Context: an optimization exercise on an open-source flow, tuned for small area, a short achievable clock period and few clock cycles per item. The choices shown serve that exercise and are no tape-out recipe. Where RTL was checked, it was by simulation tests only, not by an equivalence proof against the original. The series may have gaps, and a smaller design here may also do less where the tests do not look. The RTL of runs 2 to 8 was laid out without a check of its function.

File: flow/design.v
`timescale 1ns / 1ps
module FP16_MAC_pipeline(
    input [15:0]data_k,
    input [15:0]data_x,
    input [15:0]data_b,
    input rst,
    input input_valid,
    input clk,
    input [1:0]opcode,
    output reg [15:0]data_o,
    output reg output_up,
    output reg [1:0]opcode_o
    );
    reg [1:0]opcode1;
    reg input_check_over;
    reg sign_k;
    reg sign_x;
    reg sign_b;
    reg signed[6:0]exp_k;
    reg signed[6:0]exp_x;
    reg signed[6:0]exp_b;
    reg [10:0]rm_k;
    reg [10:0]rm_x;
    reg [10:0]rm_b;
    always@(posedge clk)    begin
        if(rst) begin                            
            opcode1 <= 2'd0;
            input_check_over <= 1'b0;
            sign_k <= 1'b0;
            sign_x <= 1'b0;
            sign_b <= 1'b0;
            exp_k <= 7'd0;
            exp_x <= 7'd0;
            exp_b <= 7'd0;
            rm_k <= 11'd0;
            rm_x <= 11'd0;
            rm_b <= 11'd0;    
        end
        else if(input_valid)    begin            
            input_check_over <= 1'b1;
            opcode1 <= opcode;
            sign_k <= data_k[15];
            sign_x <= data_x[15];
            sign_b <= data_b[15];
            rm_k[9:0] <= data_k[9:0];
            rm_x[9:0] <= data_x[9:0];
            rm_b[9:0] <= data_b[9:0];
            if(data_k[14:10] == 5'b00000)   begin
                rm_k[10] <= 1'b0;
                if(data_k[9:0] == 10'd0)         
                    exp_k <= 7'd0;
                else                             
                    exp_k <= 7'd1;
            end
            else    begin                        
                rm_k[10] <= 1'b1;
                exp_k <= data_k[14:10];
            end
            if(data_x[14:10] == 5'b00000)   begin
                rm_x[10] <= 1'b0;
                if(data_x[9:0] == 10'd0)         
                    exp_x <= 7'd0;
                else                             
                    exp_x <= 7'd1;
            end
            else    begin                        
                rm_x[10] <= 1'b1;
                exp_x <= data_x[14:10];
            end
            if(data_b[14:10] == 5'b00000)   begin
                rm_b[10] <= 1'b0;
                if(data_b[9:0] == 10'd0)         
                    exp_b <= 7'd0;
                else                             
                    exp_b <= 7'd1;
            end
            else    begin                        
                rm_b[10] <= 1'b1;
                exp_b <= data_b[14:10];
            end
        end
        else    begin                            
            input_check_over <= 1'b0;
            opcode1 <= opcode1;
            sign_k <= sign_k;
            sign_x <= sign_x;
            sign_b <= sign_b;
            exp_k <= exp_k;
            exp_x <= exp_x;
            exp_b <= exp_b;
            rm_k <= rm_k;
            rm_x <= rm_x;
            rm_b <= rm_b;
        end
    end
    reg mcl_over;
    reg [1:0]opcode2;
    reg sign_mcl;
    reg signed[6:0]exp_mcl;
    reg [21:0]rm_mcl;
    reg sign_b2;
    reg signed[6:0]exp_b2;
    reg [10:0]rm_b2;
    always@(posedge clk)    begin
        if(rst) begin                            
            mcl_over <= 1'b0;
            opcode2 <= 2'b0;
            sign_mcl <= 1'b0;
            exp_mcl <= 7'd0;
            rm_mcl <= 22'd0;
            sign_b2 <= 1'b0;
            exp_b2 <= 7'd0;
            rm_b2 <= 11'd0;
        end
        else if(input_check_over)   begin        
            mcl_over <= 1'b1;
            opcode2 <= opcode1;
            sign_mcl <= sign_k ^ sign_x;
            exp_mcl <= exp_k + exp_x - 7'd15;
            rm_mcl <= rm_k * rm_x;
            sign_b2 <= sign_b;
            exp_b2 <= exp_b;
            rm_b2 <= rm_b;
        end
        else    begin                            
            mcl_over <= 1'b0;
            opcode2 <= opcode2;
            sign_mcl <= sign_mcl;
            exp_mcl <= exp_mcl;
            rm_mcl <= rm_mcl;
            sign_b2 <= sign_b2;
            exp_b2 <= exp_b2;
            rm_b2 <= rm_b2;
        end
    end
    reg carry1_over;
    reg [1:0]opcode3;
    reg sign_mcl2;
    reg signed[6:0]exp_mcl2;
    reg [21:0]rm_mcl2;
    reg sign_b3;
    reg signed[6:0]exp_b3;
    reg [10:0]rm_b3;
    always@(posedge clk)    begin
        if(rst) begin                            
            carry1_over <= 1'b0;
            opcode3 <= 2'b0;
            sign_mcl2 <= 1'b0;
            exp_mcl2 <= 7'd0;
            rm_mcl2 <= 22'd0;
            sign_b3 <= 1'b0;
            exp_b3 <= 7'd0;
            rm_b3 <= 11'd0;
        end
        else if(mcl_over)   begin                    
            carry1_over <= 1'b1;
            opcode3 <= opcode2;
            rm_b3 <= rm_b2;
            exp_b3 <= exp_b2;
            sign_mcl2 <= sign_mcl;
            sign_b3 <= sign_b2;
            if(rm_mcl[21])  begin
                rm_mcl2 <= rm_mcl >> 1;
                exp_mcl2 <= exp_mcl + 7'd1;
            end
            else    begin
                rm_mcl2 <= rm_mcl;
                exp_mcl2 <= exp_mcl;
            end
        end
        else    begin                                
            carry1_over <= 1'b0;
            opcode3 <= opcode3;
            sign_mcl2 <= sign_mcl2;
            exp_mcl2 <= exp_mcl2;
            rm_mcl2 <= rm_mcl2;
            sign_b3 <= sign_b3;
            exp_b3 <= exp_b3;
            rm_b3 <= rm_b3;
        end
    end
    reg compare_over;
    reg [1:0]opcode4;
    reg sign_h;
    reg signed[6:0]exp_h;
    reg [32:0]rm_h;
    reg [32:0]rm_l;
    reg addorsub;
    reg [6:0]shift_bits;
    always @(posedge clk)   begin
        if(rst) begin
            compare_over <= 1'b0;
            opcode4 <= 2'b0;
            sign_h <= 1'b0;
            exp_h <= 7'd0;
            rm_h <= 33'd0;
            rm_l <= 33'd0;
            addorsub <= 1'b0;
            shift_bits <= 7'd0;
        end
        else if(carry1_over)    begin
            compare_over <= 1'b1;
            opcode4 <= opcode3;
            addorsub <= sign_mcl2 ^ sign_b3;     
            if((exp_b3 == 7'd0) || (exp_mcl2 > exp_b3)) begin
                sign_h <= sign_mcl2;
                exp_h <= exp_mcl2;
                shift_bits <= exp_mcl2 - exp_b3;
                rm_h <= {1'b0,rm_mcl2[20:0],11'd0};
                rm_l <= {1'b0,rm_b3,21'd0};
            end
            else    begin
                sign_h <= sign_b3;
                exp_h <= exp_b3;
                shift_bits <= exp_b3 - exp_mcl2;
                rm_h <= {1'b0,rm_b3,21'd0};
                rm_l <= {1'b0,rm_mcl2[20:0],11'd0};
            end
        end
        else    begin
            compare_over <= 1'b0;
            opcode4 <= opcode4;
            sign_h <= sign_h;
            exp_h <= exp_h;
            rm_h <= rm_h;
            rm_l <= rm_l;
            addorsub <= addorsub;
            shift_bits <= shift_bits;
        end
    end
    reg shift_over;
    reg [1:0]opcode5;
    reg sign_h2;
    reg signed[6:0]exp_h2;
    reg [32:0]rm_h2;
    reg [32:0]rm_l2;
    reg addorsub2;
    always@(posedge clk)    begin
        if(rst) begin                            
            shift_over <= 1'b0;
            opcode5 <= 2'b0;
            sign_h2 <= 1'b0;
            exp_h2 <= 7'd0;
            rm_h2 <= 33'd0;
            rm_l2 <= 33'd0;
            addorsub2 <= 1'b0;
        end
        else    if(compare_over)    begin        
            shift_over <= 1'b1;
            opcode5 <= opcode4;
            sign_h2 <= sign_h;
            exp_h2 <= exp_h;
            rm_h2 <= rm_h;
            addorsub2 <= addorsub;
            case(shift_bits)
                7'd0 : rm_l2 <= rm_l;
                7'd1 : rm_l2 <= rm_l >> 1;
                7'd2 : rm_l2 <= rm_l >> 2;
                7'd3 : rm_l2 <= rm_l >> 3;
                7'd4 : rm_l2 <= rm_l >> 4;
                7'd5 : rm_l2 <= rm_l >> 5;
                7'd6 : rm_l2 <= rm_l >> 6;
                7'd7 : rm_l2 <= rm_l >> 7;
                7'd8 : rm_l2 <= rm_l >> 8;
                7'd9 : rm_l2 <= rm_l >> 9;
                7'd10 : rm_l2 <= rm_l >> 10;
                7'd11 : rm_l2 <= rm_l >> 11;
                7'd12 : rm_l2 <= rm_l >> 12;
                7'd13 : rm_l2 <= rm_l >> 13;
                7'd14 : rm_l2 <= rm_l >> 14;
                7'd15 : rm_l2 <= rm_l >> 15;
                7'd16 : rm_l2 <= rm_l >> 16;
                7'd17 : rm_l2 <= rm_l >> 17;
                7'd18 : rm_l2 <= rm_l >> 18;
                7'd19 : rm_l2 <= rm_l >> 19;
                7'd20 : rm_l2 <= rm_l >> 20;
                7'd21 : rm_l2 <= rm_l >> 21;
                default : rm_l2 <= 33'd0;
            endcase
        end
        else    begin
            shift_over <= 1'b0;
            opcode5 <= opcode5;
            sign_h2 <= sign_h2;
            exp_h2 <= exp_h2;
            rm_h2 <= rm_h2;
            rm_l2 <= rm_l2;
            addorsub2 <= addorsub2;
        end
    end
    reg add_over;
    reg [1:0]opcode6;
    reg sign_add;
    reg signed[6:0]exp_add;
    reg [33:0]rm_add;                                
    always@(posedge clk)    begin
        if(rst) begin                                
            add_over <= 1'd0;
            opcode6 <= 2'b0;
            sign_add <= 1'b0;
            exp_add <= 7'd0;
            rm_add <= 33'd0;
        end
        else    if(shift_over)  begin                
            add_over <= 1'b1;
            opcode6 <= opcode5;
            sign_add <= sign_h2;
            exp_add <= exp_h2;
            if(addorsub2)
                rm_add <= rm_h2 - rm_l2;
            else
                rm_add <= rm_h2 + rm_l2;
        end
        else    begin
            add_over <= 1'b0;
            opcode6 <= opcode6;
            sign_add <= sign_add;
            exp_add <= exp_add;
            rm_add <= rm_add;
        end
    end
    reg [32:0] rm_add2;
    reg [6:0] exp_add2;
    reg sign_add2;
    reg abs_over;
    reg [1:0]opcode7;
    always @(posedge clk)   begin
        if(rst) begin
            abs_over <= 1'b0;
            opcode7 <= 2'd0;
            exp_add2 <= 0;
            rm_add2 <= 33'd0;
            sign_add2 <= 1'b0;
        end
        else if(add_over)   begin
            abs_over <= 1'b1;
            opcode7 <= opcode6;
            exp_add2 <= exp_add;
            if(rm_add[33])  begin 
                rm_add2 <= 1 + (~rm_add);
                sign_add2 <= ~sign_add;
            end
            else    begin
                rm_add2 <= rm_add;
                sign_add2 <= sign_add;
            end
        end
        else    begin
            abs_over <= 1'b0;
            opcode7 <= opcode7;
            exp_add2 <= exp_add2;
            rm_add2 <= rm_add2;
            sign_add2 <= sign_add2;
        end
    end
    reg nor_pre_over;
    reg [1:0]opcode8;
    reg sign_new;
    reg signed[6:0]exp_new;
    reg [11:0]rm_new;
    reg round_flag;
    always @(posedge clk)   begin
        if(rst) begin                            
            nor_pre_over <= 1'b0;
            opcode8 <= 2'b0;
            sign_new <= 1'b0;
            exp_new <= 7'd0;
            rm_new <= 12'd0;
            round_flag <= 1'b0;
        end
        else if(abs_over)   begin                    
            nor_pre_over <= 1'b1;
            opcode8 <= opcode7;
            sign_new <= sign_add2;
            casex(rm_add2)
                33'b1_xxxx_xxxx_xxxx_xxxx_xxxx_xxxx_xxxx_xxxx : begin
                    exp_new <= exp_add2 + 7'd1;
                    rm_new <= rm_add2[32:22];
                    round_flag <= rm_add2[21];
                end
                33'b0_1xxx_xxxx_xxxx_xxxx_xxxx_xxxx_xxxx_xxxx : begin
                    exp_new <= exp_add2;
                    rm_new <= rm_add2[31:21];
                    round_flag <= rm_add2[20];
                end
                33'b0_01xx_xxxx_xxxx_xxxx_xxxx_xxxx_xxxx_xxxx : begin
                    exp_new <= exp_add2 - 7'd1;
                    rm_new <= rm_add2[30:20];
                    round_flag <= rm_add2[19];
                end
                33'b0_001x_xxxx_xxxx_xxxx_xxxx_xxxx_xxxx_xxxx : begin
                    exp_new <= exp_add2 - 7'd2;
                    rm_new <= rm_add2[29:19];
                    round_flag <= rm_add2[18];
                end
                33'b0_0001_xxxx_xxxx_xxxx_xxxx_xxxx_xxxx_xxxx : begin
                    exp_new <= exp_add2 - 7'd3;
                    rm_new <= rm_add2[28:18];
                    round_flag <= rm_add2[17];
                end
                33'b0_0000_1xxx_xxxx_xxxx_xxxx_xxxx_xxxx_xxxx : begin
                    exp_new <= exp_add2 - 7'd4;
                    rm_new <= rm_add2[27:17];
                    round_flag <= rm_add2[16];
                end
                33'b0_0000_01xx_xxxx_xxxx_xxxx_xxxx_xxxx_xxxx : begin
                    exp_new <= exp_add2 - 7'd5;
                    rm_new <= rm_add2[26:16];
                    round_flag <= rm_add2[15];
                end
                33'b0_0000_001x_xxxx_xxxx_xxxx_xxxx_xxxx_xxxx : begin
                    exp_new <= exp_add2 - 7'd6;
                    rm_new <= rm_add2[25:15];
                    round_flag <= rm_add2[14];
                end
                33'b0_0000_0001_xxxx_xxxx_xxxx_xxxx_xxxx_xxxx : begin
                    exp_new <= exp_add2 - 7'd7;
                    rm_new <= rm_add2[24:14];
                    round_flag <= rm_add2[13];
                end
                33'b0_0000_0000_1xxx_xxxx_xxxx_xxxx_xxxx_xxxx : begin
                    exp_new <= exp_add2 - 7'd8;
                    rm_new <= rm_add2[23:13];
                    round_flag <= rm_add2[12];
                end
                33'b0_0000_0000_01xx_xxxx_xxxx_xxxx_xxxx_xxxx : begin
                    exp_new <= exp_add2 - 7'd9;
                    rm_new <= rm_add2[22:12];
                    round_flag <= rm_add2[11];
                end
                33'b0_0000_0000_001x_xxxx_xxxx_xxxx_xxxx_xxxx : begin
                    exp_new <= exp_add2 - 7'd10;
                    rm_new <= rm_add2[21:11];
                    round_flag <= rm_add2[10];
                end
                33'b0_0000_0000_0001_xxxx_xxxx_xxxx_xxxx_xxxx : begin
                    exp_new <= exp_add2 - 7'd11;
                    rm_new <= rm_add2[20:10];
                    round_flag <= rm_add2[9];
                end
                33'b0_0000_0000_0000_1xxx_xxxx_xxxx_xxxx_xxxx : begin
                    exp_new <= exp_add2 - 7'd12;
                    rm_new <= rm_add2[19:9];
                    round_flag <= rm_add2[8];
                end
                33'b0_0000_0000_0000_01xx_xxxx_xxxx_xxxx_xxxx : begin
                    exp_new <= exp_add2 - 7'd13;
                    rm_new <= rm_add2[18:8];
                    round_flag <= rm_add2[7];
                end
                33'b0_0000_0000_0000_001x_xxxx_xxxx_xxxx_xxxx : begin
                    exp_new <= exp_add2 - 7'd14;
                    rm_new <= rm_add2[17:7];
                    round_flag <= rm_add2[6];
                end
                33'b0_0000_0000_0000_0001_xxxx_xxxx_xxxx_xxxx : begin
                    exp_new <= exp_add2 - 7'd15;
                    rm_new <= rm_add2[16:6];
                    round_flag <= rm_add2[5];
                end
                33'b0_0000_0000_0000_0000_1xxx_xxxx_xxxx_xxxx : begin
                    exp_new <= exp_add2 - 7'd16;
                    rm_new <= rm_add2[15:5];
                    round_flag <= rm_add2[4];
                end
                33'b0_0000_0000_0000_0000_01xx_xxxx_xxxx_xxxx : begin
                    exp_new <= exp_add2 - 7'd17;
                    rm_new <= rm_add2[14:4];
                    round_flag <= rm_add2[3];
                end
                33'b0_0000_0000_0000_0000_001x_xxxx_xxxx_xxxx : begin
                    exp_new <= exp_add2 - 7'd18;
                    rm_new <= rm_add2[13:3];
                    round_flag <= rm_add2[2];
                end
                33'b0_0000_0000_0000_0000_0001_xxxx_xxxx_xxxx : begin
                    exp_new <= exp_add2 - 7'd19;
                    rm_new <= rm_add2[12:2];
                    round_flag <= rm_add2[1];
                end
                33'b0_0000_0000_0000_0000_0000_1xxx_xxxx_xxxx : begin
                    exp_new <= exp_add2 - 7'd20;
                    rm_new <= rm_add2[11:1];
                    round_flag <= rm_add2[0];
                end
                33'b0_0000_0000_0000_0000_0000_01xx_xxxx_xxxx : begin
                    exp_new <= exp_add2 - 7'd21;
                    rm_new <= rm_add2[10:0];
                    round_flag <= 1'b0;
                end
                33'b0_0000_0000_0000_0000_0000_001x_xxxx_xxxx : begin
                    exp_new <= exp_add2 - 7'd22;
                    rm_new <= rm_add2[9:0] << 1;
                    round_flag <= 1'b0;
                end
                33'b0_0000_0000_0000_0000_0000_0001_xxxx_xxxx : begin
                    exp_new <= exp_add2 - 7'd23;
                    rm_new <= rm_add2[9:0] << 2;
                    round_flag <= 1'b0;
                end
                33'b0_0000_0000_0000_0000_0000_0000_1xxx_xxxx : begin
                    exp_new <= exp_add2 - 7'd24;
                    rm_new <= rm_add2[9:0] << 3;
                    round_flag <= 1'b0;
                end
                default : begin
                    exp_new <= 12'd0;
                    rm_new <= 7'd0;
                    round_flag <= 1'b0;
                end
            endcase
        end
        else    begin                            
            nor_pre_over <= 1'b0;
            opcode8 <= opcode8;
            sign_new <= sign_new;
            exp_new <= exp_new;
            rm_new <= rm_new;
            round_flag <= round_flag;
        end
    end
    reg carry2_over;
    reg [1:0]opcode9;
    reg sign_new2;
    reg signed [6:0]exp_new2;
    reg [11:0]rm_new2;
    reg [11:0]rm_new2_cache;
    reg round_cache;
    always@(posedge clk)    begin
        if(rst) begin                        
            carry2_over <= 1'b0;
            opcode9 <= 2'd0;
            sign_new2 <= 1'b0;
            exp_new2 <= 7'd0;
            rm_new2 <= 12'd0;
        end
        else if(nor_pre_over)   begin            
            carry2_over <= 1'b1;
            sign_new2 <= sign_new;
            opcode9 <= opcode8;
            if((exp_new < 1) ) begin                
                case(exp_new)
                    0 : begin
                        round_cache = rm_new[0];
                        rm_new2_cache = rm_new >> 1;
                    end
                    -1 : begin
                        round_cache = rm_new[1];
                        rm_new2_cache = rm_new >> 2;
                    end
                    -2 : begin
                        round_cache = rm_new[2];
                        rm_new2_cache = rm_new >> 3;
                    end
                    -3 : begin
                        round_cache = rm_new[3];
                        rm_new2_cache = rm_new >> 4;
                    end
                    -4 : begin
                        round_cache = rm_new[4];
                        rm_new2_cache = rm_new >> 5;
                    end
                    -5 : begin
                        round_cache = rm_new[5];
                        rm_new2_cache = rm_new >> 6;
                    end
                    -6 : begin
                        round_cache = rm_new[6];
                        rm_new2_cache = rm_new >> 7;
                    end
                    -7 : begin
                        round_cache = rm_new[7];
                        rm_new2_cache = rm_new >> 8;
                    end
                    -8 : begin
                        round_cache = rm_new[8];
                        rm_new2_cache = rm_new >> 9;
                    end
                    -9 : begin
                        round_cache = rm_new[9];
                        rm_new2_cache = rm_new >> 10;
                    end
                    -10 : begin
                        round_cache = rm_new[10];
                        rm_new2_cache = rm_new >> 11;
                    end
                    default : begin
                        round_cache = 1'b0;
                        rm_new2_cache = 12'd0;
                    end
                endcase
                rm_new2 <= round_cache ? rm_new2_cache + 1 : rm_new2_cache;
                if((rm_new2_cache == 12'b001111111111) && round_cache)   
                    exp_new2 <= 7'd1;
                else
                    exp_new2 <= 7'd0;
            end   
            else                      begin               
                rm_new2_cache = round_flag ? rm_new + 1 : rm_new;
                if(rm_new2_cache[11])   begin
                    rm_new2 <= rm_new2_cache >> 1;
                    exp_new2 <= exp_new + 7'd1;
                end
                else    begin
                    rm_new2 <= rm_new2_cache;
                    exp_new2 <= exp_new;
                end
            end
        end 
        else    begin
            carry2_over <= 1'b0;
            opcode9 <= opcode9;
            sign_new2 <= sign_new2;
            exp_new2 <= exp_new2;
            rm_new2 <= rm_new2;
        end
    end
    always@(posedge clk)    begin
        if(rst) begin                        
            data_o <= 16'd0;
            output_up <= 1'b0;
            opcode_o <= 1'b0;
        end
        else if(carry2_over)    begin            
            output_up <= 1'b1;
            opcode_o <= opcode9;
            if(exp_new2 > 30)                 
                data_o <= {sign_new2,15'h7bff};
            else if(rm_new2 == 12'd0)            
                data_o <= 16'h0000;
            else
                data_o <= {sign_new2,exp_new2[4:0],rm_new2[9:0]};
        end
        else    begin                    
            data_o <= data_o;
            output_up <= 1'b0;
            opcode_o <= opcode_o;
        end
    end
endmodule
File: flow/run.sh
#!/bin/bash
# synth_recipe.tcl (not shown) runs the flow's synth.tcl, then flattens the netlist and writes it again
# the make line also repeats each setting of config.mk as NAME=value (left out here)
make -C /OpenROAD-flow-scripts/flow DESIGN_CONFIG=/design/flow/config.mk WORK_HOME=/design/flow/orfs CLKGATE_MAP_FILE= SYNTH_SCRIPT=/design/flow/synth_recipe.tcl finish
File: flow/config.mk
export PLATFORM = sky130hd
export DESIGN_NAME = FP16_MAC_pipeline
export DESIGN_NICKNAME = FP16_MAC_pipeline
export VERILOG_FILES = /design/flow/design.v
export SDC_FILE = /design/flow/constraint.sdc
export NUM_CORES = 4
export LEC_CHECK = 0
export CAP_MARGIN = 20
export CORE_MARGIN = 2
export CORE_UTILIZATION = 40
export SLEW_MARGIN = 20
File: flow/constraint.sdc
create_clock -name core_clock -period 6.0 [get_ports {clk}]
set_input_delay 1.2000 -clock core_clock [delete_from_list [all_inputs] [get_ports {clk}]]
set_output_delay 1.2000 -clock core_clock [all_outputs]
set_load 0.01 [all_outputs]
==> metrics.md, run 1 <==
| Metric | Value |
|---|---|
| Top flop regs | `rm_add (34), rm_add2 (33), rm_l2 (32)` |
| Initial drt markers | `2570` |
| FF-to-FF Start | `rm_k[5]$_SDFFE_PP0P_` |
| CP most frequent cell | `fa_1` |
| Post-synthesis mux area share | `0.0744` |
| Row count | `100` |
| Post-DRT Antenna Nets | `0` |
| Reg-to-Reg End | `rm_mcl[20]$_SDFFE_PP0P_` |
| DIE AREA | `76700 um2` |
| Worst setup EP type | `flop` |
| Maxcap violations | `0` |
| Cells after Synth | `3708` |
| Share of post-route cells with drive strength above 1 | `0.0614` |
| Sequential cell area share | `0.265` |
| Status | `finished clean` |
| Setup TNS | `0 ps` |
| Kind of critical path | `reg2reg` |
| Final worst slack | `555 ps` |
| Fin cells | `4582` |
| Startpoint Class | `flop` |
| Layout Nets | `3833` |
| Crit path to | `rm_mcl[20]$_SDFFE_PP0P_` |
| DP Wirelength | `57900 um` |
| Util after Layout | `0.444` |
| Clk tree area frac | `0.0548` |
| Largest family of logic cells by synthesized area | `compound AO/OA/AOI/OAI gates` |
| Clock tree buffer depth | `3` |
| Synthesized area | `29800 um2` |
| #FFs+latches synth | `434` |
| Fmax | `184 MHz` |
| Register area | `8700 um2` |
| Number of diodes | `0` |
| Drt drc | `0` |
| Post-CTS Setup Inserts | `0` |
| Synth Area in XOR/XNOR | `0.0397` |
| Top cells by count, synth | `nor2_1 (475), dfxtp_1 (434), nand2_1 (295)` |
| Slowest stage delay, CP | `600 ps` |
| Synth Area in Adders | `0.109` |
| Seq cells | `434` |
| Min-Delay Path Depth | `2` |
| Post_cts resized | `0` |
| CTS tree | `yes` |
| Port Buf Inserts | `71` |
| Post-synth EDFFs | `0` |
| Fillers | `7438` |
| Comb_multi_in | `2754` |
| Final Max Tran Viols | `0` |
Testbench counts for the RTL of run 1, summed over its fixed seeds: cycles 2,128, items 2,048.
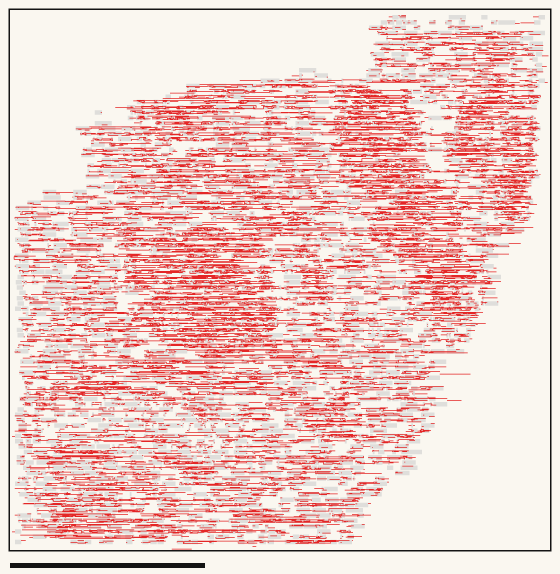
run_1/m1.png
The bar under the picture is 100 um long. Cells faint in the background.
share of all routed wire = 46%
wire length on this layer = 38.0 mm
met1 usage: 0.290
final wirelength: 83300 um
detailed-route via count: 26700

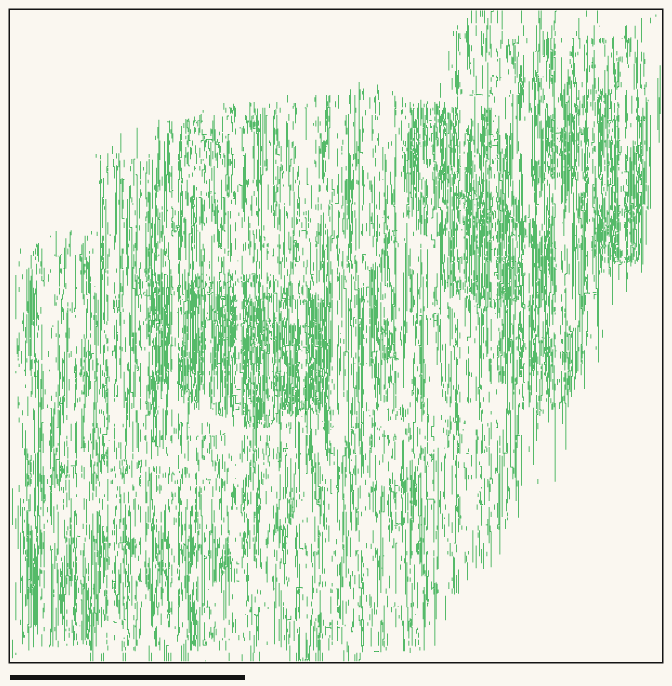
run_1/m2.png
The bar under the picture is 100 um long.
share of all routed wire = 46%
main direction = vertical
nets with wire on the layer = 2942
wire length on this layer = 38.2 mm
longest straight run = 81.9 um
GR Layer Usage met2: 0.345

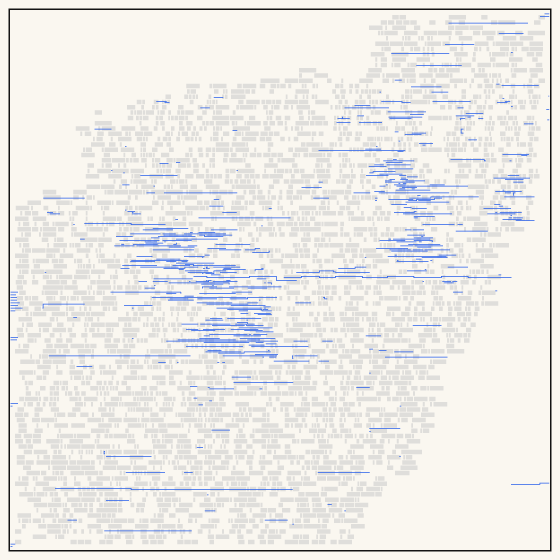
run_1/m3.png
Cells faint in the background.
nets with wire on the layer = 233
share of all routed wire = 5.1%
GR Layer Usage met3: 0.0244

run_1/m4.png
The bar under the picture is 100 um long. Cells faint in the background.
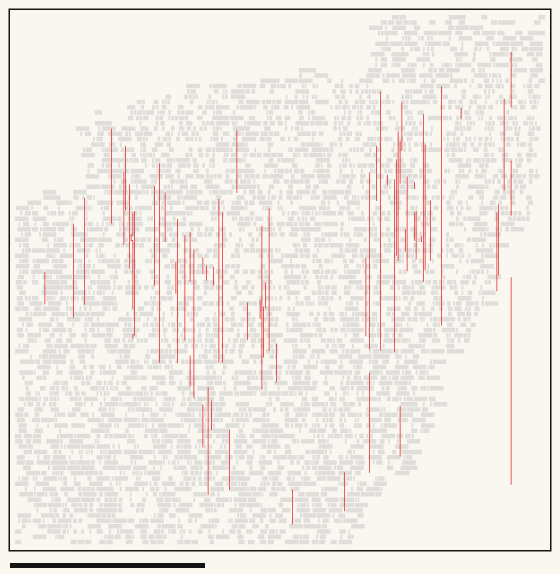

## Run 2: files that changed since run 1, shown whole
==> flow/design.v <==
module FP16_MAC_pipeline(
    input [15:0]data_k,
    input [15:0]data_x,
    input [15:0]data_b,
    input rst,
    input input_valid,
    input clk,
    input [1:0]opcode,
    output reg [15:0]data_o,
    output reg output_up,
    output reg [1:0]opcode_o
    );
    wire [15:0] k_0;
    wire [15:0] x_0;
    wire [15:0] b_0;
    wire [1:0] op_0;
    wire v_0;
    assign k_0 = data_k;
    assign x_0 = data_x;
    assign b_0 = data_b;
    assign op_0 = opcode;
    assign v_0 = input_valid;
    reg [15:0] b_r1;
    reg [15:0] k_r1;
    reg [1:0] op_r1;
    reg v_r1;
    reg [15:0] x_r1;
    always @(posedge clk) begin
        b_r1 <= b_0;
        k_r1 <= k_0;
        op_r1 <= op_0;
        v_r1 <= v_0 & ~rst;
        x_r1 <= x_0;
    end
    wire [10:0] mk_1;
    wire [10:0] mx_1;
    wire [4:0] eb_1;
    wire [10:0] mb_1;
    wire [6:0] e0_1;
    wire sub_1;
    wire sp_1;
    wire sb_1;
    wire nzk_dec1 = |k_r1[14:10];
    wire nzx_dec1 = |x_r1[14:10];
    wire nzb_dec1 = |b_r1[14:10];
    assign mk_1 = {nzk_dec1, k_r1[9:0]};
    assign mx_1 = {nzx_dec1, x_r1[9:0]};
    assign mb_1 = {nzb_dec1, b_r1[9:0]};
    wire [4:0] ek_dec1 = nzk_dec1 ? k_r1[14:10] : {4'd0, |k_r1[9:0]};
    wire [4:0] ex_dec1 = nzx_dec1 ? x_r1[14:10] : {4'd0, |x_r1[9:0]};
    assign eb_1 = nzb_dec1 ? b_r1[14:10] : {4'd0, |b_r1[9:0]};
    assign e0_1 = {2'b00, ek_dec1} + {2'b00, ex_dec1} - 7'd15;
    assign sp_1 = k_r1[15] ^ x_r1[15];
    assign sb_1 = b_r1[15];
    assign sub_1 = k_r1[15] ^ x_r1[15] ^ b_r1[15];
    wire pp0_0_1;
    wire nbn0_1;
    wire pp0_1_1;
    wire pp0_2_1;
    wire pp1_0_1;
    wire nbn1_1;
    wire pp0_3_1;
    wire pp1_1_1;
    wire pp0_4_1;
    wire pp1_2_1;
    wire pp2_0_1;
    wire nbn2_1;
    wire pp0_5_1;
    wire pp1_3_1;
    wire pp2_1_1;
    wire pp0_6_1;
    wire pp1_4_1;
    wire pp2_2_1;
    wire pp3_0_1;
    wire nbn3_1;
    wire pp0_7_1;
    wire pp1_5_1;
    wire pp2_3_1;
    wire pp3_1_1;
    wire pp0_8_1;
    wire pp1_6_1;
    wire pp2_4_1;
    wire pp3_2_1;
    wire pp4_0_1;
    wire nbn4_1;
    wire pp0_9_1;
    wire pp1_7_1;
    wire pp2_5_1;
    wire pp3_3_1;
    wire pp4_1_1;
    wire pp0_10_1;
    wire pp1_8_1;
    wire pp2_6_1;
    wire pp3_4_1;
    wire pp4_2_1;
    wire pp5_0_1;
    wire pp0_11_1;
    wire pp1_9_1;
    wire pp2_7_1;
    wire pp3_5_1;
    wire pp4_3_1;
    wire pp5_1_1;
    wire ps0_1;
    wire pp1_10_1;
    wire pp2_8_1;
    wire pp3_6_1;
    wire pp4_4_1;
    wire pp5_2_1;
    wire pp1_11_1;
    wire pp2_9_1;
    wire pp3_7_1;
    wire pp4_5_1;
    wire pp5_3_1;
    wire ps1_1;
    wire pp2_10_1;
    wire pp3_8_1;
    wire pp4_6_1;
    wire pp5_4_1;
    wire pp2_11_1;
    wire pp3_9_1;
    wire pp4_7_1;
    wire pp5_5_1;
    wire ps2_1;
    wire pp3_10_1;
    wire pp4_8_1;
    wire pp5_6_1;
    wire pp3_11_1;
    wire pp4_9_1;
    wire pp5_7_1;
    wire ps3_1;
    wire pp4_10_1;
    wire pp5_8_1;
    wire pp4_11_1;
    wire pp5_9_1;
    wire ps4_1;
    wire pp5_10_1;
    wire pp5_11_1;
    wire bo0_ppg1 = mx_1[0] ^ 1'b0;
    wire bt0_ppg1 = (mx_1[1] & ~mx_1[0] & ~1'b0) | (~mx_1[1] & mx_1[0] & 1'b0);
    wire bn0_ppg1 = mx_1[1];
    assign pp0_0_1 = ((bo0_ppg1 & mk_1[0]) | (bt0_ppg1 & 1'b0)) ^ bn0_ppg1;
    assign pp0_1_1 = ((bo0_ppg1 & mk_1[1]) | (bt0_ppg1 & mk_1[0])) ^ bn0_ppg1;
    assign pp0_2_1 = ((bo0_ppg1 & mk_1[2]) | (bt0_ppg1 & mk_1[1])) ^ bn0_ppg1;
    assign pp0_3_1 = ((bo0_ppg1 & mk_1[3]) | (bt0_ppg1 & mk_1[2])) ^ bn0_ppg1;
    assign pp0_4_1 = ((bo0_ppg1 & mk_1[4]) | (bt0_ppg1 & mk_1[3])) ^ bn0_ppg1;
    assign pp0_5_1 = ((bo0_ppg1 & mk_1[5]) | (bt0_ppg1 & mk_1[4])) ^ bn0_ppg1;
    assign pp0_6_1 = ((bo0_ppg1 & mk_1[6]) | (bt0_ppg1 & mk_1[5])) ^ bn0_ppg1;
    assign pp0_7_1 = ((bo0_ppg1 & mk_1[7]) | (bt0_ppg1 & mk_1[6])) ^ bn0_ppg1;
    assign pp0_8_1 = ((bo0_ppg1 & mk_1[8]) | (bt0_ppg1 & mk_1[7])) ^ bn0_ppg1;
    assign pp0_9_1 = ((bo0_ppg1 & mk_1[9]) | (bt0_ppg1 & mk_1[8])) ^ bn0_ppg1;
    assign pp0_10_1 = ((bo0_ppg1 & mk_1[10]) | (bt0_ppg1 & mk_1[9])) ^ bn0_ppg1;
    assign pp0_11_1 = ((bo0_ppg1 & 1'b0) | (bt0_ppg1 & mk_1[10])) ^ bn0_ppg1;
    assign ps0_1 = ~bn0_ppg1;
    wire bo1_ppg1 = mx_1[2] ^ mx_1[1];
    wire bt1_ppg1 = (mx_1[3] & ~mx_1[2] & ~mx_1[1]) | (~mx_1[3] & mx_1[2] & mx_1[1]);
    wire bn1_ppg1 = mx_1[3];
    assign pp1_0_1 = ((bo1_ppg1 & mk_1[0]) | (bt1_ppg1 & 1'b0)) ^ bn1_ppg1;
    assign pp1_1_1 = ((bo1_ppg1 & mk_1[1]) | (bt1_ppg1 & mk_1[0])) ^ bn1_ppg1;
    assign pp1_2_1 = ((bo1_ppg1 & mk_1[2]) | (bt1_ppg1 & mk_1[1])) ^ bn1_ppg1;
    assign pp1_3_1 = ((bo1_ppg1 & mk_1[3]) | (bt1_ppg1 & mk_1[2])) ^ bn1_ppg1;
    assign pp1_4_1 = ((bo1_ppg1 & mk_1[4]) | (bt1_ppg1 & mk_1[3])) ^ bn1_ppg1;
    assign pp1_5_1 = ((bo1_ppg1 & mk_1[5]) | (bt1_ppg1 & mk_1[4])) ^ bn1_ppg1;
    assign pp1_6_1 = ((bo1_ppg1 & mk_1[6]) | (bt1_ppg1 & mk_1[5])) ^ bn1_ppg1;
    assign pp1_7_1 = ((bo1_ppg1 & mk_1[7]) | (bt1_ppg1 & mk_1[6])) ^ bn1_ppg1;
    assign pp1_8_1 = ((bo1_ppg1 & mk_1[8]) | (bt1_ppg1 & mk_1[7])) ^ bn1_ppg1;
    assign pp1_9_1 = ((bo1_ppg1 & mk_1[9]) | (bt1_ppg1 & mk_1[8])) ^ bn1_ppg1;
    assign pp1_10_1 = ((bo1_ppg1 & mk_1[10]) | (bt1_ppg1 & mk_1[9])) ^ bn1_ppg1;
    assign pp1_11_1 = ((bo1_ppg1 & 1'b0) | (bt1_ppg1 & mk_1[10])) ^ bn1_ppg1;
    assign ps1_1 = ~bn1_ppg1;
    wire bo2_ppg1 = mx_1[4] ^ mx_1[3];
    wire bt2_ppg1 = (mx_1[5] & ~mx_1[4] & ~mx_1[3]) | (~mx_1[5] & mx_1[4] & mx_1[3]);
    wire bn2_ppg1 = mx_1[5];
    assign pp2_0_1 = ((bo2_ppg1 & mk_1[0]) | (bt2_ppg1 & 1'b0)) ^ bn2_ppg1;
    assign pp2_1_1 = ((bo2_ppg1 & mk_1[1]) | (bt2_ppg1 & mk_1[0])) ^ bn2_ppg1;
    assign pp2_2_1 = ((bo2_ppg1 & mk_1[2]) | (bt2_ppg1 & mk_1[1])) ^ bn2_ppg1;
    assign pp2_3_1 = ((bo2_ppg1 & mk_1[3]) | (bt2_ppg1 & mk_1[2])) ^ bn2_ppg1;
    assign pp2_4_1 = ((bo2_ppg1 & mk_1[4]) | (bt2_ppg1 & mk_1[3])) ^ bn2_ppg1;
    assign pp2_5_1 = ((bo2_ppg1 & mk_1[5]) | (bt2_ppg1 & mk_1[4])) ^ bn2_ppg1;
    assign pp2_6_1 = ((bo2_ppg1 & mk_1[6]) | (bt2_ppg1 & mk_1[5])) ^ bn2_ppg1;
    assign pp2_7_1 = ((bo2_ppg1 & mk_1[7]) | (bt2_ppg1 & mk_1[6])) ^ bn2_ppg1;
    assign pp2_8_1 = ((bo2_ppg1 & mk_1[8]) | (bt2_ppg1 & mk_1[7])) ^ bn2_ppg1;
    assign pp2_9_1 = ((bo2_ppg1 & mk_1[9]) | (bt2_ppg1 & mk_1[8])) ^ bn2_ppg1;
    assign pp2_10_1 = ((bo2_ppg1 & mk_1[10]) | (bt2_ppg1 & mk_1[9])) ^ bn2_ppg1;
    assign pp2_11_1 = ((bo2_ppg1 & 1'b0) | (bt2_ppg1 & mk_1[10])) ^ bn2_ppg1;
    assign ps2_1 = ~bn2_ppg1;
    wire bo3_ppg1 = mx_1[6] ^ mx_1[5];
    wire bt3_ppg1 = (mx_1[7] & ~mx_1[6] & ~mx_1[5]) | (~mx_1[7] & mx_1[6] & mx_1[5]);
    wire bn3_ppg1 = mx_1[7];
    assign pp3_0_1 = ((bo3_ppg1 & mk_1[0]) | (bt3_ppg1 & 1'b0)) ^ bn3_ppg1;
    assign pp3_1_1 = ((bo3_ppg1 & mk_1[1]) | (bt3_ppg1 & mk_1[0])) ^ bn3_ppg1;
    assign pp3_2_1 = ((bo3_ppg1 & mk_1[2]) | (bt3_ppg1 & mk_1[1])) ^ bn3_ppg1;
    assign pp3_3_1 = ((bo3_ppg1 & mk_1[3]) | (bt3_ppg1 & mk_1[2])) ^ bn3_ppg1;
    assign pp3_4_1 = ((bo3_ppg1 & mk_1[4]) | (bt3_ppg1 & mk_1[3])) ^ bn3_ppg1;
    assign pp3_5_1 = ((bo3_ppg1 & mk_1[5]) | (bt3_ppg1 & mk_1[4])) ^ bn3_ppg1;
    assign pp3_6_1 = ((bo3_ppg1 & mk_1[6]) | (bt3_ppg1 & mk_1[5])) ^ bn3_ppg1;
    assign pp3_7_1 = ((bo3_ppg1 & mk_1[7]) | (bt3_ppg1 & mk_1[6])) ^ bn3_ppg1;
    assign pp3_8_1 = ((bo3_ppg1 & mk_1[8]) | (bt3_ppg1 & mk_1[7])) ^ bn3_ppg1;
    assign pp3_9_1 = ((bo3_ppg1 & mk_1[9]) | (bt3_ppg1 & mk_1[8])) ^ bn3_ppg1;
    assign pp3_10_1 = ((bo3_ppg1 & mk_1[10]) | (bt3_ppg1 & mk_1[9])) ^ bn3_ppg1;
    assign pp3_11_1 = ((bo3_ppg1 & 1'b0) | (bt3_ppg1 & mk_1[10])) ^ bn3_ppg1;
    assign ps3_1 = ~bn3_ppg1;
    wire bo4_ppg1 = mx_1[8] ^ mx_1[7];
    wire bt4_ppg1 = (mx_1[9] & ~mx_1[8] & ~mx_1[7]) | (~mx_1[9] & mx_1[8] & mx_1[7]);
    wire bn4_ppg1 = mx_1[9];
    assign pp4_0_1 = ((bo4_ppg1 & mk_1[0]) | (bt4_ppg1 & 1'b0)) ^ bn4_ppg1;
    assign pp4_1_1 = ((bo4_ppg1 & mk_1[1]) | (bt4_ppg1 & mk_1[0])) ^ bn4_ppg1;
    assign pp4_2_1 = ((bo4_ppg1 & mk_1[2]) | (bt4_ppg1 & mk_1[1])) ^ bn4_ppg1;
    assign pp4_3_1 = ((bo4_ppg1 & mk_1[3]) | (bt4_ppg1 & mk_1[2])) ^ bn4_ppg1;
    assign pp4_4_1 = ((bo4_ppg1 & mk_1[4]) | (bt4_ppg1 & mk_1[3])) ^ bn4_ppg1;
    assign pp4_5_1 = ((bo4_ppg1 & mk_1[5]) | (bt4_ppg1 & mk_1[4])) ^ bn4_ppg1;
    assign pp4_6_1 = ((bo4_ppg1 & mk_1[6]) | (bt4_ppg1 & mk_1[5])) ^ bn4_ppg1;
    assign pp4_7_1 = ((bo4_ppg1 & mk_1[7]) | (bt4_ppg1 & mk_1[6])) ^ bn4_ppg1;
    assign pp4_8_1 = ((bo4_ppg1 & mk_1[8]) | (bt4_ppg1 & mk_1[7])) ^ bn4_ppg1;
    assign pp4_9_1 = ((bo4_ppg1 & mk_1[9]) | (bt4_ppg1 & mk_1[8])) ^ bn4_ppg1;
    assign pp4_10_1 = ((bo4_ppg1 & mk_1[10]) | (bt4_ppg1 & mk_1[9])) ^ bn4_ppg1;
    assign pp4_11_1 = ((bo4_ppg1 & 1'b0) | (bt4_ppg1 & mk_1[10])) ^ bn4_ppg1;
    assign ps4_1 = ~bn4_ppg1;
    wire bo5_ppg1 = mx_1[10] ^ mx_1[9];
    wire bt5_ppg1 = (1'b0 & ~mx_1[10] & ~mx_1[9]) | (~1'b0 & mx_1[10] & mx_1[9]);
    wire bn5_ppg1 = 1'b0;
    assign pp5_0_1 = ((bo5_ppg1 & mk_1[0]) | (bt5_ppg1 & 1'b0)) ^ bn5_ppg1;
    assign pp5_1_1 = ((bo5_ppg1 & mk_1[1]) | (bt5_ppg1 & mk_1[0])) ^ bn5_ppg1;
    assign pp5_2_1 = ((bo5_ppg1 & mk_1[2]) | (bt5_ppg1 & mk_1[1])) ^ bn5_ppg1;
    assign pp5_3_1 = ((bo5_ppg1 & mk_1[3]) | (bt5_ppg1 & mk_1[2])) ^ bn5_ppg1;
    assign pp5_4_1 = ((bo5_ppg1 & mk_1[4]) | (bt5_ppg1 & mk_1[3])) ^ bn5_ppg1;
    assign pp5_5_1 = ((bo5_ppg1 & mk_1[5]) | (bt5_ppg1 & mk_1[4])) ^ bn5_ppg1;
    assign pp5_6_1 = ((bo5_ppg1 & mk_1[6]) | (bt5_ppg1 & mk_1[5])) ^ bn5_ppg1;
    assign pp5_7_1 = ((bo5_ppg1 & mk_1[7]) | (bt5_ppg1 & mk_1[6])) ^ bn5_ppg1;
    assign pp5_8_1 = ((bo5_ppg1 & mk_1[8]) | (bt5_ppg1 & mk_1[7])) ^ bn5_ppg1;
    assign pp5_9_1 = ((bo5_ppg1 & mk_1[9]) | (bt5_ppg1 & mk_1[8])) ^ bn5_ppg1;
    assign pp5_10_1 = ((bo5_ppg1 & mk_1[10]) | (bt5_ppg1 & mk_1[9])) ^ bn5_ppg1;
    assign pp5_11_1 = ((bo5_ppg1 & 1'b0) | (bt5_ppg1 & mk_1[10])) ^ bn5_ppg1;
    assign nbn0_1 = bn0_ppg1;
    assign nbn1_1 = bn1_ppg1;
    assign nbn2_1 = bn2_ppg1;
    assign nbn3_1 = bn3_ppg1;
    assign nbn4_1 = bn4_ppg1;
    wire hs1_1;
    wire hc2_1;
    wire hs3_1;
    wire hc4_1;
    assign hs1_1 = ps0_1 ^ pp1_10_1;
    assign hc2_1 = ps0_1 & pp1_10_1;
    assign hs3_1 = pp1_11_1 ^ pp2_9_1;
    assign hc4_1 = pp1_11_1 & pp2_9_1;
    wire hs5_1;
    wire hc6_1;
    wire hs7_1;
    wire hc8_1;
    wire fs9_1;
    wire fc10_1;
    wire hs11_1;
    wire hc12_1;
    wire fs13_1;
    wire fc14_1;
    wire hs15_1;
    wire hc16_1;
    wire fs17_1;
    wire fc18_1;
    wire fs19_1;
    wire fc20_1;
    wire fs21_1;
    wire fc22_1;
    wire fs23_1;
    wire fc24_1;
    wire fs25_1;
    wire fc26_1;
    wire fs27_1;
    wire fc28_1;
    wire fs29_1;
    wire fc30_1;
    wire fs31_1;
    wire fc32_1;
    wire fs33_1;
    wire fc34_1;
    wire fs35_1;
    wire fc36_1;
    wire fs37_1;
    wire fc38_1;
    wire hs39_1;
    wire hc40_1;
    wire fs41_1;
    wire fc42_1;
    wire hs43_1;
    wire hc44_1;
    assign hs5_1 = pp0_6_1 ^ pp1_4_1;
    assign hc6_1 = pp0_6_1 & pp1_4_1;
    assign hs7_1 = pp0_7_1 ^ pp1_5_1;
    assign hc8_1 = pp0_7_1 & pp1_5_1;
    assign fs9_1 = pp0_8_1 ^ pp1_6_1 ^ pp2_4_1;
    assign fc10_1 = (pp0_8_1 & pp1_6_1) | (pp0_8_1 & pp2_4_1) | (pp1_6_1 & pp2_4_1);
    assign hs11_1 = pp3_2_1 ^ pp4_0_1;
    assign hc12_1 = pp3_2_1 & pp4_0_1;
    assign fs13_1 = pp0_9_1 ^ pp1_7_1 ^ pp2_5_1;
    assign fc14_1 = (pp0_9_1 & pp1_7_1) | (pp0_9_1 & pp2_5_1) | (pp1_7_1 & pp2_5_1);
    assign hs15_1 = pp3_3_1 ^ pp4_1_1;
    assign hc16_1 = pp3_3_1 & pp4_1_1;
    assign fs17_1 = pp0_10_1 ^ pp1_8_1 ^ pp2_6_1;
    assign fc18_1 = (pp0_10_1 & pp1_8_1) | (pp0_10_1 & pp2_6_1) | (pp1_8_1 & pp2_6_1);
    assign fs19_1 = pp3_4_1 ^ pp4_2_1 ^ pp5_0_1;
    assign fc20_1 = (pp3_4_1 & pp4_2_1) | (pp3_4_1 & pp5_0_1) | (pp4_2_1 & pp5_0_1);
    assign fs21_1 = pp0_11_1 ^ pp1_9_1 ^ pp2_7_1;
    assign fc22_1 = (pp0_11_1 & pp1_9_1) | (pp0_11_1 & pp2_7_1) | (pp1_9_1 & pp2_7_1);
    assign fs23_1 = pp3_5_1 ^ pp4_3_1 ^ pp5_1_1;
    assign fc24_1 = (pp3_5_1 & pp4_3_1) | (pp3_5_1 & pp5_1_1) | (pp4_3_1 & pp5_1_1);
    assign fs25_1 = pp2_8_1 ^ pp3_6_1 ^ pp4_4_1;
    assign fc26_1 = (pp2_8_1 & pp3_6_1) | (pp2_8_1 & pp4_4_1) | (pp3_6_1 & pp4_4_1);
    assign fs27_1 = pp5_2_1 ^ 1'b1 ^ hs1_1;
    assign fc28_1 = (pp5_2_1 & 1'b1) | (pp5_2_1 & hs1_1) | (1'b1 & hs1_1);
    assign fs29_1 = pp3_7_1 ^ pp4_5_1 ^ pp5_3_1;
    assign fc30_1 = (pp3_7_1 & pp4_5_1) | (pp3_7_1 & pp5_3_1) | (pp4_5_1 & pp5_3_1);
    assign fs31_1 = 1'b1 ^ hs3_1 ^ hc2_1;
    assign fc32_1 = (1'b1 & hs3_1) | (1'b1 & hc2_1) | (hs3_1 & hc2_1);
    assign fs33_1 = ps1_1 ^ pp2_10_1 ^ pp3_8_1;
    assign fc34_1 = (ps1_1 & pp2_10_1) | (ps1_1 & pp3_8_1) | (pp2_10_1 & pp3_8_1);
    assign fs35_1 = pp4_6_1 ^ pp5_4_1 ^ hc4_1;
    assign fc36_1 = (pp4_6_1 & pp5_4_1) | (pp4_6_1 & hc4_1) | (pp5_4_1 & hc4_1);
    assign fs37_1 = pp2_11_1 ^ pp3_9_1 ^ pp4_7_1;
    assign fc38_1 = (pp2_11_1 & pp3_9_1) | (pp2_11_1 & pp4_7_1) | (pp3_9_1 & pp4_7_1);
    assign hs39_1 = pp5_5_1 ^ 1'b1;
    assign hc40_1 = pp5_5_1 & 1'b1;
    assign fs41_1 = ps2_1 ^ pp3_10_1 ^ pp4_8_1;
    assign fc42_1 = (ps2_1 & pp3_10_1) | (ps2_1 & pp4_8_1) | (pp3_10_1 & pp4_8_1);
    assign hs43_1 = pp3_11_1 ^ pp4_9_1;
    assign hc44_1 = pp3_11_1 & pp4_9_1;
    reg [6:0] e0_r2;
    reg [4:0] eb_r2;
    reg fc10_r2;
    reg fc14_r2;
    reg fc18_r2;
    reg fc20_r2;
    reg fc22_r2;
    reg fc24_r2;
    reg fc26_r2;
    reg fc28_r2;
    reg fc30_r2;
    reg fc32_r2;
    reg fc34_r2;
    reg fc36_r2;
    reg fc38_r2;
    reg fc42_r2;
    reg fs13_r2;
    reg fs17_r2;
    reg fs19_r2;
    reg fs21_r2;
    reg fs23_r2;
    reg fs25_r2;
    reg fs27_r2;
    reg fs29_r2;
    reg fs31_r2;
    reg fs33_r2;
    reg fs35_r2;
    reg fs37_r2;
    reg fs41_r2;
    reg fs9_r2;
    reg hc12_r2;
    reg hc16_r2;
    reg hc40_r2;
    reg hc44_r2;
    reg hc6_r2;
    reg hc8_r2;
    reg hs11_r2;
    reg hs15_r2;
    reg hs39_r2;
    reg hs43_r2;
    reg hs5_r2;
    reg hs7_r2;
    reg [10:0] mb_r2;
    reg nbn0_r2;
    reg nbn1_r2;
    reg nbn2_r2;
    reg nbn3_r2;
    reg nbn4_r2;
    reg [1:0] op_r2;
    reg pp0_0_r2;
    reg pp0_1_r2;
    reg pp0_2_r2;
    reg pp0_3_r2;
    reg pp0_4_r2;
    reg pp0_5_r2;
    reg pp1_0_r2;
    reg pp1_1_r2;
    reg pp1_2_r2;
    reg pp1_3_r2;
    reg pp2_0_r2;
    reg pp2_1_r2;
    reg pp2_2_r2;
    reg pp2_3_r2;
    reg pp3_0_r2;
    reg pp3_1_r2;
    reg pp4_10_r2;
    reg pp4_11_r2;
    reg pp5_10_r2;
    reg pp5_11_r2;
    reg pp5_6_r2;
    reg pp5_7_r2;
    reg pp5_8_r2;
    reg pp5_9_r2;
    reg ps3_r2;
    reg ps4_r2;
    reg sb_r2;
    reg sp_r2;
    reg sub_r2;
    reg v_r2;
    always @(posedge clk) begin
        e0_r2 <= e0_1;
        eb_r2 <= eb_1;
        fc10_r2 <= fc10_1;
        fc14_r2 <= fc14_1;
        fc18_r2 <= fc18_1;
        fc20_r2 <= fc20_1;
        fc22_r2 <= fc22_1;
        fc24_r2 <= fc24_1;
        fc26_r2 <= fc26_1;
        fc28_r2 <= fc28_1;
        fc30_r2 <= fc30_1;
        fc32_r2 <= fc32_1;
        fc34_r2 <= fc34_1;
        fc36_r2 <= fc36_1;
        fc38_r2 <= fc38_1;
        fc42_r2 <= fc42_1;
        fs13_r2 <= fs13_1;
        fs17_r2 <= fs17_1;
        fs19_r2 <= fs19_1;
        fs21_r2 <= fs21_1;
        fs23_r2 <= fs23_1;
        fs25_r2 <= fs25_1;
        fs27_r2 <= fs27_1;
        fs29_r2 <= fs29_1;
        fs31_r2 <= fs31_1;
        fs33_r2 <= fs33_1;
        fs35_r2 <= fs35_1;
        fs37_r2 <= fs37_1;
        fs41_r2 <= fs41_1;
        fs9_r2 <= fs9_1;
        hc12_r2 <= hc12_1;
        hc16_r2 <= hc16_1;
        hc40_r2 <= hc40_1;
        hc44_r2 <= hc44_1;
        hc6_r2 <= hc6_1;
        hc8_r2 <= hc8_1;
        hs11_r2 <= hs11_1;
        hs15_r2 <= hs15_1;
        hs39_r2 <= hs39_1;
        hs43_r2 <= hs43_1;
        hs5_r2 <= hs5_1;
        hs7_r2 <= hs7_1;
        mb_r2 <= mb_1;
        nbn0_r2 <= nbn0_1;
        nbn1_r2 <= nbn1_1;
        nbn2_r2 <= nbn2_1;
        nbn3_r2 <= nbn3_1;
        nbn4_r2 <= nbn4_1;
        op_r2 <= op_r1;
        pp0_0_r2 <= pp0_0_1;
        pp0_1_r2 <= pp0_1_1;
        pp0_2_r2 <= pp0_2_1;
        pp0_3_r2 <= pp0_3_1;
        pp0_4_r2 <= pp0_4_1;
        pp0_5_r2 <= pp0_5_1;
        pp1_0_r2 <= pp1_0_1;
        pp1_1_r2 <= pp1_1_1;
        pp1_2_r2 <= pp1_2_1;
        pp1_3_r2 <= pp1_3_1;
        pp2_0_r2 <= pp2_0_1;
        pp2_1_r2 <= pp2_1_1;
        pp2_2_r2 <= pp2_2_1;
        pp2_3_r2 <= pp2_3_1;
        pp3_0_r2 <= pp3_0_1;
        pp3_1_r2 <= pp3_1_1;
        pp4_10_r2 <= pp4_10_1;
        pp4_11_r2 <= pp4_11_1;
        pp5_10_r2 <= pp5_10_1;
        pp5_11_r2 <= pp5_11_1;
        pp5_6_r2 <= pp5_6_1;
        pp5_7_r2 <= pp5_7_1;
        pp5_8_r2 <= pp5_8_1;
        pp5_9_r2 <= pp5_9_1;
        ps3_r2 <= ps3_1;
        ps4_r2 <= ps4_1;
        sb_r2 <= sb_1;
        sp_r2 <= sp_1;
        sub_r2 <= sub_1;
        v_r2 <= v_r1 & ~rst;
    end
    wire hs45_2;
    wire hc46_2;
    wire hs47_2;
    wire hc48_2;
    wire fs49_2;
    wire fc50_2;
    wire fs51_2;
    wire fc52_2;
    wire fs53_2;
    wire fc54_2;
    wire fs55_2;
    wire fc56_2;
    wire fs57_2;
    wire fc58_2;
    wire fs59_2;
    wire fc60_2;
    wire fs61_2;
    wire fc62_2;
    wire fs63_2;
    wire fc64_2;
    wire fs65_2;
    wire fc66_2;
    wire fs67_2;
    wire fc68_2;
    wire fs69_2;
    wire fc70_2;
    wire fs71_2;
    wire fc72_2;
    wire fs73_2;
    wire fc74_2;
    wire hs75_2;
    wire hc76_2;
    assign hs45_2 = pp0_4_r2 ^ pp1_2_r2;
    assign hc46_2 = pp0_4_r2 & pp1_2_r2;
    assign hs47_2 = pp0_5_r2 ^ pp1_3_r2;
    assign hc48_2 = pp0_5_r2 & pp1_3_r2;
    assign fs49_2 = pp2_2_r2 ^ pp3_0_r2 ^ nbn3_r2;
    assign fc50_2 = (pp2_2_r2 & pp3_0_r2) | (pp2_2_r2 & nbn3_r2) | (pp3_0_r2 & nbn3_r2);
    assign fs51_2 = pp2_3_r2 ^ pp3_1_r2 ^ hs7_r2;
    assign fc52_2 = (pp2_3_r2 & pp3_1_r2) | (pp2_3_r2 & hs7_r2) | (pp3_1_r2 & hs7_r2);
    assign fs53_2 = nbn4_r2 ^ fs9_r2 ^ hs11_r2;
    assign fc54_2 = (nbn4_r2 & fs9_r2) | (nbn4_r2 & hs11_r2) | (fs9_r2 & hs11_r2);
    assign fs55_2 = fs13_r2 ^ hs15_r2 ^ fc10_r2;
    assign fc56_2 = (fs13_r2 & hs15_r2) | (fs13_r2 & fc10_r2) | (hs15_r2 & fc10_r2);
    assign fs57_2 = fs17_r2 ^ fs19_r2 ^ fc14_r2;
    assign fc58_2 = (fs17_r2 & fs19_r2) | (fs17_r2 & fc14_r2) | (fs19_r2 & fc14_r2);
    assign fs59_2 = fs21_r2 ^ fs23_r2 ^ fc18_r2;
    assign fc60_2 = (fs21_r2 & fs23_r2) | (fs21_r2 & fc18_r2) | (fs23_r2 & fc18_r2);
    assign fs61_2 = fs25_r2 ^ fs27_r2 ^ fc22_r2;
    assign fc62_2 = (fs25_r2 & fs27_r2) | (fs25_r2 & fc22_r2) | (fs27_r2 & fc22_r2);
    assign fs63_2 = fs29_r2 ^ fs31_r2 ^ fc26_r2;
    assign fc64_2 = (fs29_r2 & fs31_r2) | (fs29_r2 & fc26_r2) | (fs31_r2 & fc26_r2);
    assign fs65_2 = fs33_r2 ^ fs35_r2 ^ fc30_r2;
    assign fc66_2 = (fs33_r2 & fs35_r2) | (fs33_r2 & fc30_r2) | (fs35_r2 & fc30_r2);
    assign fs67_2 = fs37_r2 ^ hs39_r2 ^ fc34_r2;
    assign fc68_2 = (fs37_r2 & hs39_r2) | (fs37_r2 & fc34_r2) | (hs39_r2 & fc34_r2);
    assign fs69_2 = pp5_6_r2 ^ fs41_r2 ^ fc38_r2;
    assign fc70_2 = (pp5_6_r2 & fs41_r2) | (pp5_6_r2 & fc38_r2) | (fs41_r2 & fc38_r2);
    assign fs71_2 = pp5_7_r2 ^ 1'b1 ^ hs43_r2;
    assign fc72_2 = (pp5_7_r2 & 1'b1) | (pp5_7_r2 & hs43_r2) | (1'b1 & hs43_r2);
    assign fs73_2 = ps3_r2 ^ pp4_10_r2 ^ pp5_8_r2;
    assign fc74_2 = (ps3_r2 & pp4_10_r2) | (ps3_r2 & pp5_8_r2) | (pp4_10_r2 & pp5_8_r2);
    assign hs75_2 = pp4_11_r2 ^ pp5_9_r2;
    assign hc76_2 = pp4_11_r2 & pp5_9_r2;
    wire hs77_2;
    wire hc78_2;
    wire hs79_2;
    wire hc80_2;
    wire fs81_2;
    wire fc82_2;
    wire fs83_2;
    wire fc84_2;
    wire fs85_2;
    wire fc86_2;
    wire fs87_2;
    wire fc88_2;
    wire fs89_2;
    wire fc90_2;
    wire fs91_2;
    wire fc92_2;
    wire fs93_2;
    wire fc94_2;
    wire fs95_2;
    wire fc96_2;
    wire fs97_2;
    wire fc98_2;
    wire fs99_2;
    wire fc100_2;
    wire fs101_2;
    wire fc102_2;
    wire fs103_2;
    wire fc104_2;
    wire fs105_2;
    wire fc106_2;
    wire fs107_2;
    wire fc108_2;
    wire fs109_2;
    wire fc110_2;
    wire fs111_2;
    wire fc112_2;
    wire fs113_2;
    wire fc114_2;
    wire hs115_2;
    wire hc116_2;
    assign hs77_2 = pp0_2_r2 ^ pp1_0_r2;
    assign hc78_2 = pp0_2_r2 & pp1_0_r2;
    assign hs79_2 = pp0_3_r2 ^ pp1_1_r2;
    assign hc80_2 = pp0_3_r2 & pp1_1_r2;
    assign fs81_2 = pp2_0_r2 ^ nbn2_r2 ^ hs45_2;
    assign fc82_2 = (pp2_0_r2 & nbn2_r2) | (pp2_0_r2 & hs45_2) | (nbn2_r2 & hs45_2);
    assign fs83_2 = pp2_1_r2 ^ hs47_2 ^ hc46_2;
    assign fc84_2 = (pp2_1_r2 & hs47_2) | (pp2_1_r2 & hc46_2) | (hs47_2 & hc46_2);
    assign fs85_2 = hs5_r2 ^ fs49_2 ^ hc48_2;
    assign fc86_2 = (hs5_r2 & fs49_2) | (hs5_r2 & hc48_2) | (fs49_2 & hc48_2);
    assign fs87_2 = hc6_r2 ^ fs51_2 ^ fc50_2;
    assign fc88_2 = (hc6_r2 & fs51_2) | (hc6_r2 & fc50_2) | (fs51_2 & fc50_2);
    assign fs89_2 = hc8_r2 ^ fs53_2 ^ fc52_2;
    assign fc90_2 = (hc8_r2 & fs53_2) | (hc8_r2 & fc52_2) | (fs53_2 & fc52_2);
    assign fs91_2 = hc12_r2 ^ fs55_2 ^ fc54_2;
    assign fc92_2 = (hc12_r2 & fs55_2) | (hc12_r2 & fc54_2) | (fs55_2 & fc54_2);
    assign fs93_2 = hc16_r2 ^ fs57_2 ^ fc56_2;
    assign fc94_2 = (hc16_r2 & fs57_2) | (hc16_r2 & fc56_2) | (fs57_2 & fc56_2);
    assign fs95_2 = fc20_r2 ^ fs59_2 ^ fc58_2;
    assign fc96_2 = (fc20_r2 & fs59_2) | (fc20_r2 & fc58_2) | (fs59_2 & fc58_2);
    assign fs97_2 = fc24_r2 ^ fs61_2 ^ fc60_2;
    assign fc98_2 = (fc24_r2 & fs61_2) | (fc24_r2 & fc60_2) | (fs61_2 & fc60_2);
    assign fs99_2 = fc28_r2 ^ fs63_2 ^ fc62_2;
    assign fc100_2 = (fc28_r2 & fs63_2) | (fc28_r2 & fc62_2) | (fs63_2 & fc62_2);
    assign fs101_2 = fc32_r2 ^ fs65_2 ^ fc64_2;
    assign fc102_2 = (fc32_r2 & fs65_2) | (fc32_r2 & fc64_2) | (fs65_2 & fc64_2);
    assign fs103_2 = fc36_r2 ^ fs67_2 ^ fc66_2;
    assign fc104_2 = (fc36_r2 & fs67_2) | (fc36_r2 & fc66_2) | (fs67_2 & fc66_2);
    assign fs105_2 = hc40_r2 ^ fs69_2 ^ fc68_2;
    assign fc106_2 = (hc40_r2 & fs69_2) | (hc40_r2 & fc68_2) | (fs69_2 & fc68_2);
    assign fs107_2 = fc42_r2 ^ fs71_2 ^ fc70_2;
    assign fc108_2 = (fc42_r2 & fs71_2) | (fc42_r2 & fc70_2) | (fs71_2 & fc70_2);
    assign fs109_2 = hc44_r2 ^ fs73_2 ^ fc72_2;
    assign fc110_2 = (hc44_r2 & fs73_2) | (hc44_r2 & fc72_2) | (fs73_2 & fc72_2);
    assign fs111_2 = 1'b1 ^ hs75_2 ^ fc74_2;
    assign fc112_2 = (1'b1 & hs75_2) | (1'b1 & fc74_2) | (hs75_2 & fc74_2);
    assign fs113_2 = ps4_r2 ^ pp5_10_r2 ^ hc76_2;
    assign fc114_2 = (ps4_r2 & pp5_10_r2) | (ps4_r2 & hc76_2) | (pp5_10_r2 & hc76_2);
    assign hs115_2 = pp5_11_r2 ^ 1'b1;
    assign hc116_2 = pp5_11_r2 & 1'b1;
    wire [21:0] p_2;
    assign p_2 = {hs115_2, fs113_2, fs111_2, fs109_2, fs107_2, fs105_2, fs103_2, fs101_2, fs99_2, fs97_2, fs95_2, fs93_2, fs91_2, fs89_2, fs87_2, fs85_2, fs83_2, fs81_2, hs79_2, nbn1_r2, pp0_1_r2, pp0_0_r2} + {fc114_2, fc112_2, fc110_2, fc108_2, fc106_2, fc104_2, fc102_2, fc100_2, fc98_2, fc96_2, fc94_2, fc92_2, fc90_2, fc88_2, fc86_2, fc84_2, fc82_2, hc80_2, hc78_2, hs77_2, 1'b0, nbn0_r2};
    reg [6:0] e0_r3;
    reg [4:0] eb_r3;
    reg [10:0] mb_r3;
    reg [1:0] op_r3;
    reg [21:0] p_r3;
    reg sb_r3;
    reg sp_r3;
    reg sub_r3;
    reg v_r3;
    always @(posedge clk) begin
        e0_r3 <= e0_r2;
        eb_r3 <= eb_r2;
        mb_r3 <= mb_r2;
        op_r3 <= op_r2;
        p_r3 <= p_2;
        sb_r3 <= sb_r2;
        sp_r3 <= sp_r2;
        sub_r3 <= sub_r2;
        v_r3 <= v_r2 & ~rst;
    end
    wire [20:0] pn_3;
    wire ph_3;
    wire [4:0] d_3;
    wire big_3;
    wire [6:0] eh_3;
    wire sh_3;
    wire p21_norm3 = p_r3[21];
    assign pn_3 = p21_norm3 ? p_r3[21:1] : p_r3[20:0];
    wire signed [6:0] ep_norm3 = e0_r3 + {6'd0, p21_norm3};
    assign ph_3 = ep_norm3 > $signed({2'b00, eb_r3});
    wire [6:0] dd_norm3 = ph_3 ? ep_norm3 - {2'b00, eb_r3} : {2'b00, eb_r3} - ep_norm3;
    assign d_3 = dd_norm3[4:0];
    assign big_3 = dd_norm3 > 7'd21;
    assign eh_3 = ph_3 ? ep_norm3 : {2'b00, eb_r3};
    assign sh_3 = ph_3 ? sp_r3 : sb_r3;
    reg big_r4;
    reg [4:0] d_r4;
    reg [6:0] eh_r4;
    reg [10:0] mb_r4;
    reg [1:0] op_r4;
    reg ph_r4;
    reg [20:0] pn_r4;
    reg sh_r4;
    reg sub_r4;
    reg v_r4;
    always @(posedge clk) begin
        big_r4 <= big_3;
        d_r4 <= d_3;
        eh_r4 <= eh_3;
        mb_r4 <= mb_r3;
        op_r4 <= op_r3;
        ph_r4 <= ph_3;
        pn_r4 <= pn_3;
        sh_r4 <= sh_3;
        sub_r4 <= sub_r3;
        v_r4 <= v_r3 & ~rst;
    end
    wire [20:0] hi_4;
    wire [31:0] lo_4;
    wire [25:0] msk_4;
    assign hi_4 = ph_r4 ? pn_r4 : {mb_r4, 10'd0};
    wire [31:0] lo0_align4 = ph_r4 ? {mb_r4, 21'd0} : {pn_r4, 11'd0};
    assign lo_4 = big_r4 ? 32'd0 : lo0_align4 >> d_r4;
    wire [32:0] mk33_align4 = 33'h100000000 >> eh_r4[5:0];
    assign msk_4 = (eh_r4 <= 7'd25) ? mk33_align4[32:7] : 26'd0;
    reg [6:0] eh_r5;
    reg [20:0] hi_r5;
    reg [31:0] lo_r5;
    reg [25:0] msk_r5;
    reg [1:0] op_r5;
    reg sh_r5;
    reg sub_r5;
    reg v_r5;
    always @(posedge clk) begin
        eh_r5 <= eh_r4;
        hi_r5 <= hi_4;
        lo_r5 <= lo_4;
        msk_r5 <= msk_4;
        op_r5 <= op_r4;
        sh_r5 <= sh_r4;
        sub_r5 <= sub_r4;
        v_r5 <= v_r4 & ~rst;
    end
    wire [32:0] a_5;
    wire sgn_5;
    wire [32:0] hh_addsub5 = {1'b0, hi_r5, 11'd0};
    wire [32:0] r_addsub5 = sub_r5 ? hh_addsub5 - {1'b0, lo_r5} : hh_addsub5 + {1'b0, lo_r5};
    wire neg_addsub5 = sub_r5 & r_addsub5[32];
    assign a_5 = neg_addsub5 ? -r_addsub5 : r_addsub5;
    assign sgn_5 = sh_r5 ^ neg_addsub5;
    reg [32:0] a_r6;
    reg [6:0] eh_r6;
    reg [25:0] msk_r6;
    reg [1:0] op_r6;
    reg sgn_r6;
    reg v_r6;
    always @(posedge clk) begin
        a_r6 <= a_5;
        eh_r6 <= eh_r5;
        msk_r6 <= msk_r5;
        op_r6 <= op_r5;
        sgn_r6 <= sgn_5;
        v_r6 <= v_r5 & ~rst;
    end
    wire [4:0] s_6;
    wire zero_6;
    wire [25:0] q_lzc6 = a_r6[32:7] | msk_r6;
    reg [4:0] lz_lzc6;
    integer i_lzc6;
    always @(*) begin
        lz_lzc6 = 5'd25;
        for (i_lzc6 = 0; i_lzc6 <= 25; i_lzc6 = i_lzc6 + 1)
            if (q_lzc6[i_lzc6]) lz_lzc6 = 25 - i_lzc6;
    end
    assign s_6 = lz_lzc6;
    assign zero_6 = ~|a_r6[32:7];
    reg [32:0] a_r7;
    reg [6:0] eh_r7;
    reg [1:0] op_r7;
    reg [4:0] s_r7;
    reg sgn_r7;
    reg v_r7;
    reg zero_r7;
    always @(posedge clk) begin
        a_r7 <= a_r6;
        eh_r7 <= eh_r6;
        op_r7 <= op_r6;
        s_r7 <= s_6;
        sgn_r7 <= sgn_r6;
        v_r7 <= v_r6 & ~rst;
        zero_r7 <= zero_6;
    end
    wire [10:0] man_7;
    wire rnd_7;
    wire [6:0] ef_7;
    wire [35:0] z_shift7 = {a_r7, 3'b000} << s_r7;
    assign man_7 = z_shift7[35:25];
    assign rnd_7 = z_shift7[24];
    assign ef_7 = eh_r7 - {2'b00, s_r7};
    reg [6:0] ef_r8;
    reg [10:0] man_r8;
    reg [1:0] op_r8;
    reg rnd_r8;
    reg sgn_r8;
    reg v_r8;
    reg zero_r8;
    always @(posedge clk) begin
        ef_r8 <= ef_7;
        man_r8 <= man_7;
        op_r8 <= op_r7;
        rnd_r8 <= rnd_7;
        sgn_r8 <= sgn_r7;
        v_r8 <= v_r7 & ~rst;
        zero_r8 <= zero_r7;
    end
    wire [15:0] res_8;
    wire [16:0] t_round8 = {ef_r8, 10'd0} + {6'd0, man_r8} + {16'd0, rnd_r8};
    assign res_8 = zero_r8 ? 16'd0 :
                   (t_round8[16:10] > 7'd30) ? {sgn_r8, 15'h7bff} :
                   (t_round8 == 17'd0) ? 16'd0 : {sgn_r8, t_round8[14:0]};
always @(posedge clk) begin
    output_up <= v_r8 & ~rst;
    opcode_o  <= op_r8;
    data_o    <= res_8;
end
endmodule
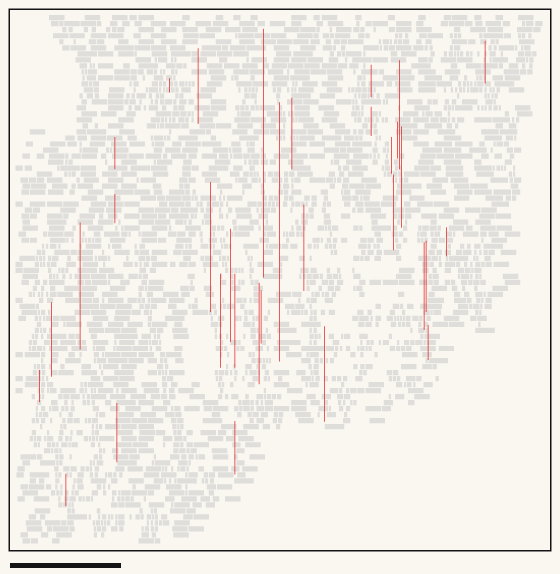
run_2/m4.png
The bar under the picture is 50 um long. Cells faint in the background.
share of all routed wire = 2.2%
nets with wire on the layer = 21
wire length on this layer = 1150 um
main direction = vertical
longest straight run = 117 um
final wirelength: 53000 um
detailed-route via count: 16700

==> run 2 against run 1 <==
  * First-iteration DRC count decreased by 55%
  * Clock-buffer cell count is 14 higher
  * Critical endpoint is now p_r3[21]$_DFF_P_
  * Final cell count fell by 31%
  * Flip-flop and latch count is 71 higher
  * Still clean
==> metrics.md, run 2 <==
| Metric | Value |
|---|---|
| Worst path bufs/invs | `2` |
| DP Wirelength | `39800 um` |
| FF-to-FF Start | `nbn3_r2$_DFF_P_` |
| DIE AREA | `59600 um2` |
| Port Buf Inserts | `71` |
| IO Count | `72` |
| Min-Delay Path Depth | `0` |
| Post-synthesis mux area share | `0.0768` |
| Clock tree buffer depth | `3` |
| Data buffer area share | `0.0325` |
| Worst setup EP type | `flop` |
| CP Depth | `13` |
| Cell variety after synth | `98` |
| Layout Nets | `2586` |
| Fillers | `5410` |
| Top cells by count, synth | `dfxtp_1 (505), nor2_1 (248), a21oi_1 (151)` |
| GR Layer Usage met2 | `0.307` |
| Reg-to-Reg End | `p_r3[21]$_DFF_P_` |
| Fmax | `228 MHz` |
| Register area | `10100 um2` |
| Comb_multi_in | `1598` |
| Sequential cell area share | `0.389` |
| Status | `finished clean` |
| Top flop regs | `a_r6 (33), a_r7 (33), lo_r5 (32)` |
| Synthesized area | `23100 um2` |
| Initial drt markers | `1158` |
| Synth Area in XOR/XNOR | `0.0459` |
| Util after Layout | `0.453` |
| Maxcap violations | `0` |
| Fin cells | `3180` |
| GR Layer Usage met3 | `0.0266` |
| CTS tree | `yes` |
| Number of diodes | `0` |
| Post-DRT Antenna Nets | `0` |
| Post-CTS Setup Inserts | `0` |
| Signal buffers | `89` |
| Seq cells | `505` |
| Area after DPL | `24300 um2` |
| Initial core utilization | `0.402` |
| #FFs+latches synth | `505` |
| Crit path to | `p_r3[21]$_DFF_P_` |
| Gr ovfl total | `0` |
| Final worst slack | `1620 ps` |
| Slowest stage delay, CP | `570 ps` |
| Post-synth EDFFs | `0` |
| Kind of critical path | `reg2reg` |
| Row count | `88` |
| Post_cts resized | `0` |
| Final Max Tran Viols | `0` |
| Register-to-Register Path Depth | `13` |
| Met1 usage | `0.228` |
| Startpoint Class | `flop` |
| Cells after Synth | `2377` |
| Share of post-route cells with drive strength above 1 | `0.0952` |
| Synth Area in Adders | `0.0992` |
| # hold bufs at CTS | `0` |
| Crit path time final | `4380 ps` |
| Largest family of logic cells by synthesized area | `compound AO/OA/AOI/OAI gates` |
| Tap cells | `765` |
| Drt drc | `0` |
| Clk tree area frac | `0.0669` |
| Setup TNS | `0 ps` |
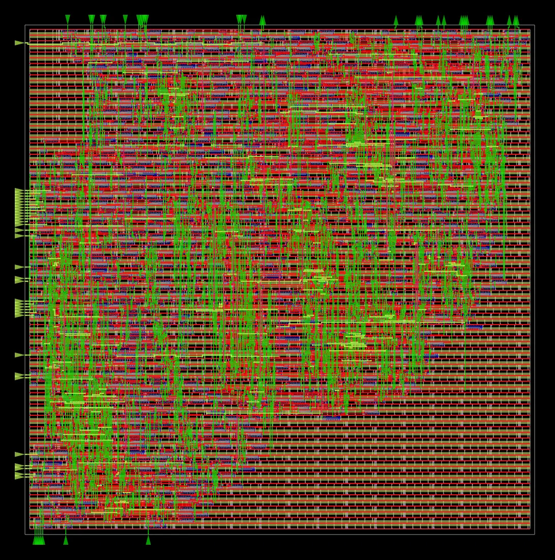
run_2/routed.png
GRT Resource Usage Total: 0.177
max layer used: met4
met2 routed WL: 25600 um
WL per Instance: 16.7 um

run_2/m1.png
The bar under the picture is 50 um long. Cells faint in the background.
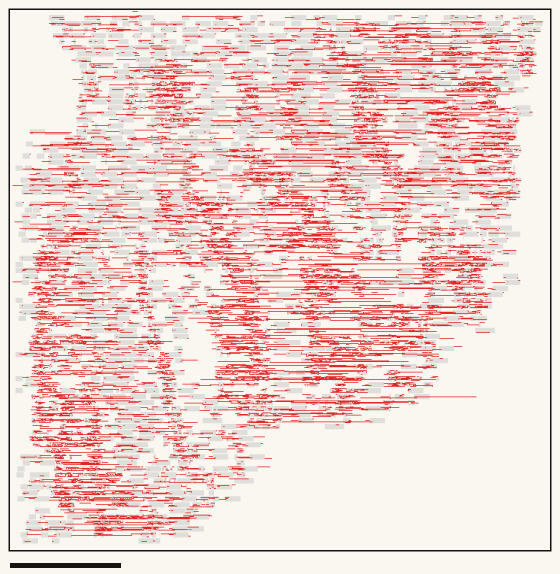

--- run 3: outline of the changes from run 2 ---
flow/design.v: 797 -> 1050 lines; modules unchanged: 0
  FP16_MAC_pipeline: edited, 797 -> 1050 lines
--- a/flow/config.mk
+++ b/flow/config.mk
@@ -8,4 +8,5 @@
 export CAP_MARGIN = 20
 export CORE_MARGIN = 2
-export CORE_UTILIZATION = 40
+export CORE_UTILIZATION = 60
+export SETUP_SLACK_MARGIN = 3.0
 export SLEW_MARGIN = 20
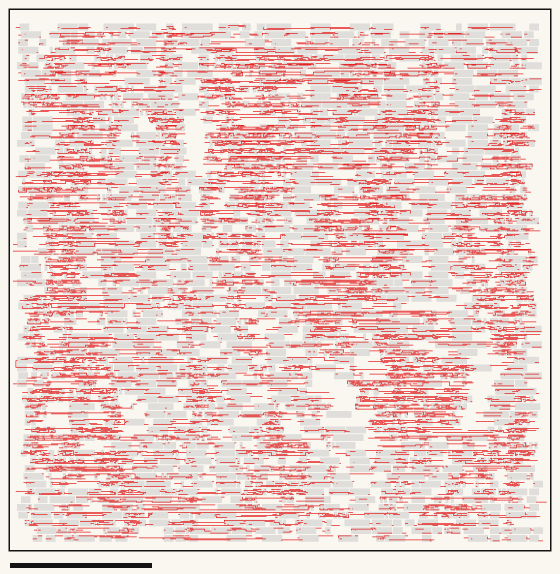
run_3/m1.png
The bar under the picture is 50 um long. Cells faint in the background.
wire length on this layer = 19500 um
share of all routed wire = 40%
longest straight run = 47.8 um
main direction = horizontal
nets with wire on the layer = 2333
met1 usage: 0.313
detailed-route via count: 15800
final wirelength: 48700 um

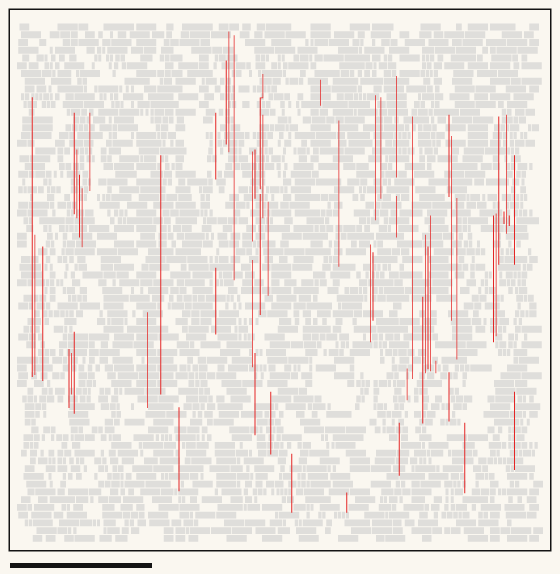
run_3/m4.png
The bar under the picture is 50 um long. Cells faint in the background.
nets with wire on the layer = 49
main direction = vertical

==> run 3 against run 2 <==
  * Design area shrank 8.7%
  * Sequential share of layout area down 3.2 points
  * Clock skew is 16 ps lower
  * Flip-flop and latch count down 82
  * Routed wire length down 8.1%
  * Clock-buffer cell count fell by 15
  * Via count shrank 5.5%
==> metrics.md, run 3 <==
| Metric | Value |
|---|---|
| Vias/cell | `5.76` |
| Area after DPL | `21600 um2` |
| GR Layer Usage met2 | `0.495` |
| Synth Area in Adders | `0.119` |
| CP Depth | `14` |
| Most frequent cells in the layout | `dfxtp_1 (412), nand2_1 (257), a21oi_1 (164)` |
| #FFs+latches synth | `423` |
| Hold_sp | `sp_r2$_DFF_P_` |
| Max layer used | `met4` |
| Signal buffers | `115` |
| Slew margin rel. | `0.303` |
| Comb_multi_in | `1564` |
| DIE AREA | `35900 um2` |
| Post-synthesis compound-gate area fraction | `0.153` |
| Met3 WL | `2210 um` |
| Worst-path cell with the longest stage delay | `fa_1` |
| H-tree depth | `2` |
| Clk tree area frac | `0.0643` |
| Util after Layout | `0.705` |
| Tap cells | `448` |
| Initial core utilization | `0.613` |
| WHS | `320 ps` |
| FF-to-FF Start | `nbn3_r2$_DFF_P_` |
| Reg clk slew, reported paths | `60 ps` |
| Crit path to | `p_r3[21]$_DFF_P_` |
| CP most frequent cell | `fa_1` |
| Final worst slack | `2760 ps` |
| Row count | `67` |
| Seq cells | `423` |
| Hold Crit Class | `reg2reg` |
| Sequential cell area share | `0.357` |
| Worst path bufs/invs | `2` |
| Flop-to-flop setup slack | `2760 ps` |
| Syn. warnings | `1` |
| Maxcap violations | `0` |
| Gr ovfl total | `0` |
| Crit path time final | `3240 ps` |
| Min-Delay Path Depth | `0` |
| CP delay by family, top | `adder cells` |
| Setup TNS | `0 ps` |
| Synth Area in XOR/XNOR | `0.0538` |
| Synthesized area | `20700 um2` |
| GRT Resource Usage Total | `0.271` |
| Largest family of logic cells by synthesized area | `compound AO/OA/AOI/OAI gates` |
| WL per Instance | `17.8 um` |
| GR Layer Usage met3 | `0.0371` |
| Crit path from | `nbn3_r2$_DFF_P_` |
| Post-DRT Antenna Nets | `0` |
| Drt drc | `0` |
| Number of diodes | `0` |
| Data buffer area share | `0.0491` |
| Layout Nets | `2456` |
| Reg-to-Reg End | `p_r3[21]$_DFF_P_` |
| Clock tree buffer depth | `3` |
| Worst setup EP type | `flop` |
| Unrepaired setup endpoints after global routing | `yes` |
| Register-to-Register Path Depth | `14` |
| Cells after Synth | `2250` |
| Top flop regs | `a_r5 (34), a_r6 (34), lo_r4 (32)` |
| Share of post-route cells with drive strength above 1 | `0.0965` |
| Cell variety after synth | `82` |
| DP Wirelength | `35200 um` |
| Kind of critical path | `reg2reg` |
| Fmax | `309 MHz` |
| Fin cells | `2738` |
| Status | `finished clean` |
| Register area | `8490 um2` |
| IO Count | `72` |
| Final Max Tran Viols | `0` |
| Inverters, non-clock | `111` |
| CTS tree | `yes` |
| Initial drt markers | `928` |
| Post-synth EDFFs | `0` |
| Clock Tree Root | `clkbuf_16` |
| Post-synthesis mux area share | `0.0742` |
| Post_cts resized | `30` |
| # hold bufs at CTS | `0` |
| Initial antenna violation count | `0` |
| Post-CTS Setup Inserts | `8` |
| Port Buf Inserts | `71` |
| Met2 routed WL | `24900 um` |
| Chip width | `190 um` |
| Startpoint Class | `flop` |
| Slowest stage delay, CP | `540 ps` |
| Fillers | `2626` |
| WP data required | `6440 ps` |
| Top cells by count, synth | `dfxtp_1 (423), nand2_1 (260), a21oi_1 (170)` |
| Global-route wire length before repair | `78100 um` |
run_3/m2.png
The bar under the picture is 50 um long.
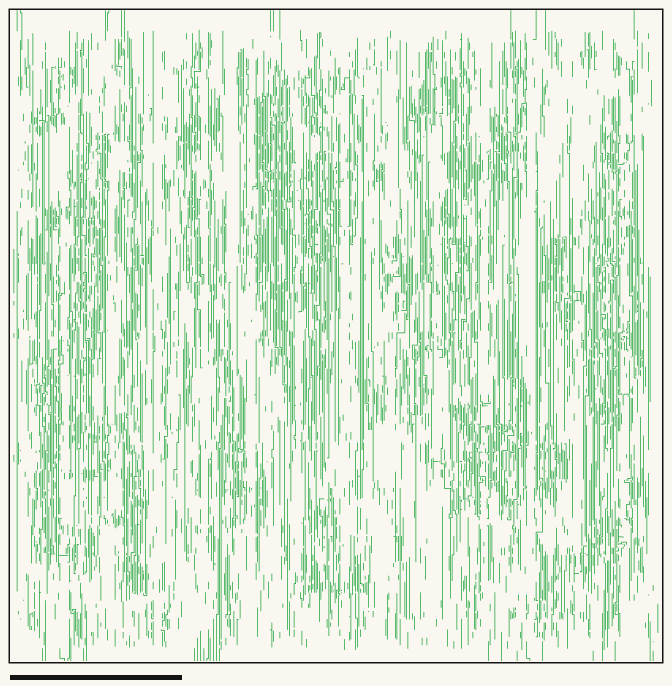

==> run 4: changes to the inputs <==
--- a/flow/config.mk
+++ b/flow/config.mk
@@ -8,5 +8,4 @@
 export CAP_MARGIN = 20
 export CORE_MARGIN = 2
-export CORE_UTILIZATION = 60
-export SETUP_SLACK_MARGIN = 3.0
+export CORE_UTILIZATION = 40
 export SLEW_MARGIN = 20
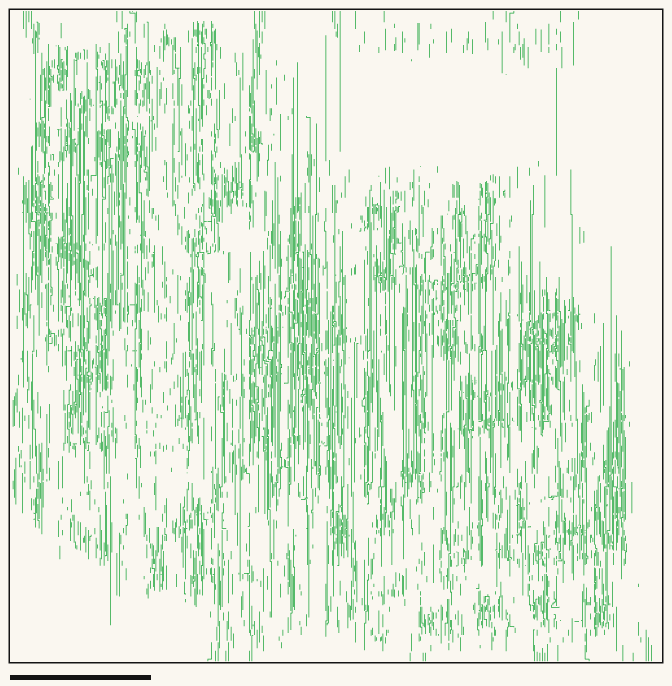
run_4/m2.png
The bar under the picture is 50 um long.
share of all routed wire = 49%
main direction = vertical
GR Layer Usage met2: 0.323
final wirelength: 49700 um
detailed-route via count: 15500

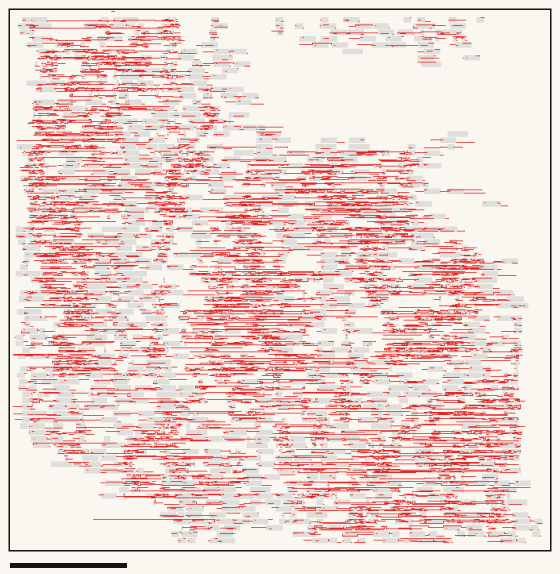
run_4/m1.png
The bar under the picture is 50 um long. Cells faint in the background.
longest straight run = 58.0 um
share of all routed wire = 44%
main direction = horizontal
nets with wire on the layer = 2297
met1 usage: 0.232

==> run 4 against run 3 <==
  * Design area decreased by 1.5%
  * Area after synthesis unchanged
  * Fmax fell by 14%
  * Sequential share of layout area up 0.49 points
  * Clock skew grew 6.0 ps
  * Final cell count up 7.9%
==> metrics.md, run 4 <==
| Metric | Value |
|---|---|
| Clk tree area frac | `0.0679` |
| Flop-to-flop setup slack | `2230 ps` |
| Synth Area in Adders | `0.119` |
| Crit path from | `nbn3_r2$_DFF_P_` |
| Pre-CTS worst setup slack | `2240 ps` |
| Status | `finished clean` |
| Met2 routed WL | `24400 um` |
| Yosys top cell area share | `0.410` |
| Initial antenna violation count | `0` |
| Util after Layout | `0.457` |
| Register area | `8470 um2` |
| Fin cells | `2954` |
| CP Depth | `12` |
| Post-synthesis mux area share | `0.0742` |
| CP delay by family, top | `compound AO/OA/AOI/OAI gates` |
| DP Wirelength | `37400 um` |
| H-tree depth | `2` |
| FF-to-FF Start | `nbn3_r2$_DFF_P_` |
| Signal buffers | `92` |
| Async S/R FF share, synth | `0` |
| Tap cells | `680` |
| Kind of critical path | `reg2reg` |
| Drt drc | `0` |
| WHS | `322 ps` |
| Register area share after synthesis | `0.410` |
| Top flop regs | `a_r5 (34), a_r6 (34), lo_r4 (32)` |
| Hold Crit Class | `reg2reg` |
| Final worst slack | `2230 ps` |
| Vias/cell | `5.26` |
| GRT Resource Usage Total | `0.185` |
| Share of post-route cells with drive strength above 1 | `0.0668` |
| Register-to-Register Path Depth | `12` |
| Area after DPL | `21800 um2` |
| Clock Tree Root | `clkbuf_16` |
| Max layer used | `met4` |
| Number of diodes | `0` |
| Hold_sp | `mb_r2[2]$_DFF_P_` |
| Syn. warnings | `1` |
| Slew margin rel. | `0.298` |
| Gr ovfl total | `0` |
| Reg clk slew, reported paths | `60 ps` |
| # hold bufs at CTS | `0` |
| Reg-to-Reg End | `p_r3[19]$_DFF_P_` |
| Initial core utilization | `0.404` |
| Crit path to | `p_r3[19]$_DFF_P_` |
| CP max FO | `5` |
| Met3 WL | `2160 um` |
| Row count | `83` |
| Min-Delay Path Depth | `0` |
| Cell variety after synth | `82` |
| DIE AREA | `53500 um2` |
| Hold endpoint | `mb_r3[2]$_DFF_P_` |
| Global-route wire length before repair | `79800 um` |
| Startpoint Class | `flop` |
| Largest family of logic cells by synthesized area | `compound AO/OA/AOI/OAI gates` |
| WL per Instance | `16.8 um` |
| Clock tree buffer depth | `3` |
| Post-DRT Antenna Nets | `0` |
| WP data required | `6510 ps` |
| Synth Area in XOR/XNOR | `0.0538` |
| Data buffer area share | `0.0371` |
| Cells after Synth | `2250` |
| Inverters, non-clock | `111` |
| Maxcap violations | `0` |
| Port Buf Inserts | `71` |
| Seq cells | `423` |
| Final Max Tran Viols | `0` |
| Worst setup EP type | `flop` |
| Synthesized area | `20700 um2` |
| Chip width | `231 um` |
| Post-CTS Setup Inserts | `0` |
| Slowest stage delay, CP | `530 ps` |
| Net Count, Synth | `2447` |
| Worst path bufs/invs | `2` |
| Unrepaired setup endpoints after global routing | `no` |
| Initial drt markers | `961` |
| Final Skew | `24.0 ps` |
| Period utilization | `0.629` |
| Fmax | `265 MHz` |
| Fillers | `4843` |
| Post-synth EDFFs | `0` |
| Setup TNS | `0 ps` |
| Hold Violations, Final | `0` |
| Most frequent cells in the layout | `dfxtp_1 (419), nand2_1 (260), a21oi_1 (169)` |
| Crit path time final | `3770 ps` |
| Worst-path cell with the longest stage delay | `fa_1` |
| Vias in the first global route | `14900` |
| Post_cts resized | `0` |
| Comb_multi_in | `1564` |
| #FFs+latches synth | `423` |
| Gr busiest metal | `met2` |
| IO Count | `72` |
| Layout Nets | `2436` |
| GR Layer Usage met3 | `0.0304` |
| Sequential cell area share | `0.362` |
| Final number of setup-violating endpoints | `0` |
| Post-synthesis compound-gate area fraction | `0.153` |
| Top cells by count, synth | `dfxtp_1 (423), nand2_1 (260), a21oi_1 (170)` |
| CTS tree | `yes` |
run_4/m4.png
The bar under the picture is 50 um long. Cells faint in the background.
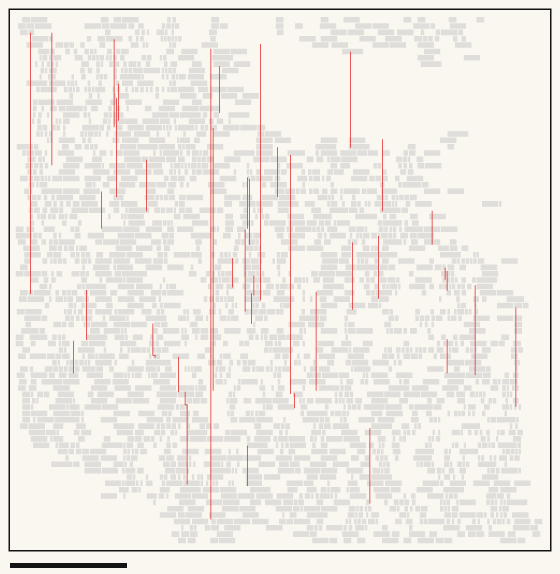

==> run 5: too many edits to list; what changed since run 4 <==
flow/design.v: 1050 -> 1036 lines; modules unchanged: 0
  FP16_MAC_pipeline: edited, 1050 -> 1036 lines
--- a/flow/config.mk
+++ b/flow/config.mk
@@ -8,4 +8,5 @@
 export CAP_MARGIN = 20
 export CORE_MARGIN = 2
-export CORE_UTILIZATION = 40
+export CORE_UTILIZATION = 65
+export SETUP_SLACK_MARGIN = 4.0
 export SLEW_MARGIN = 20
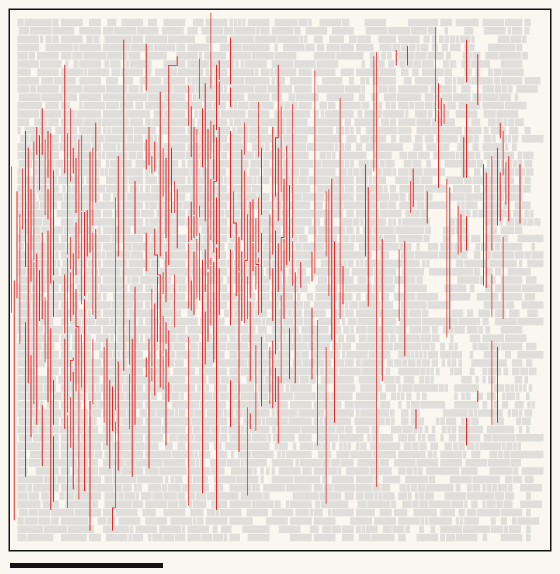
run_5/m4.png
The bar under the picture is 50 um long. Cells faint in the background.
wire length on this layer = 6530 um
longest straight run = 142 um
nets with wire on the layer = 194
detailed-route via count: 17700
final wirelength: 68300 um

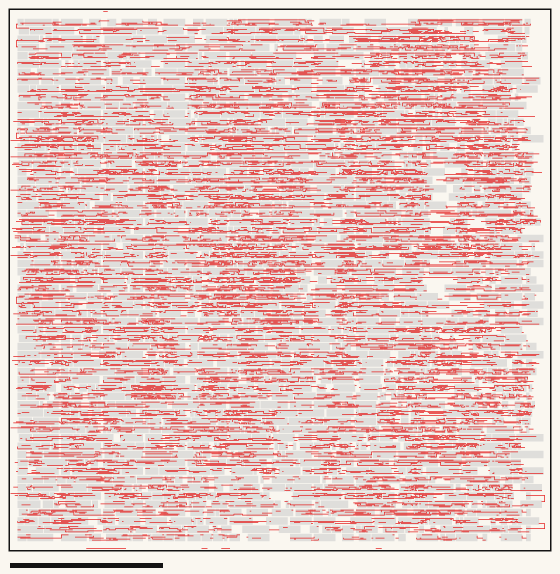
run_5/m1.png
The bar under the picture is 50 um long. Cells faint in the background.
wire length on this layer = 23.1 mm
longest straight run = 42.8 um
share of all routed wire = 34%
nets with wire on the layer = 2308
main direction = horizontal
met1 usage: 0.389

==> run 5 against run 4 <==
  * Fmax increased by 30%
  * Highest routed layer unchanged
  * Critical path type unchanged
  * Non-clock buffer count increased by 180
  * Clock-buffer cell count decreased by 8
  * Setup slack improved by 870 ps
  * Critical path depth unchanged
  * Routed wire length increased by 37%
  * Register-to-register slack improved by 870 ps
==> metrics.md, run 5 <==
| Metric | Value |
|---|---|
| Met2 routed WL | `33300 um` |
| CP Depth | `12` |
| Row count | `63` |
| Flop-to-flop setup slack | `3100 ps` |
| Share of post-route cells with drive strength above 1 | `0.348` |
| Worst setup EP type | `flop` |
| Synthesized area | `19400 um2` |
| Hold Crit Class | `reg2reg` |
| Post-CTS Setup Inserts | `127` |
| Data buffer area share | `0.0976` |
| GR Layer Usage met2 | `0.645` |
| Final worst slack | `3100 ps` |
| Initial core utilization | `0.657` |
| Synth Area in Adders | `0.109` |
| WP data required | `6430 ps` |
| Hold_sp | `a_r5[5]$_DFF_P_` |
| Register area share after synthesis | `0.414` |
| Crit path to | `a_r5[29]$_DFF_P_` |
| IO Count | `72` |
| Cell variety after synth | `82` |
| CP delay by family, top | `compound AO/OA/AOI/OAI gates` |
| Slowest stage delay, CP | `380 ps` |
| Layout Nets | `2409` |
| Crit path from | `hi_r4[10]$_DFF_P_` |
| Async S/R FF share, synth | `0` |
| Clock Tree Root | `clkbuf_16` |
| Worst path bufs/invs | `3` |
| CP most frequent cell | `buf_6` |
| Post-synth EDFFs | `0` |
| Crit path time final | `2900 ps` |
| Clk tree area frac | `0.0549` |
| Vias in the first global route | `16400` |
| Final Skew | `13.7 ps` |
| Unrepaired setup endpoints after global routing | `yes` |
| Hold Violations, Final | `0` |
| #FFs+latches synth | `401` |
| DIE AREA | `31300 um2` |
| Fillers | `1238` |
| Synth Area in XOR/XNOR | `0.0803` |
| Drt drc | `0` |
| Register area | `8210 um2` |
| CTS tree | `yes` |
| Post_cts resized | `439` |
| Startpoint Class | `flop` |
| Slew margin rel. | `0.258` |
| Seq cells | `401` |
| Pre-CTS worst setup slack | `2490 ps` |
| DP Wirelength | `34300 um` |
| WL per Instance | `25.9 um` |
| Reg-to-Reg End | `a_r5[29]$_DFF_P_` |
| CP max FO | `6` |
| Most frequent cells in the layout | `dfxtp_1 (332), nand2_1 (161), buf_4 (129)` |
| Sequential cell area share | `0.315` |
| Initial antenna violation count | `1` |
| Util after Layout | `0.882` |
| Final number of setup-violating endpoints | `0` |
| Port Buf Inserts | `71` |
| GR Layer Usage met3 | `0.0468` |
| Initial drt markers | `2019` |
| Syn. warnings | `1` |
| Area after DPL | `20700 um2` |
| Comb_multi_in | `1390` |
| Fmax | `345 MHz` |
| Maxcap violations | `0` |
| Status | `finished clean` |
| Register-to-Register Path Depth | `12` |
| Max layer used | `met4` |
| FF-to-FF Start | `hi_r4[10]$_DFF_P_` |
| Top cells by count, synth | `dfxtp_1 (401), nand2_1 (172), nor2_1 (122)` |
| Cells after Synth | `2002` |
| Setup TNS | `0 ps` |
run_5/routed.png
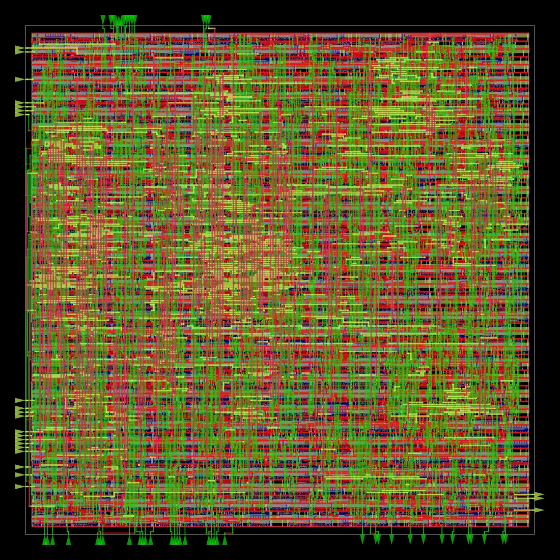

==> run 6: changes to the inputs <==
--- a/flow/config.mk
+++ b/flow/config.mk
@@ -8,5 +8,5 @@
 export CAP_MARGIN = 20
 export CORE_MARGIN = 2
-export CORE_UTILIZATION = 65
-export SETUP_SLACK_MARGIN = 4.0
+export CORE_UTILIZATION = 60
+export SETUP_SLACK_MARGIN = 3.5
 export SLEW_MARGIN = 20
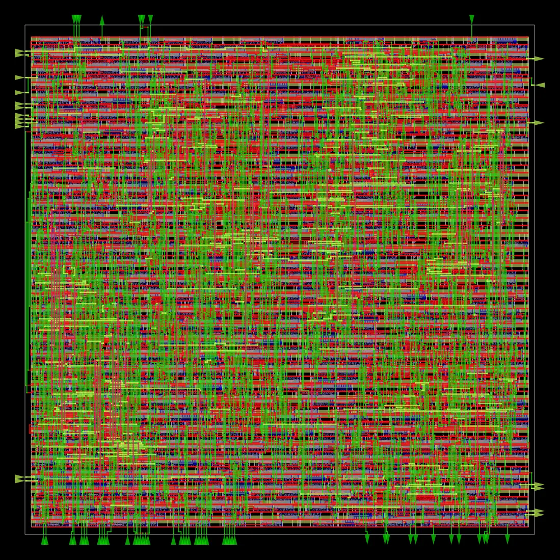
run_6/routed.png
DRT met1 WL: 20100 um
WL per Instance: 20.2 um
met3 WL: 2700 um
met2 routed WL: 27000 um
GRT Resource Usage Total: 0.298

==> run 6 against run 5 <==
  * Still clean
  * Fmax is 4.7% higher
  * Global-route usage is 5.0 points lower
  * Final cell count is 2.7% lower
  * Area after synthesis stayed put
==> metrics.md, run 6 <==
| Metric | Value |
|---|---|
| Status | `finished clean` |
| Register area share after synthesis | `0.414` |
| Register-to-Register Path Depth | `11` |
| Period utilization | `0.461` |
| Gr busiest metal | `met2` |
| Final worst slack | `3230 ps` |
| Drt drc | `0` |
| Clk tree area frac | `0.0645` |
| Post-DRT Antenna Nets | `0` |
| Worst-path cell with the longest stage delay | `o41a_4` |
| Maxcap violations | `0` |
| Post-synthesis mux area share | `0.0758` |
| Clock tree buffer depth | `3` |
| Max layer used | `met4` |
| Hold Violations, Final | `0` |
| Clock Tree Root | `clkbuf_16` |
| Synth Area in Adders | `0.109` |
| CP Depth | `11` |
| DP Wirelength | `34600 um` |
| Top flop regs | `a_r5 (34), a_r6 (34), lo_r4 (32)` |
| Detailed-route via count | `15400` |
| Post_cts resized | `209` |
| Inverters, non-clock | `108` |
| Cell variety after synth | `82` |
| CP delay by family, top | `compound AO/OA/AOI/OAI gates` |
| Synth Area in XOR/XNOR | `0.0803` |
| Signal buffers | `193` |
| Row count | `65` |
| CP most frequent cell | `buf_6` |
| Largest family of logic cells by synthesized area | `compound AO/OA/AOI/OAI gates` |
| Number of diodes | `0` |
| Pre-CTS worst setup slack | `2540 ps` |
| Register area | `8180 um2` |
| Worst setup EP type | `flop` |
| Share of post-route cells with drive strength above 1 | `0.228` |
| Reg clk slew, reported paths | `60 ps` |
| # hold bufs at CTS | `0` |
| Layout Nets | `2327` |
| Worst path bufs/invs | `2` |
| GR Layer Usage met3 | `0.0366` |
| IO Count | `72` |
| WP data required | `6410 ps` |
| Area after DPL | `20300 um2` |
| Gr ovfl total | `0` |
| Vias in the first global route | `15200` |
| Initial drt markers | `1204` |
| CTS tree | `yes` |
| Initial core utilization | `0.612` |
| Global-route wire length before repair | `80300 um` |
| Setup TNS | `0 ps` |
| Port Buf Inserts | `71` |
| H-tree depth | `2` |
| Kind of critical path | `reg2reg` |
| Final Max Tran Viols | `0` |
| Comb_multi_in | `1388` |
| DIE AREA | `33800 um2` |
| Post-CTS Setup Inserts | `58` |
| Chip width | `184 um` |
| Async S/R FF share, synth | `0` |
| Fmax | `361 MHz` |
| Final number of setup-violating endpoints | `0` |
| Net Count, Synth | `2197` |
| Flop-to-flop setup slack | `3230 ps` |
| Hold_sp | `a_r5[6]$_DFF_P_` |
| Sink Count | `401` |
| Crit path time final | `2770 ps` |
| Min-Delay Path Depth | `0` |
| Startpoint Class | `flop` |
| Crit path from | `lo_r4[23]$_DFF_P_` |
| Final Skew | `20.9 ps` |
| Cells after Synth | `2002` |
| Fillers | `2112` |
| Reg-to-Reg End | `a_r5[32]$_DFF_P_` |
| Syn. warnings | `1` |
| Initial antenna violation count | `0` |
| Core box area | `31700 um2` |
| Tap cells | `402` |
| Vias/cell | `6.00` |
| #FFs+latches synth | `401` |
| Slowest stage delay, CP | `390 ps` |
| Unrepaired setup endpoints after global routing | `yes` |
| WHS | `311 ps` |
| Sequential cell area share | `0.339` |
| Slew margin rel. | `0.362` |
| Met1 usage | `0.351` |
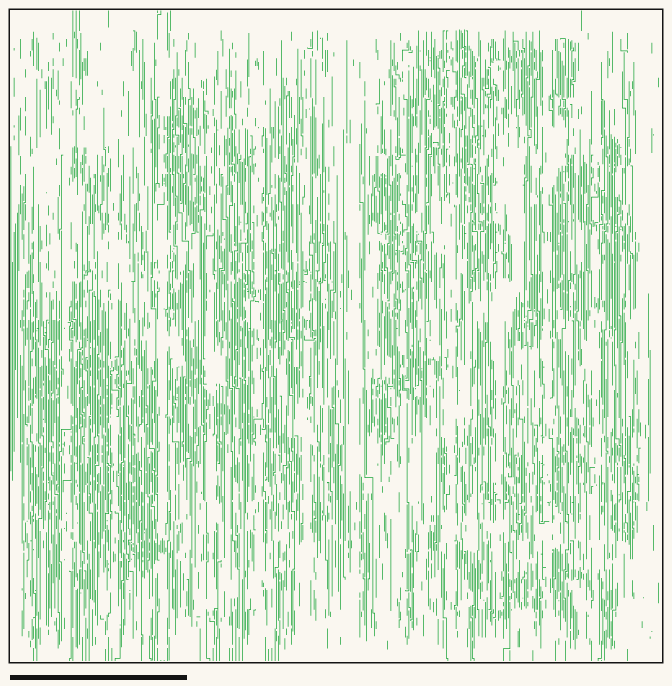
run_6/m2.png
The bar under the picture is 50 um long.
share of all routed wire = 52%
nets with wire on the layer = 2010
longest straight run = 91.5 um
final wirelength: 51800 um
GR Layer Usage met2: 0.553

run_6/m1.png
The bar under the picture is 50 um long. Cells faint in the background.
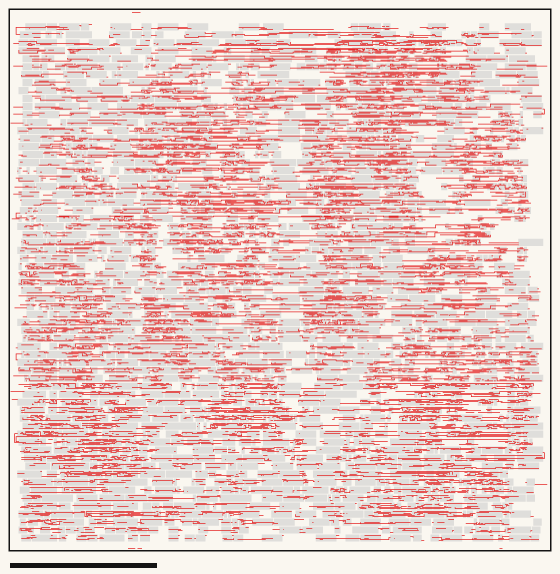

==> run 7: changes to the inputs <==
--- a/flow/design.v
+++ b/flow/design.v
@@ -1004,7 +1004,32 @@
     wire rnd_6;
     wire [6:0] ef_6;
-    wire [36:0] z_shift6 = {a_r6, 3'b000} << s_r6;
-    assign man_6 = z_shift6[36:26];
-    assign rnd_6 = z_shift6[25];
+    wire [36:0] z0_shift6 = {a_r6, 3'b000};
+    wire [36:10] z16_shift6;
+    genvar g16_shift6;
+    generate for (g16_shift6 = 10; g16_shift6 <= 36; g16_shift6 = g16_shift6 + 1) begin : l16_shift6
+        assign z16_shift6[g16_shift6] = s_r6[4] ? ((g16_shift6 >= 16) ? z0_shift6[g16_shift6 - 16] : 1'b0) : z0_shift6[g16_shift6];
+    end endgenerate
+    wire [36:18] z8_shift6;
+    genvar g8_shift6;
+    generate for (g8_shift6 = 18; g8_shift6 <= 36; g8_shift6 = g8_shift6 + 1) begin : l8_shift6
+        assign z8_shift6[g8_shift6] = s_r6[3] ? ((g8_shift6 >= 8) ? z16_shift6[g8_shift6 - 8] : 1'b0) : z16_shift6[g8_shift6];
+    end endgenerate
+    wire [36:22] z4_shift6;
+    genvar g4_shift6;
+    generate for (g4_shift6 = 22; g4_shift6 <= 36; g4_shift6 = g4_shift6 + 1) begin : l4_shift6
+        assign z4_shift6[g4_shift6] = s_r6[2] ? ((g4_shift6 >= 4) ? z8_shift6[g4_shift6 - 4] : 1'b0) : z8_shift6[g4_shift6];
+    end endgenerate
+    wire [36:24] z2_shift6;
+    genvar g2_shift6;
+    generate for (g2_shift6 = 24; g2_shift6 <= 36; g2_shift6 = g2_shift6 + 1) begin : l2_shift6
+        assign z2_shift6[g2_shift6] = s_r6[1] ? ((g2_shift6 >= 2) ? z4_shift6[g2_shift6 - 2] : 1'b0) : z4_shift6[g2_shift6];
+    end endgenerate
+    wire [36:25] z1_shift6;
+    genvar g1_shift6;
+    generate for (g1_shift6 = 25; g1_shift6 <= 36; g1_shift6 = g1_shift6 + 1) begin : l1_shift6
+        assign z1_shift6[g1_shift6] = s_r6[0] ? ((g1_shift6 >= 1) ? z2_shift6[g1_shift6 - 1] : 1'b0) : z2_shift6[g1_shift6];
+    end endgenerate
+    assign man_6 = z1_shift6[36:26];
+    assign rnd_6 = z1_shift6[25];
     assign ef_6 = eh_r6 + 7'd1 - {2'b00, s_r6};
     reg [6:0] ef_r7;
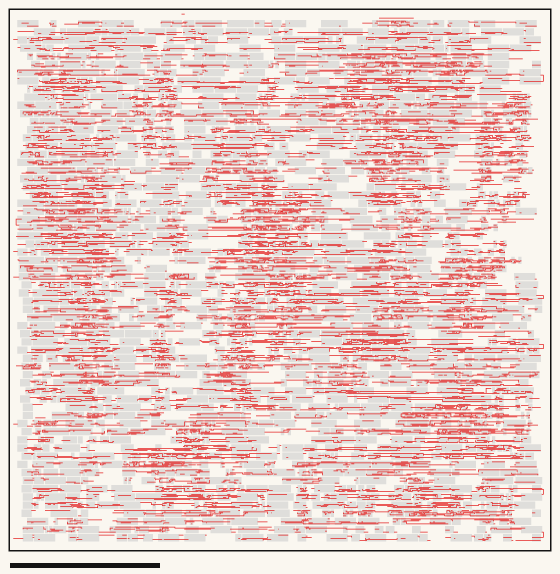
run_7/m1.png
The bar under the picture is 50 um long. Cells faint in the background.
nets with wire on the layer = 2053
longest straight run = 40.0 um
main direction = horizontal
share of all routed wire = 40%
wire length on this layer = 17700 um
detailed-route via count: 13800
final wirelength: 44900 um
met1 usage: 0.305

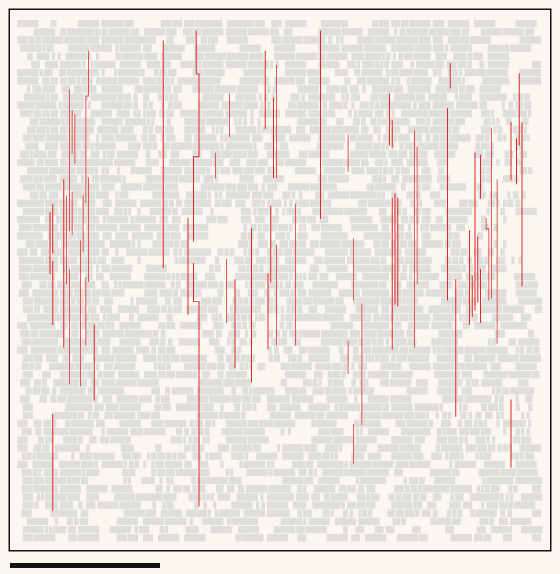
run_7/m4.png
The bar under the picture is 50 um long. Cells faint in the background.
wire length on this layer = 2080 um
nets with wire on the layer = 52
share of all routed wire = 4.6%
main direction = vertical
longest straight run = 75.5 um

==> run 7 against run 6 <==
  * Global-route usage decreased by 3.8 points
  * Synthesized cell count decreased by 6.1%
  * First-iteration DRC count down 24%
  * Flip-flop and latch count unchanged
  * Critical path depth rose by 2
  * Critical path type unchanged
==> metrics.md, run 7 <==
| Metric | Value |
|---|---|
| Status | `finished clean` |
| Hold_sp | `op_r1[0]$_DFF_P_` |
| CP Depth | `13` |
| Sequential cell area share | `0.360` |
| Largest family of logic cells by synthesized area | `compound AO/OA/AOI/OAI gates` |
| Clock Tree Root | `clkbuf_16` |
| Top flop regs | `a_r5 (34), a_r6 (34), lo_r4 (32)` |
| Crit path from | `lo_r4[17]$_DFF_P_` |
| WP data required | `6440 ps` |
| Syn. warnings | `1` |
| Unrepaired setup endpoints after global routing | `yes` |
| Post-synthesis compound-gate area fraction | `0.138` |
| Max layer used | `met4` |
| Clock tree buffer depth | `3` |
| Share of post-route cells with drive strength above 1 | `0.196` |
| Final Skew | `19.4 ps` |
| Startpoint Class | `flop` |
| Synth Area in Adders | `0.114` |
| Flop-to-flop setup slack | `3120 ps` |
| Tap cells | `396` |
| Vias/cell | `5.74` |
| Worst setup EP type | `flop` |
| Most frequent cells in the layout | `dfxtp_1 (352), nand2_1 (162), inv_1 (102)` |
| WL per Instance | `18.7 um` |
| Maxcap violations | `0` |
| Post-synthesis mux area share | `0.0696` |
| Util after Layout | `0.743` |
| Post-CTS Setup Inserts | `35` |
| Min-Delay Path Depth | `0` |
| WHS | `319 ps` |
| Data buffer area share | `0.0686` |
| Initial core utilization | `0.609` |
| Post_cts resized | `161` |
| Post-synth EDFFs | `0` |
| GRT Resource Usage Total | `0.259` |
| Met2 routed WL | `23100 um` |
| Gr busiest metal | `met2` |
| Reg clk slew, reported paths | `60 ps` |
| Initial antenna violation count | `0` |
| Crit path to | `a_r5[22]$_DFF_P_` |
| FF-to-FF Start | `lo_r4[17]$_DFF_P_` |
| Hold Violations, Final | `0` |
| Comb_multi_in | `1270` |
| Cells after Synth | `1879` |
| # hold bufs at CTS | `0` |
| Synthesized area | `18600 um2` |
| Setup TNS | `0 ps` |
| Drt drc | `0` |
| Final worst slack | `3120 ps` |
| Register-to-Register Path Depth | `13` |
| Hold Crit Class | `reg2reg` |
| DRT met1 WL | `17700 um` |
run_7/m2.png
The bar under the picture is 50 um long.
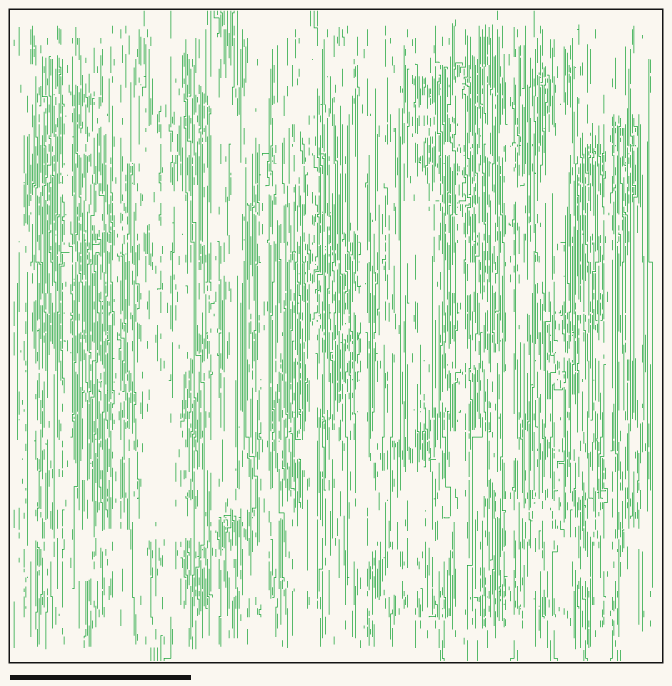

==> run 8: changes to the inputs <==
--- a/flow/design.v
+++ b/flow/design.v
@@ -681,6 +681,6 @@
         v_r3 <= v_r2 & ~rst;
     end
-    wire [21:0] hi_3;
-    wire [31:0] lo_3;
+    wire [32:0] pv_3;
+    wire [21:0] gv_3;
     wire [6:0] eh_3;
     wire zs_3;
@@ -690,15 +690,18 @@
     wire [21:0] pp_align3 = {p_r3[21:1], p_r3[0] & ~p21_align3};
     wire big_align3 = ph_align3 ? (bA_r3 | (eA_r3 & p21_align3)) : (bB_r3 | (eB_r3 & ~p21_align3));
-    assign hi_3 = ph_align3 ? pp_align3 : {1'b0, mb_r3, 10'd0};
+    wire [21:0] hi_align3 = ph_align3 ? pp_align3 : {1'b0, mb_r3, 10'd0};
     wire [32:0] lo0_align3 = ph_align3 ? {1'b0, mb_r3, 21'd0} : {pp_align3, 11'd0};
     wire [32:0] lo1_align3 = lo0_align3 >> ad_r3;
     assign zs_3 = ph_align3 & p21_align3;
-    assign lo_3 = (big_align3 ? 32'd0 : {lo1_align3[31:1], lo1_align3[0] & ~zs_3}) ^ {32{sub_r3}};
+    wire [32:0] lx_align3 = {1'b0, (big_align3 ? 32'd0 : {lo1_align3[31:1], lo1_align3[0] & ~zs_3})} ^ {33{sub_r3}};
+    wire [32:0] hx_align3 = {hi_align3, 11'd0};
+    assign pv_3 = hx_align3 ^ lx_align3;
+    assign gv_3 = hi_align3 & lx_align3[32:11];
     assign eh_3 = ph_align3 ? e0_r3 : {2'b00, eb_r3};
     assign sh_3 = ph_align3 ? sp_r3 : sb_r3;
     reg [6:0] eh_r4;
-    reg [21:0] hi_r4;
-    reg [31:0] lo_r4;
+    reg [21:0] gv_r4;
     reg [1:0] op_r4;
+    reg [32:0] pv_r4;
     reg sh_r4;
     reg sub_r4;
@@ -707,7 +710,7 @@
     always @(posedge clk) begin
         eh_r4 <= eh_3;
-        hi_r4 <= hi_3;
-        lo_r4 <= lo_3;
+        gv_r4 <= gv_3;
         op_r4 <= op_r3;
+        pv_r4 <= pv_3;
         sh_r4 <= sh_3;
         sub_r4 <= sub_r3;
@@ -717,74 +720,74 @@
     wire [33:0] a_4;
     wire sgn_4;
-    wire [33:0] hh_addsub4 = {1'b0, hi_r4, 11'd0};
-    wire [33:0] bb_addsub4 = {sub_r4, sub_r4, lo_r4};
-    wire xaddsub4_p0 = hh_addsub4[0] ^ bb_addsub4[0];
-    wire xaddsub4_g0 = hh_addsub4[0] & bb_addsub4[0];
-    wire xaddsub4_p1 = hh_addsub4[1] ^ bb_addsub4[1];
-    wire xaddsub4_g1 = hh_addsub4[1] & bb_addsub4[1];
-    wire xaddsub4_p2 = hh_addsub4[2] ^ bb_addsub4[2];
-    wire xaddsub4_g2 = hh_addsub4[2] & bb_addsub4[2];
-    wire xaddsub4_p3 = hh_addsub4[3] ^ bb_addsub4[3];
-    wire xaddsub4_g3 = hh_addsub4[3] & bb_addsub4[3];
-    wire xaddsub4_p4 = hh_addsub4[4] ^ bb_addsub4[4];
-    wire xaddsub4_g4 = hh_addsub4[4] & bb_addsub4[4];
-    wire xaddsub4_p5 = hh_addsub4[5] ^ bb_addsub4[5];
-    wire xaddsub4_g5 = hh_addsub4[5] & bb_addsub4[5];
-    wire xaddsub4_p6 = hh_addsub4[6] ^ bb_addsub4[6];
-    wire xaddsub4_g6 = hh_addsub4[6] & bb_addsub4[6];
-    wire xaddsub4_p7 = hh_addsub4[7] ^ bb_addsub4[7];
-    wire xaddsub4_g7 = hh_addsub4[7] & bb_addsub4[7];
-    wire xaddsub4_p8 = hh_addsub4[8] ^ bb_addsub4[8];
-    wire xaddsub4_g8 = hh_addsub4[8] & bb_addsub4[8];
-    wire xaddsub4_p9 = hh_addsub4[9] ^ bb_addsub4[9];
-    wire xaddsub4_g9 = hh_addsub4[9] & bb_addsub4[9];
-    wire xaddsub4_p10 = hh_addsub4[10] ^ bb_addsub4[10];
-    wire xaddsub4_g10 = hh_addsub4[10] & bb_addsub4[10];
-    wire xaddsub4_p11 = hh_addsub4[11] ^ bb_addsub4[11];
-    wire xaddsub4_g11 = hh_addsub4[11] & bb_addsub4[11];
-    wire xaddsub4_p12 = hh_addsub4[12] ^ bb_addsub4[12];
-    wire xaddsub4_g12 = hh_addsub4[12] & bb_addsub4[12];
-    wire xaddsub4_p13 = hh_addsub4[13] ^ bb_addsub4[13];
-    wire xaddsub4_g13 = hh_addsub4[13] & bb_addsub4[13];
-    wire xaddsub4_p14 = hh_addsub4[14] ^ bb_addsub4[14];
-    wire xaddsub4_g14 = hh_addsub4[14] & bb_addsub4[14];
-    wire xaddsub4_p15 = hh_addsub4[15] ^ bb_addsub4[15];
-    wire xaddsub4_g15 = hh_addsub4[15] & bb_addsub4[15];
-    wire xaddsub4_p16 = hh_addsub4[16] ^ bb_addsub4[16];
-    wire xaddsub4_g16 = hh_addsub4[16] & bb_addsub4[16];
-    wire xaddsub4_p17 = hh_addsub4[17] ^ bb_addsub4[17];
-    wire xaddsub4_g17 = hh_addsub4[17] & bb_addsub4[17];
-    wire xaddsub4_p18 = hh_addsub4[18] ^ bb_addsub4[18];
-    wire xaddsub4_g18 = hh_addsub4[18] & bb_addsub4[18];
-    wire xaddsub4_p19 = hh_addsub4[19] ^ bb_addsub4[19];
-    wire xaddsub4_g19 = hh_addsub4[19] & bb_addsub4[19];
-    wire xaddsub4_p20 = hh_addsub4[20] ^ bb_addsub4[20];
-    wire xaddsub4_g20 = hh_addsub4[20] & bb_addsub4[20];
-    wire xaddsub4_p21 = hh_addsub4[21] ^ bb_addsub4[21];
-    wire xaddsub4_g21 = hh_addsub4[21] & bb_addsub4[21];
-    wire xaddsub4_p22 = hh_addsub4[22] ^ bb_addsub4[22];
-    wire xaddsub4_g22 = hh_addsub4[22] & bb_addsub4[22];
-    wire xaddsub4_p23 = hh_addsub4[23] ^ bb_addsub4[23];
-    wire xaddsub4_g23 = hh_addsub4[23] & bb_addsub4[23];
-    wire xaddsub4_p24 = hh_addsub4[24] ^ bb_addsub4[24];
-    wire xaddsub4_g24 = hh_addsub4[24] & bb_addsub4[24];
-    wire xaddsub4_p25 = hh_addsub4[25] ^ bb_addsub4[25];
-    wire xaddsub4_g25 = hh_addsub4[25] & bb_addsub4[25];
-    wire xaddsub4_p26 = hh_addsub4[26] ^ bb_addsub4[26];
-    wire xaddsub4_g26 = hh_addsub4[26] & bb_addsub4[26];
-    wire xaddsub4_p27 = hh_addsub4[27] ^ bb_addsub4[27];
-    wire xaddsub4_g27 = hh_addsub4[27] & bb_addsub4[27];
-    wire xaddsub4_p28 = hh_addsub4[28] ^ bb_addsub4[28];
-    wire xaddsub4_g28 = hh_addsub4[28] & bb_addsub4[28];
-    wire xaddsub4_p29 = hh_addsub4[29] ^ bb_addsub4[29];
-    wire xaddsub4_g29 = hh_addsub4[29] & bb_addsub4[29];
-    wire xaddsub4_p30 = hh_addsub4[30] ^ bb_addsub4[30];
-    wire xaddsub4_g30 = hh_addsub4[30] & bb_addsub4[30];
-    wire xaddsub4_p31 = hh_addsub4[31] ^ bb_addsub4[31];
-    wire xaddsub4_g31 = hh_addsub4[31] & bb_addsub4[31];
-    wire xaddsub4_p32 = hh_addsub4[32] ^ bb_addsub4[32];
-    wire xaddsub4_g32 = hh_addsub4[32] & bb_addsub4[32];
-    wire xaddsub4_p33 = hh_addsub4[33] ^ bb_addsub4[33];
-    wire xaddsub4_g33 = hh_addsub4[33] & bb_addsub4[33];
+    wire [33:0] pp34_addsub4 = {sub_r4, pv_r4};
+    wire [33:0] gg34_addsub4 = {1'b0, gv_r4, 11'd0};
+    wire xaddsub4_p0 = pp34_addsub4[0];
+    wire xaddsub4_g0 = gg34_addsub4[0];
+    wire xaddsub4_p1 = pp34_addsub4[1];
+    wire xaddsub4_g1 = gg34_addsub4[1];
+    wire xaddsub4_p2 = pp34_addsub4[2];
+    wire xaddsub4_g2 = gg34_addsub4[2];
+    wire xaddsub4_p3 = pp34_addsub4[3];
+    wire xaddsub4_g3 = gg34_addsub4[3];
+    wire xaddsub4_p4 = pp34_addsub4[4];
+    wire xaddsub4_g4 = gg34_addsub4[4];
+    wire xaddsub4_p5 = pp34_addsub4[5];
+    wire xaddsub4_g5 = gg34_addsub4[5];
+    wire xaddsub4_p6 = pp34_addsub4[6];
+    wire xaddsub4_g6 = gg34_addsub4[6];
+    wire xaddsub4_p7 = pp34_addsub4[7];
+    wire xaddsub4_g7 = gg34_addsub4[7];
+    wire xaddsub4_p8 = pp34_addsub4[8];
+    wire xaddsub4_g8 = gg34_addsub4[8];
+    wire xaddsub4_p9 = pp34_addsub4[9];
+    wire xaddsub4_g9 = gg34_addsub4[9];
+    wire xaddsub4_p10 = pp34_addsub4[10];
+    wire xaddsub4_g10 = gg34_addsub4[10];
+    wire xaddsub4_p11 = pp34_addsub4[11];
+    wire xaddsub4_g11 = gg34_addsub4[11];
+    wire xaddsub4_p12 = pp34_addsub4[12];
+    wire xaddsub4_g12 = gg34_addsub4[12];
+    wire xaddsub4_p13 = pp34_addsub4[13];
+    wire xaddsub4_g13 = gg34_addsub4[13];
+    wire xaddsub4_p14 = pp34_addsub4[14];
+    wire xaddsub4_g14 = gg34_addsub4[14];
+    wire xaddsub4_p15 = pp34_addsub4[15];
+    wire xaddsub4_g15 = gg34_addsub4[15];
+    wire xaddsub4_p16 = pp34_addsub4[16];
+    wire xaddsub4_g16 = gg34_addsub4[16];
+    wire xaddsub4_p17 = pp34_addsub4[17];
+    wire xaddsub4_g17 = gg34_addsub4[17];
+    wire xaddsub4_p18 = pp34_addsub4[18];
+    wire xaddsub4_g18 = gg34_addsub4[18];
+    wire xaddsub4_p19 = pp34_addsub4[19];
+    wire xaddsub4_g19 = gg34_addsub4[19];
+    wire xaddsub4_p20 = pp34_addsub4[20];
+    wire xaddsub4_g20 = gg34_addsub4[20];
+    wire xaddsub4_p21 = pp34_addsub4[21];
+    wire xaddsub4_g21 = gg34_addsub4[21];
+    wire xaddsub4_p22 = pp34_addsub4[22];
+    wire xaddsub4_g22 = gg34_addsub4[22];
+    wire xaddsub4_p23 = pp34_addsub4[23];
+    wire xaddsub4_g23 = gg34_addsub4[23];
+    wire xaddsub4_p24 = pp34_addsub4[24];
+    wire xaddsub4_g24 = gg34_addsub4[24];
+    wire xaddsub4_p25 = pp34_addsub4[25];
+    wire xaddsub4_g25 = gg34_addsub4[25];
+    wire xaddsub4_p26 = pp34_addsub4[26];
+    wire xaddsub4_g26 = gg34_addsub4[26];
+    wire xaddsub4_p27 = pp34_addsub4[27];
+    wire xaddsub4_g27 = gg34_addsub4[27];
+    wire xaddsub4_p28 = pp34_addsub4[28];
+    wire xaddsub4_g28 = gg34_addsub4[28];
+    wire xaddsub4_p29 = pp34_addsub4[29];
+    wire xaddsub4_g29 = gg34_addsub4[29];
+    wire xaddsub4_p30 = pp34_addsub4[30];
+    wire xaddsub4_g30 = gg34_addsub4[30];
+    wire xaddsub4_p31 = pp34_addsub4[31];
+    wire xaddsub4_g31 = gg34_addsub4[31];
+    wire xaddsub4_p32 = pp34_addsub4[32];
+    wire xaddsub4_g32 = gg34_addsub4[32];
+    wire xaddsub4_p33 = pp34_addsub4[33];
+    wire xaddsub4_g33 = gg34_addsub4[33];
     wire xaddsub4_g1_0 = xaddsub4_g1 | (xaddsub4_p1 & xaddsub4_g0);
     wire xaddsub4_q1_0 = xaddsub4_p1 & xaddsub4_p0;
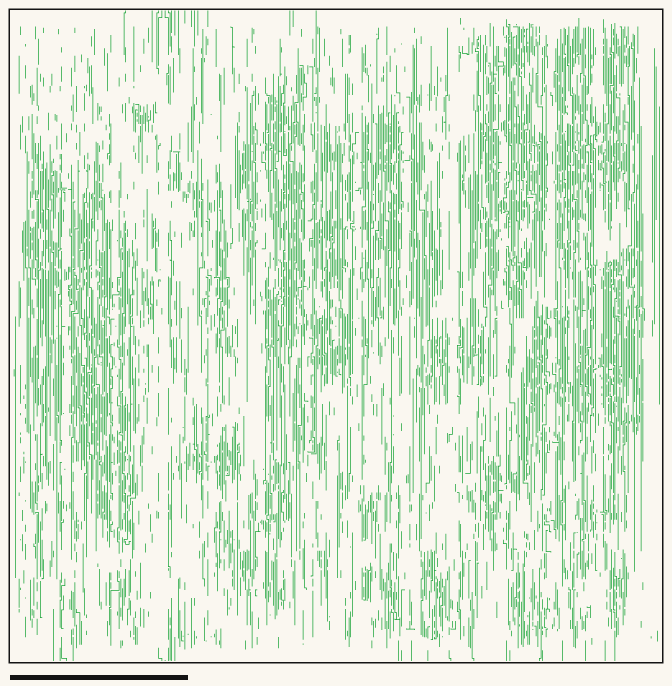
run_8/m2.png
The bar under the picture is 50 um long.
longest straight run = 83.3 um
nets with wire on the layer = 1971
share of all routed wire = 50%
final wirelength: 49500 um
detailed-route via count: 15000
GR Layer Usage met2: 0.501

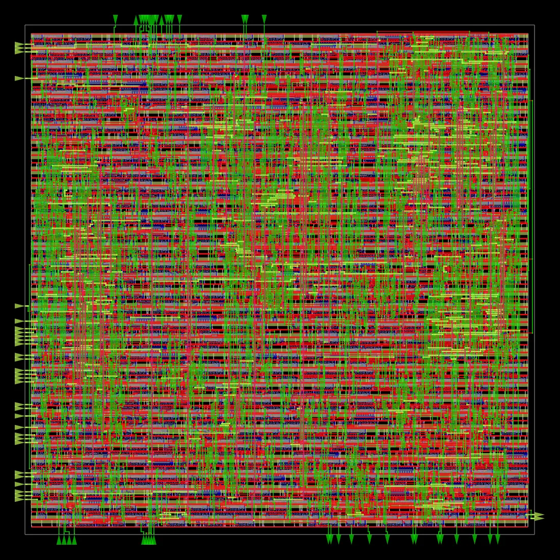
run_8/routed.png
GRT Resource Usage Total: 0.280
met2 routed WL: 24600 um
DRT met1 WL: 19800 um
WL per Instance: 19.6 um

==> run 8 against run 7 <==
  * Fmax is 2.8% higher
  * Clock skew fell by 1.1 ps
  * Area after synthesis grew 3.1%
  * Still clean on timing, DRC and antenna
  * Critical path depth decreased by 3
==> metrics.md, run 8 <==
| Metric | Value |
|---|---|
| Status | `finished clean` |
| Inverters, non-clock | `118` |
| Initial drt markers | `1102` |
| Crit path to | `a_r5[27]$_DFF_P_` |
| Reg clk slew, reported paths | `60 ps` |
| Post_cts resized | `213` |
| Drt drc | `0` |
| CTS tree | `yes` |
| Min-Delay Path Depth | `0` |
| Worst path bufs/invs | `3` |
| Final Skew | `18.3 ps` |
| Tap cells | `402` |
| #FFs+latches synth | `402` |
| Global-route wire length before repair | `74700 um` |
| Syn. warnings | `1` |
| Crit path time final | `2800 ps` |
| Comb_multi_in | `1314` |
| Hold endpoint | `sub_r3$_DFF_P_` |
| Port Buf Inserts | `71` |
| Largest family of logic cells by synthesized area | `compound AO/OA/AOI/OAI gates` |
| Met1 usage | `0.332` |
| Initial antenna violation count | `0` |
| Hold Crit Class | `reg2reg` |
| CP Depth | `10` |
| Sink Count | `402` |
| Share of post-route cells with drive strength above 1 | `0.248` |
| GR Layer Usage met3 | `0.0381` |
| Post-DRT Antenna Nets | `0` |
| Top flop regs | `a_r5 (34), a_r6 (34), pv_r4 (33)` |
| Maxcap violations | `0` |
| DIE AREA | `33400 um2` |
| Startpoint Class | `flop` |
| Data buffer area share | `0.0820` |
| Register area share after synthesis | `0.420` |
| CP most frequent cell | `buf_4` |
| Fmax | `357 MHz` |
| Post-synthesis compound-gate area fraction | `0.148` |
| Clock tree buffer depth | `3` |
| Reg-to-Reg End | `a_r5[27]$_DFF_P_` |
| Clk tree area frac | `0.0615` |
| WP data required | `6390 ps` |
| DP Wirelength | `33300 um` |
| Signal buffers | `208` |
| Setup TNS | `0 ps` |
| H-tree depth | `2` |
| Number of diodes | `0` |
| WHS | `321 ps` |
| Util after Layout | `0.759` |
| Crit path from | `pv_r4[22]$_DFF_P_` |
| Seq cells | `402` |
| Period utilization | `0.466` |
| Vias/cell | `5.94` |
| Hold_sp | `sub_r2$_DFF_P_` |
| Max layer used | `met4` |
| Gr busiest metal | `met2` |
| Slowest stage delay, CP | `580 ps` |
| Cells after Synth | `1946` |
| Area after DPL | `19900 um2` |
| Post-CTS Setup Inserts | `69` |
| Kind of critical path | `reg2reg` |
| Synthesized area | `19200 um2` |
| Met3 WL | `2370 um` |
| Slew margin rel. | `0.335` |
| CP max FO | `6` |
| Final number of setup-violating endpoints | `0` |
| Initial core utilization | `0.609` |
| Worst-path cell with the longest stage delay | `a2111oi_1` |
| CP delay by family, top | `compound AO/OA/AOI/OAI gates` |
| Worst setup EP type | `flop` |
| Synth Area in XOR/XNOR | `0.0837` |
| Register-to-Register Path Depth | `10` |
| Layout Nets | `2280` |
| Gr ovfl total | `0` |
| Fillers | `2071` |
| # hold bufs at CTS | `0` |
| FF-to-FF Start | `pv_r4[22]$_DFF_P_` |
| Hold Violations, Final | `0` |
| IO Count | `72` |
| Flop-to-flop setup slack | `3200 ps` |
| Pre-CTS worst setup slack | `2470 ps` |
| Async S/R FF share, synth | `0` |
| Cell variety after synth | `94` |
| Core box area | `31500 um2` |
| Unrepaired setup endpoints after global routing | `yes` |
| Net Count, Synth | `2140` |
| Chip width | `183 um` |

## re-timing with driven ports
How much do the figures lean on ideal ports? The routed layouts below were timed once more, with nothing changed but the port constraints.
Step 1 assumes that a clkbuf_16 drives the clock port and a buf_2 every other input.
Step 2, shift: input delay + t, output delay - t, t = (earliest + latest rising clock arrival at the registers) / 2. This alone moves slack from input paths to output paths.
a / b / c = no drivers / after step 1 / after step 2; a / b = the first two.
run | t, ns | setup WS [ns] | worst data-port slew with drivers (ns)
run 1 | 0.651 | 0.555 / 0.555 / 0.555 | 0.05
run 2 | 0.659 | 1.618 / 1.618 / 1.618 | 0.04
run 3 | 0.613 | 2.763 / 2.763 / 2.763 | 0.05
run 4 | 0.628 | 2.228 / 2.228 / 2.228 | 0.05
run 5 | 0.599 | 3.101 / 3.101 / 3.101 | 0.05
run 6 | 0.581 | 3.232 / 3.232 / 3.038 | 0.05
run 7 | 0.575 | 3.122 / 3.122 / 3.122 | 0.04
run 8 | 0.599 | 3.201 / 3.201 / 3.132 | 0.04
After both steps every run listed still meets setup and hold. The setup slack of run 6, which loses most, moves by 0.000 ns with the drivers and by -0.194 ns with both steps.
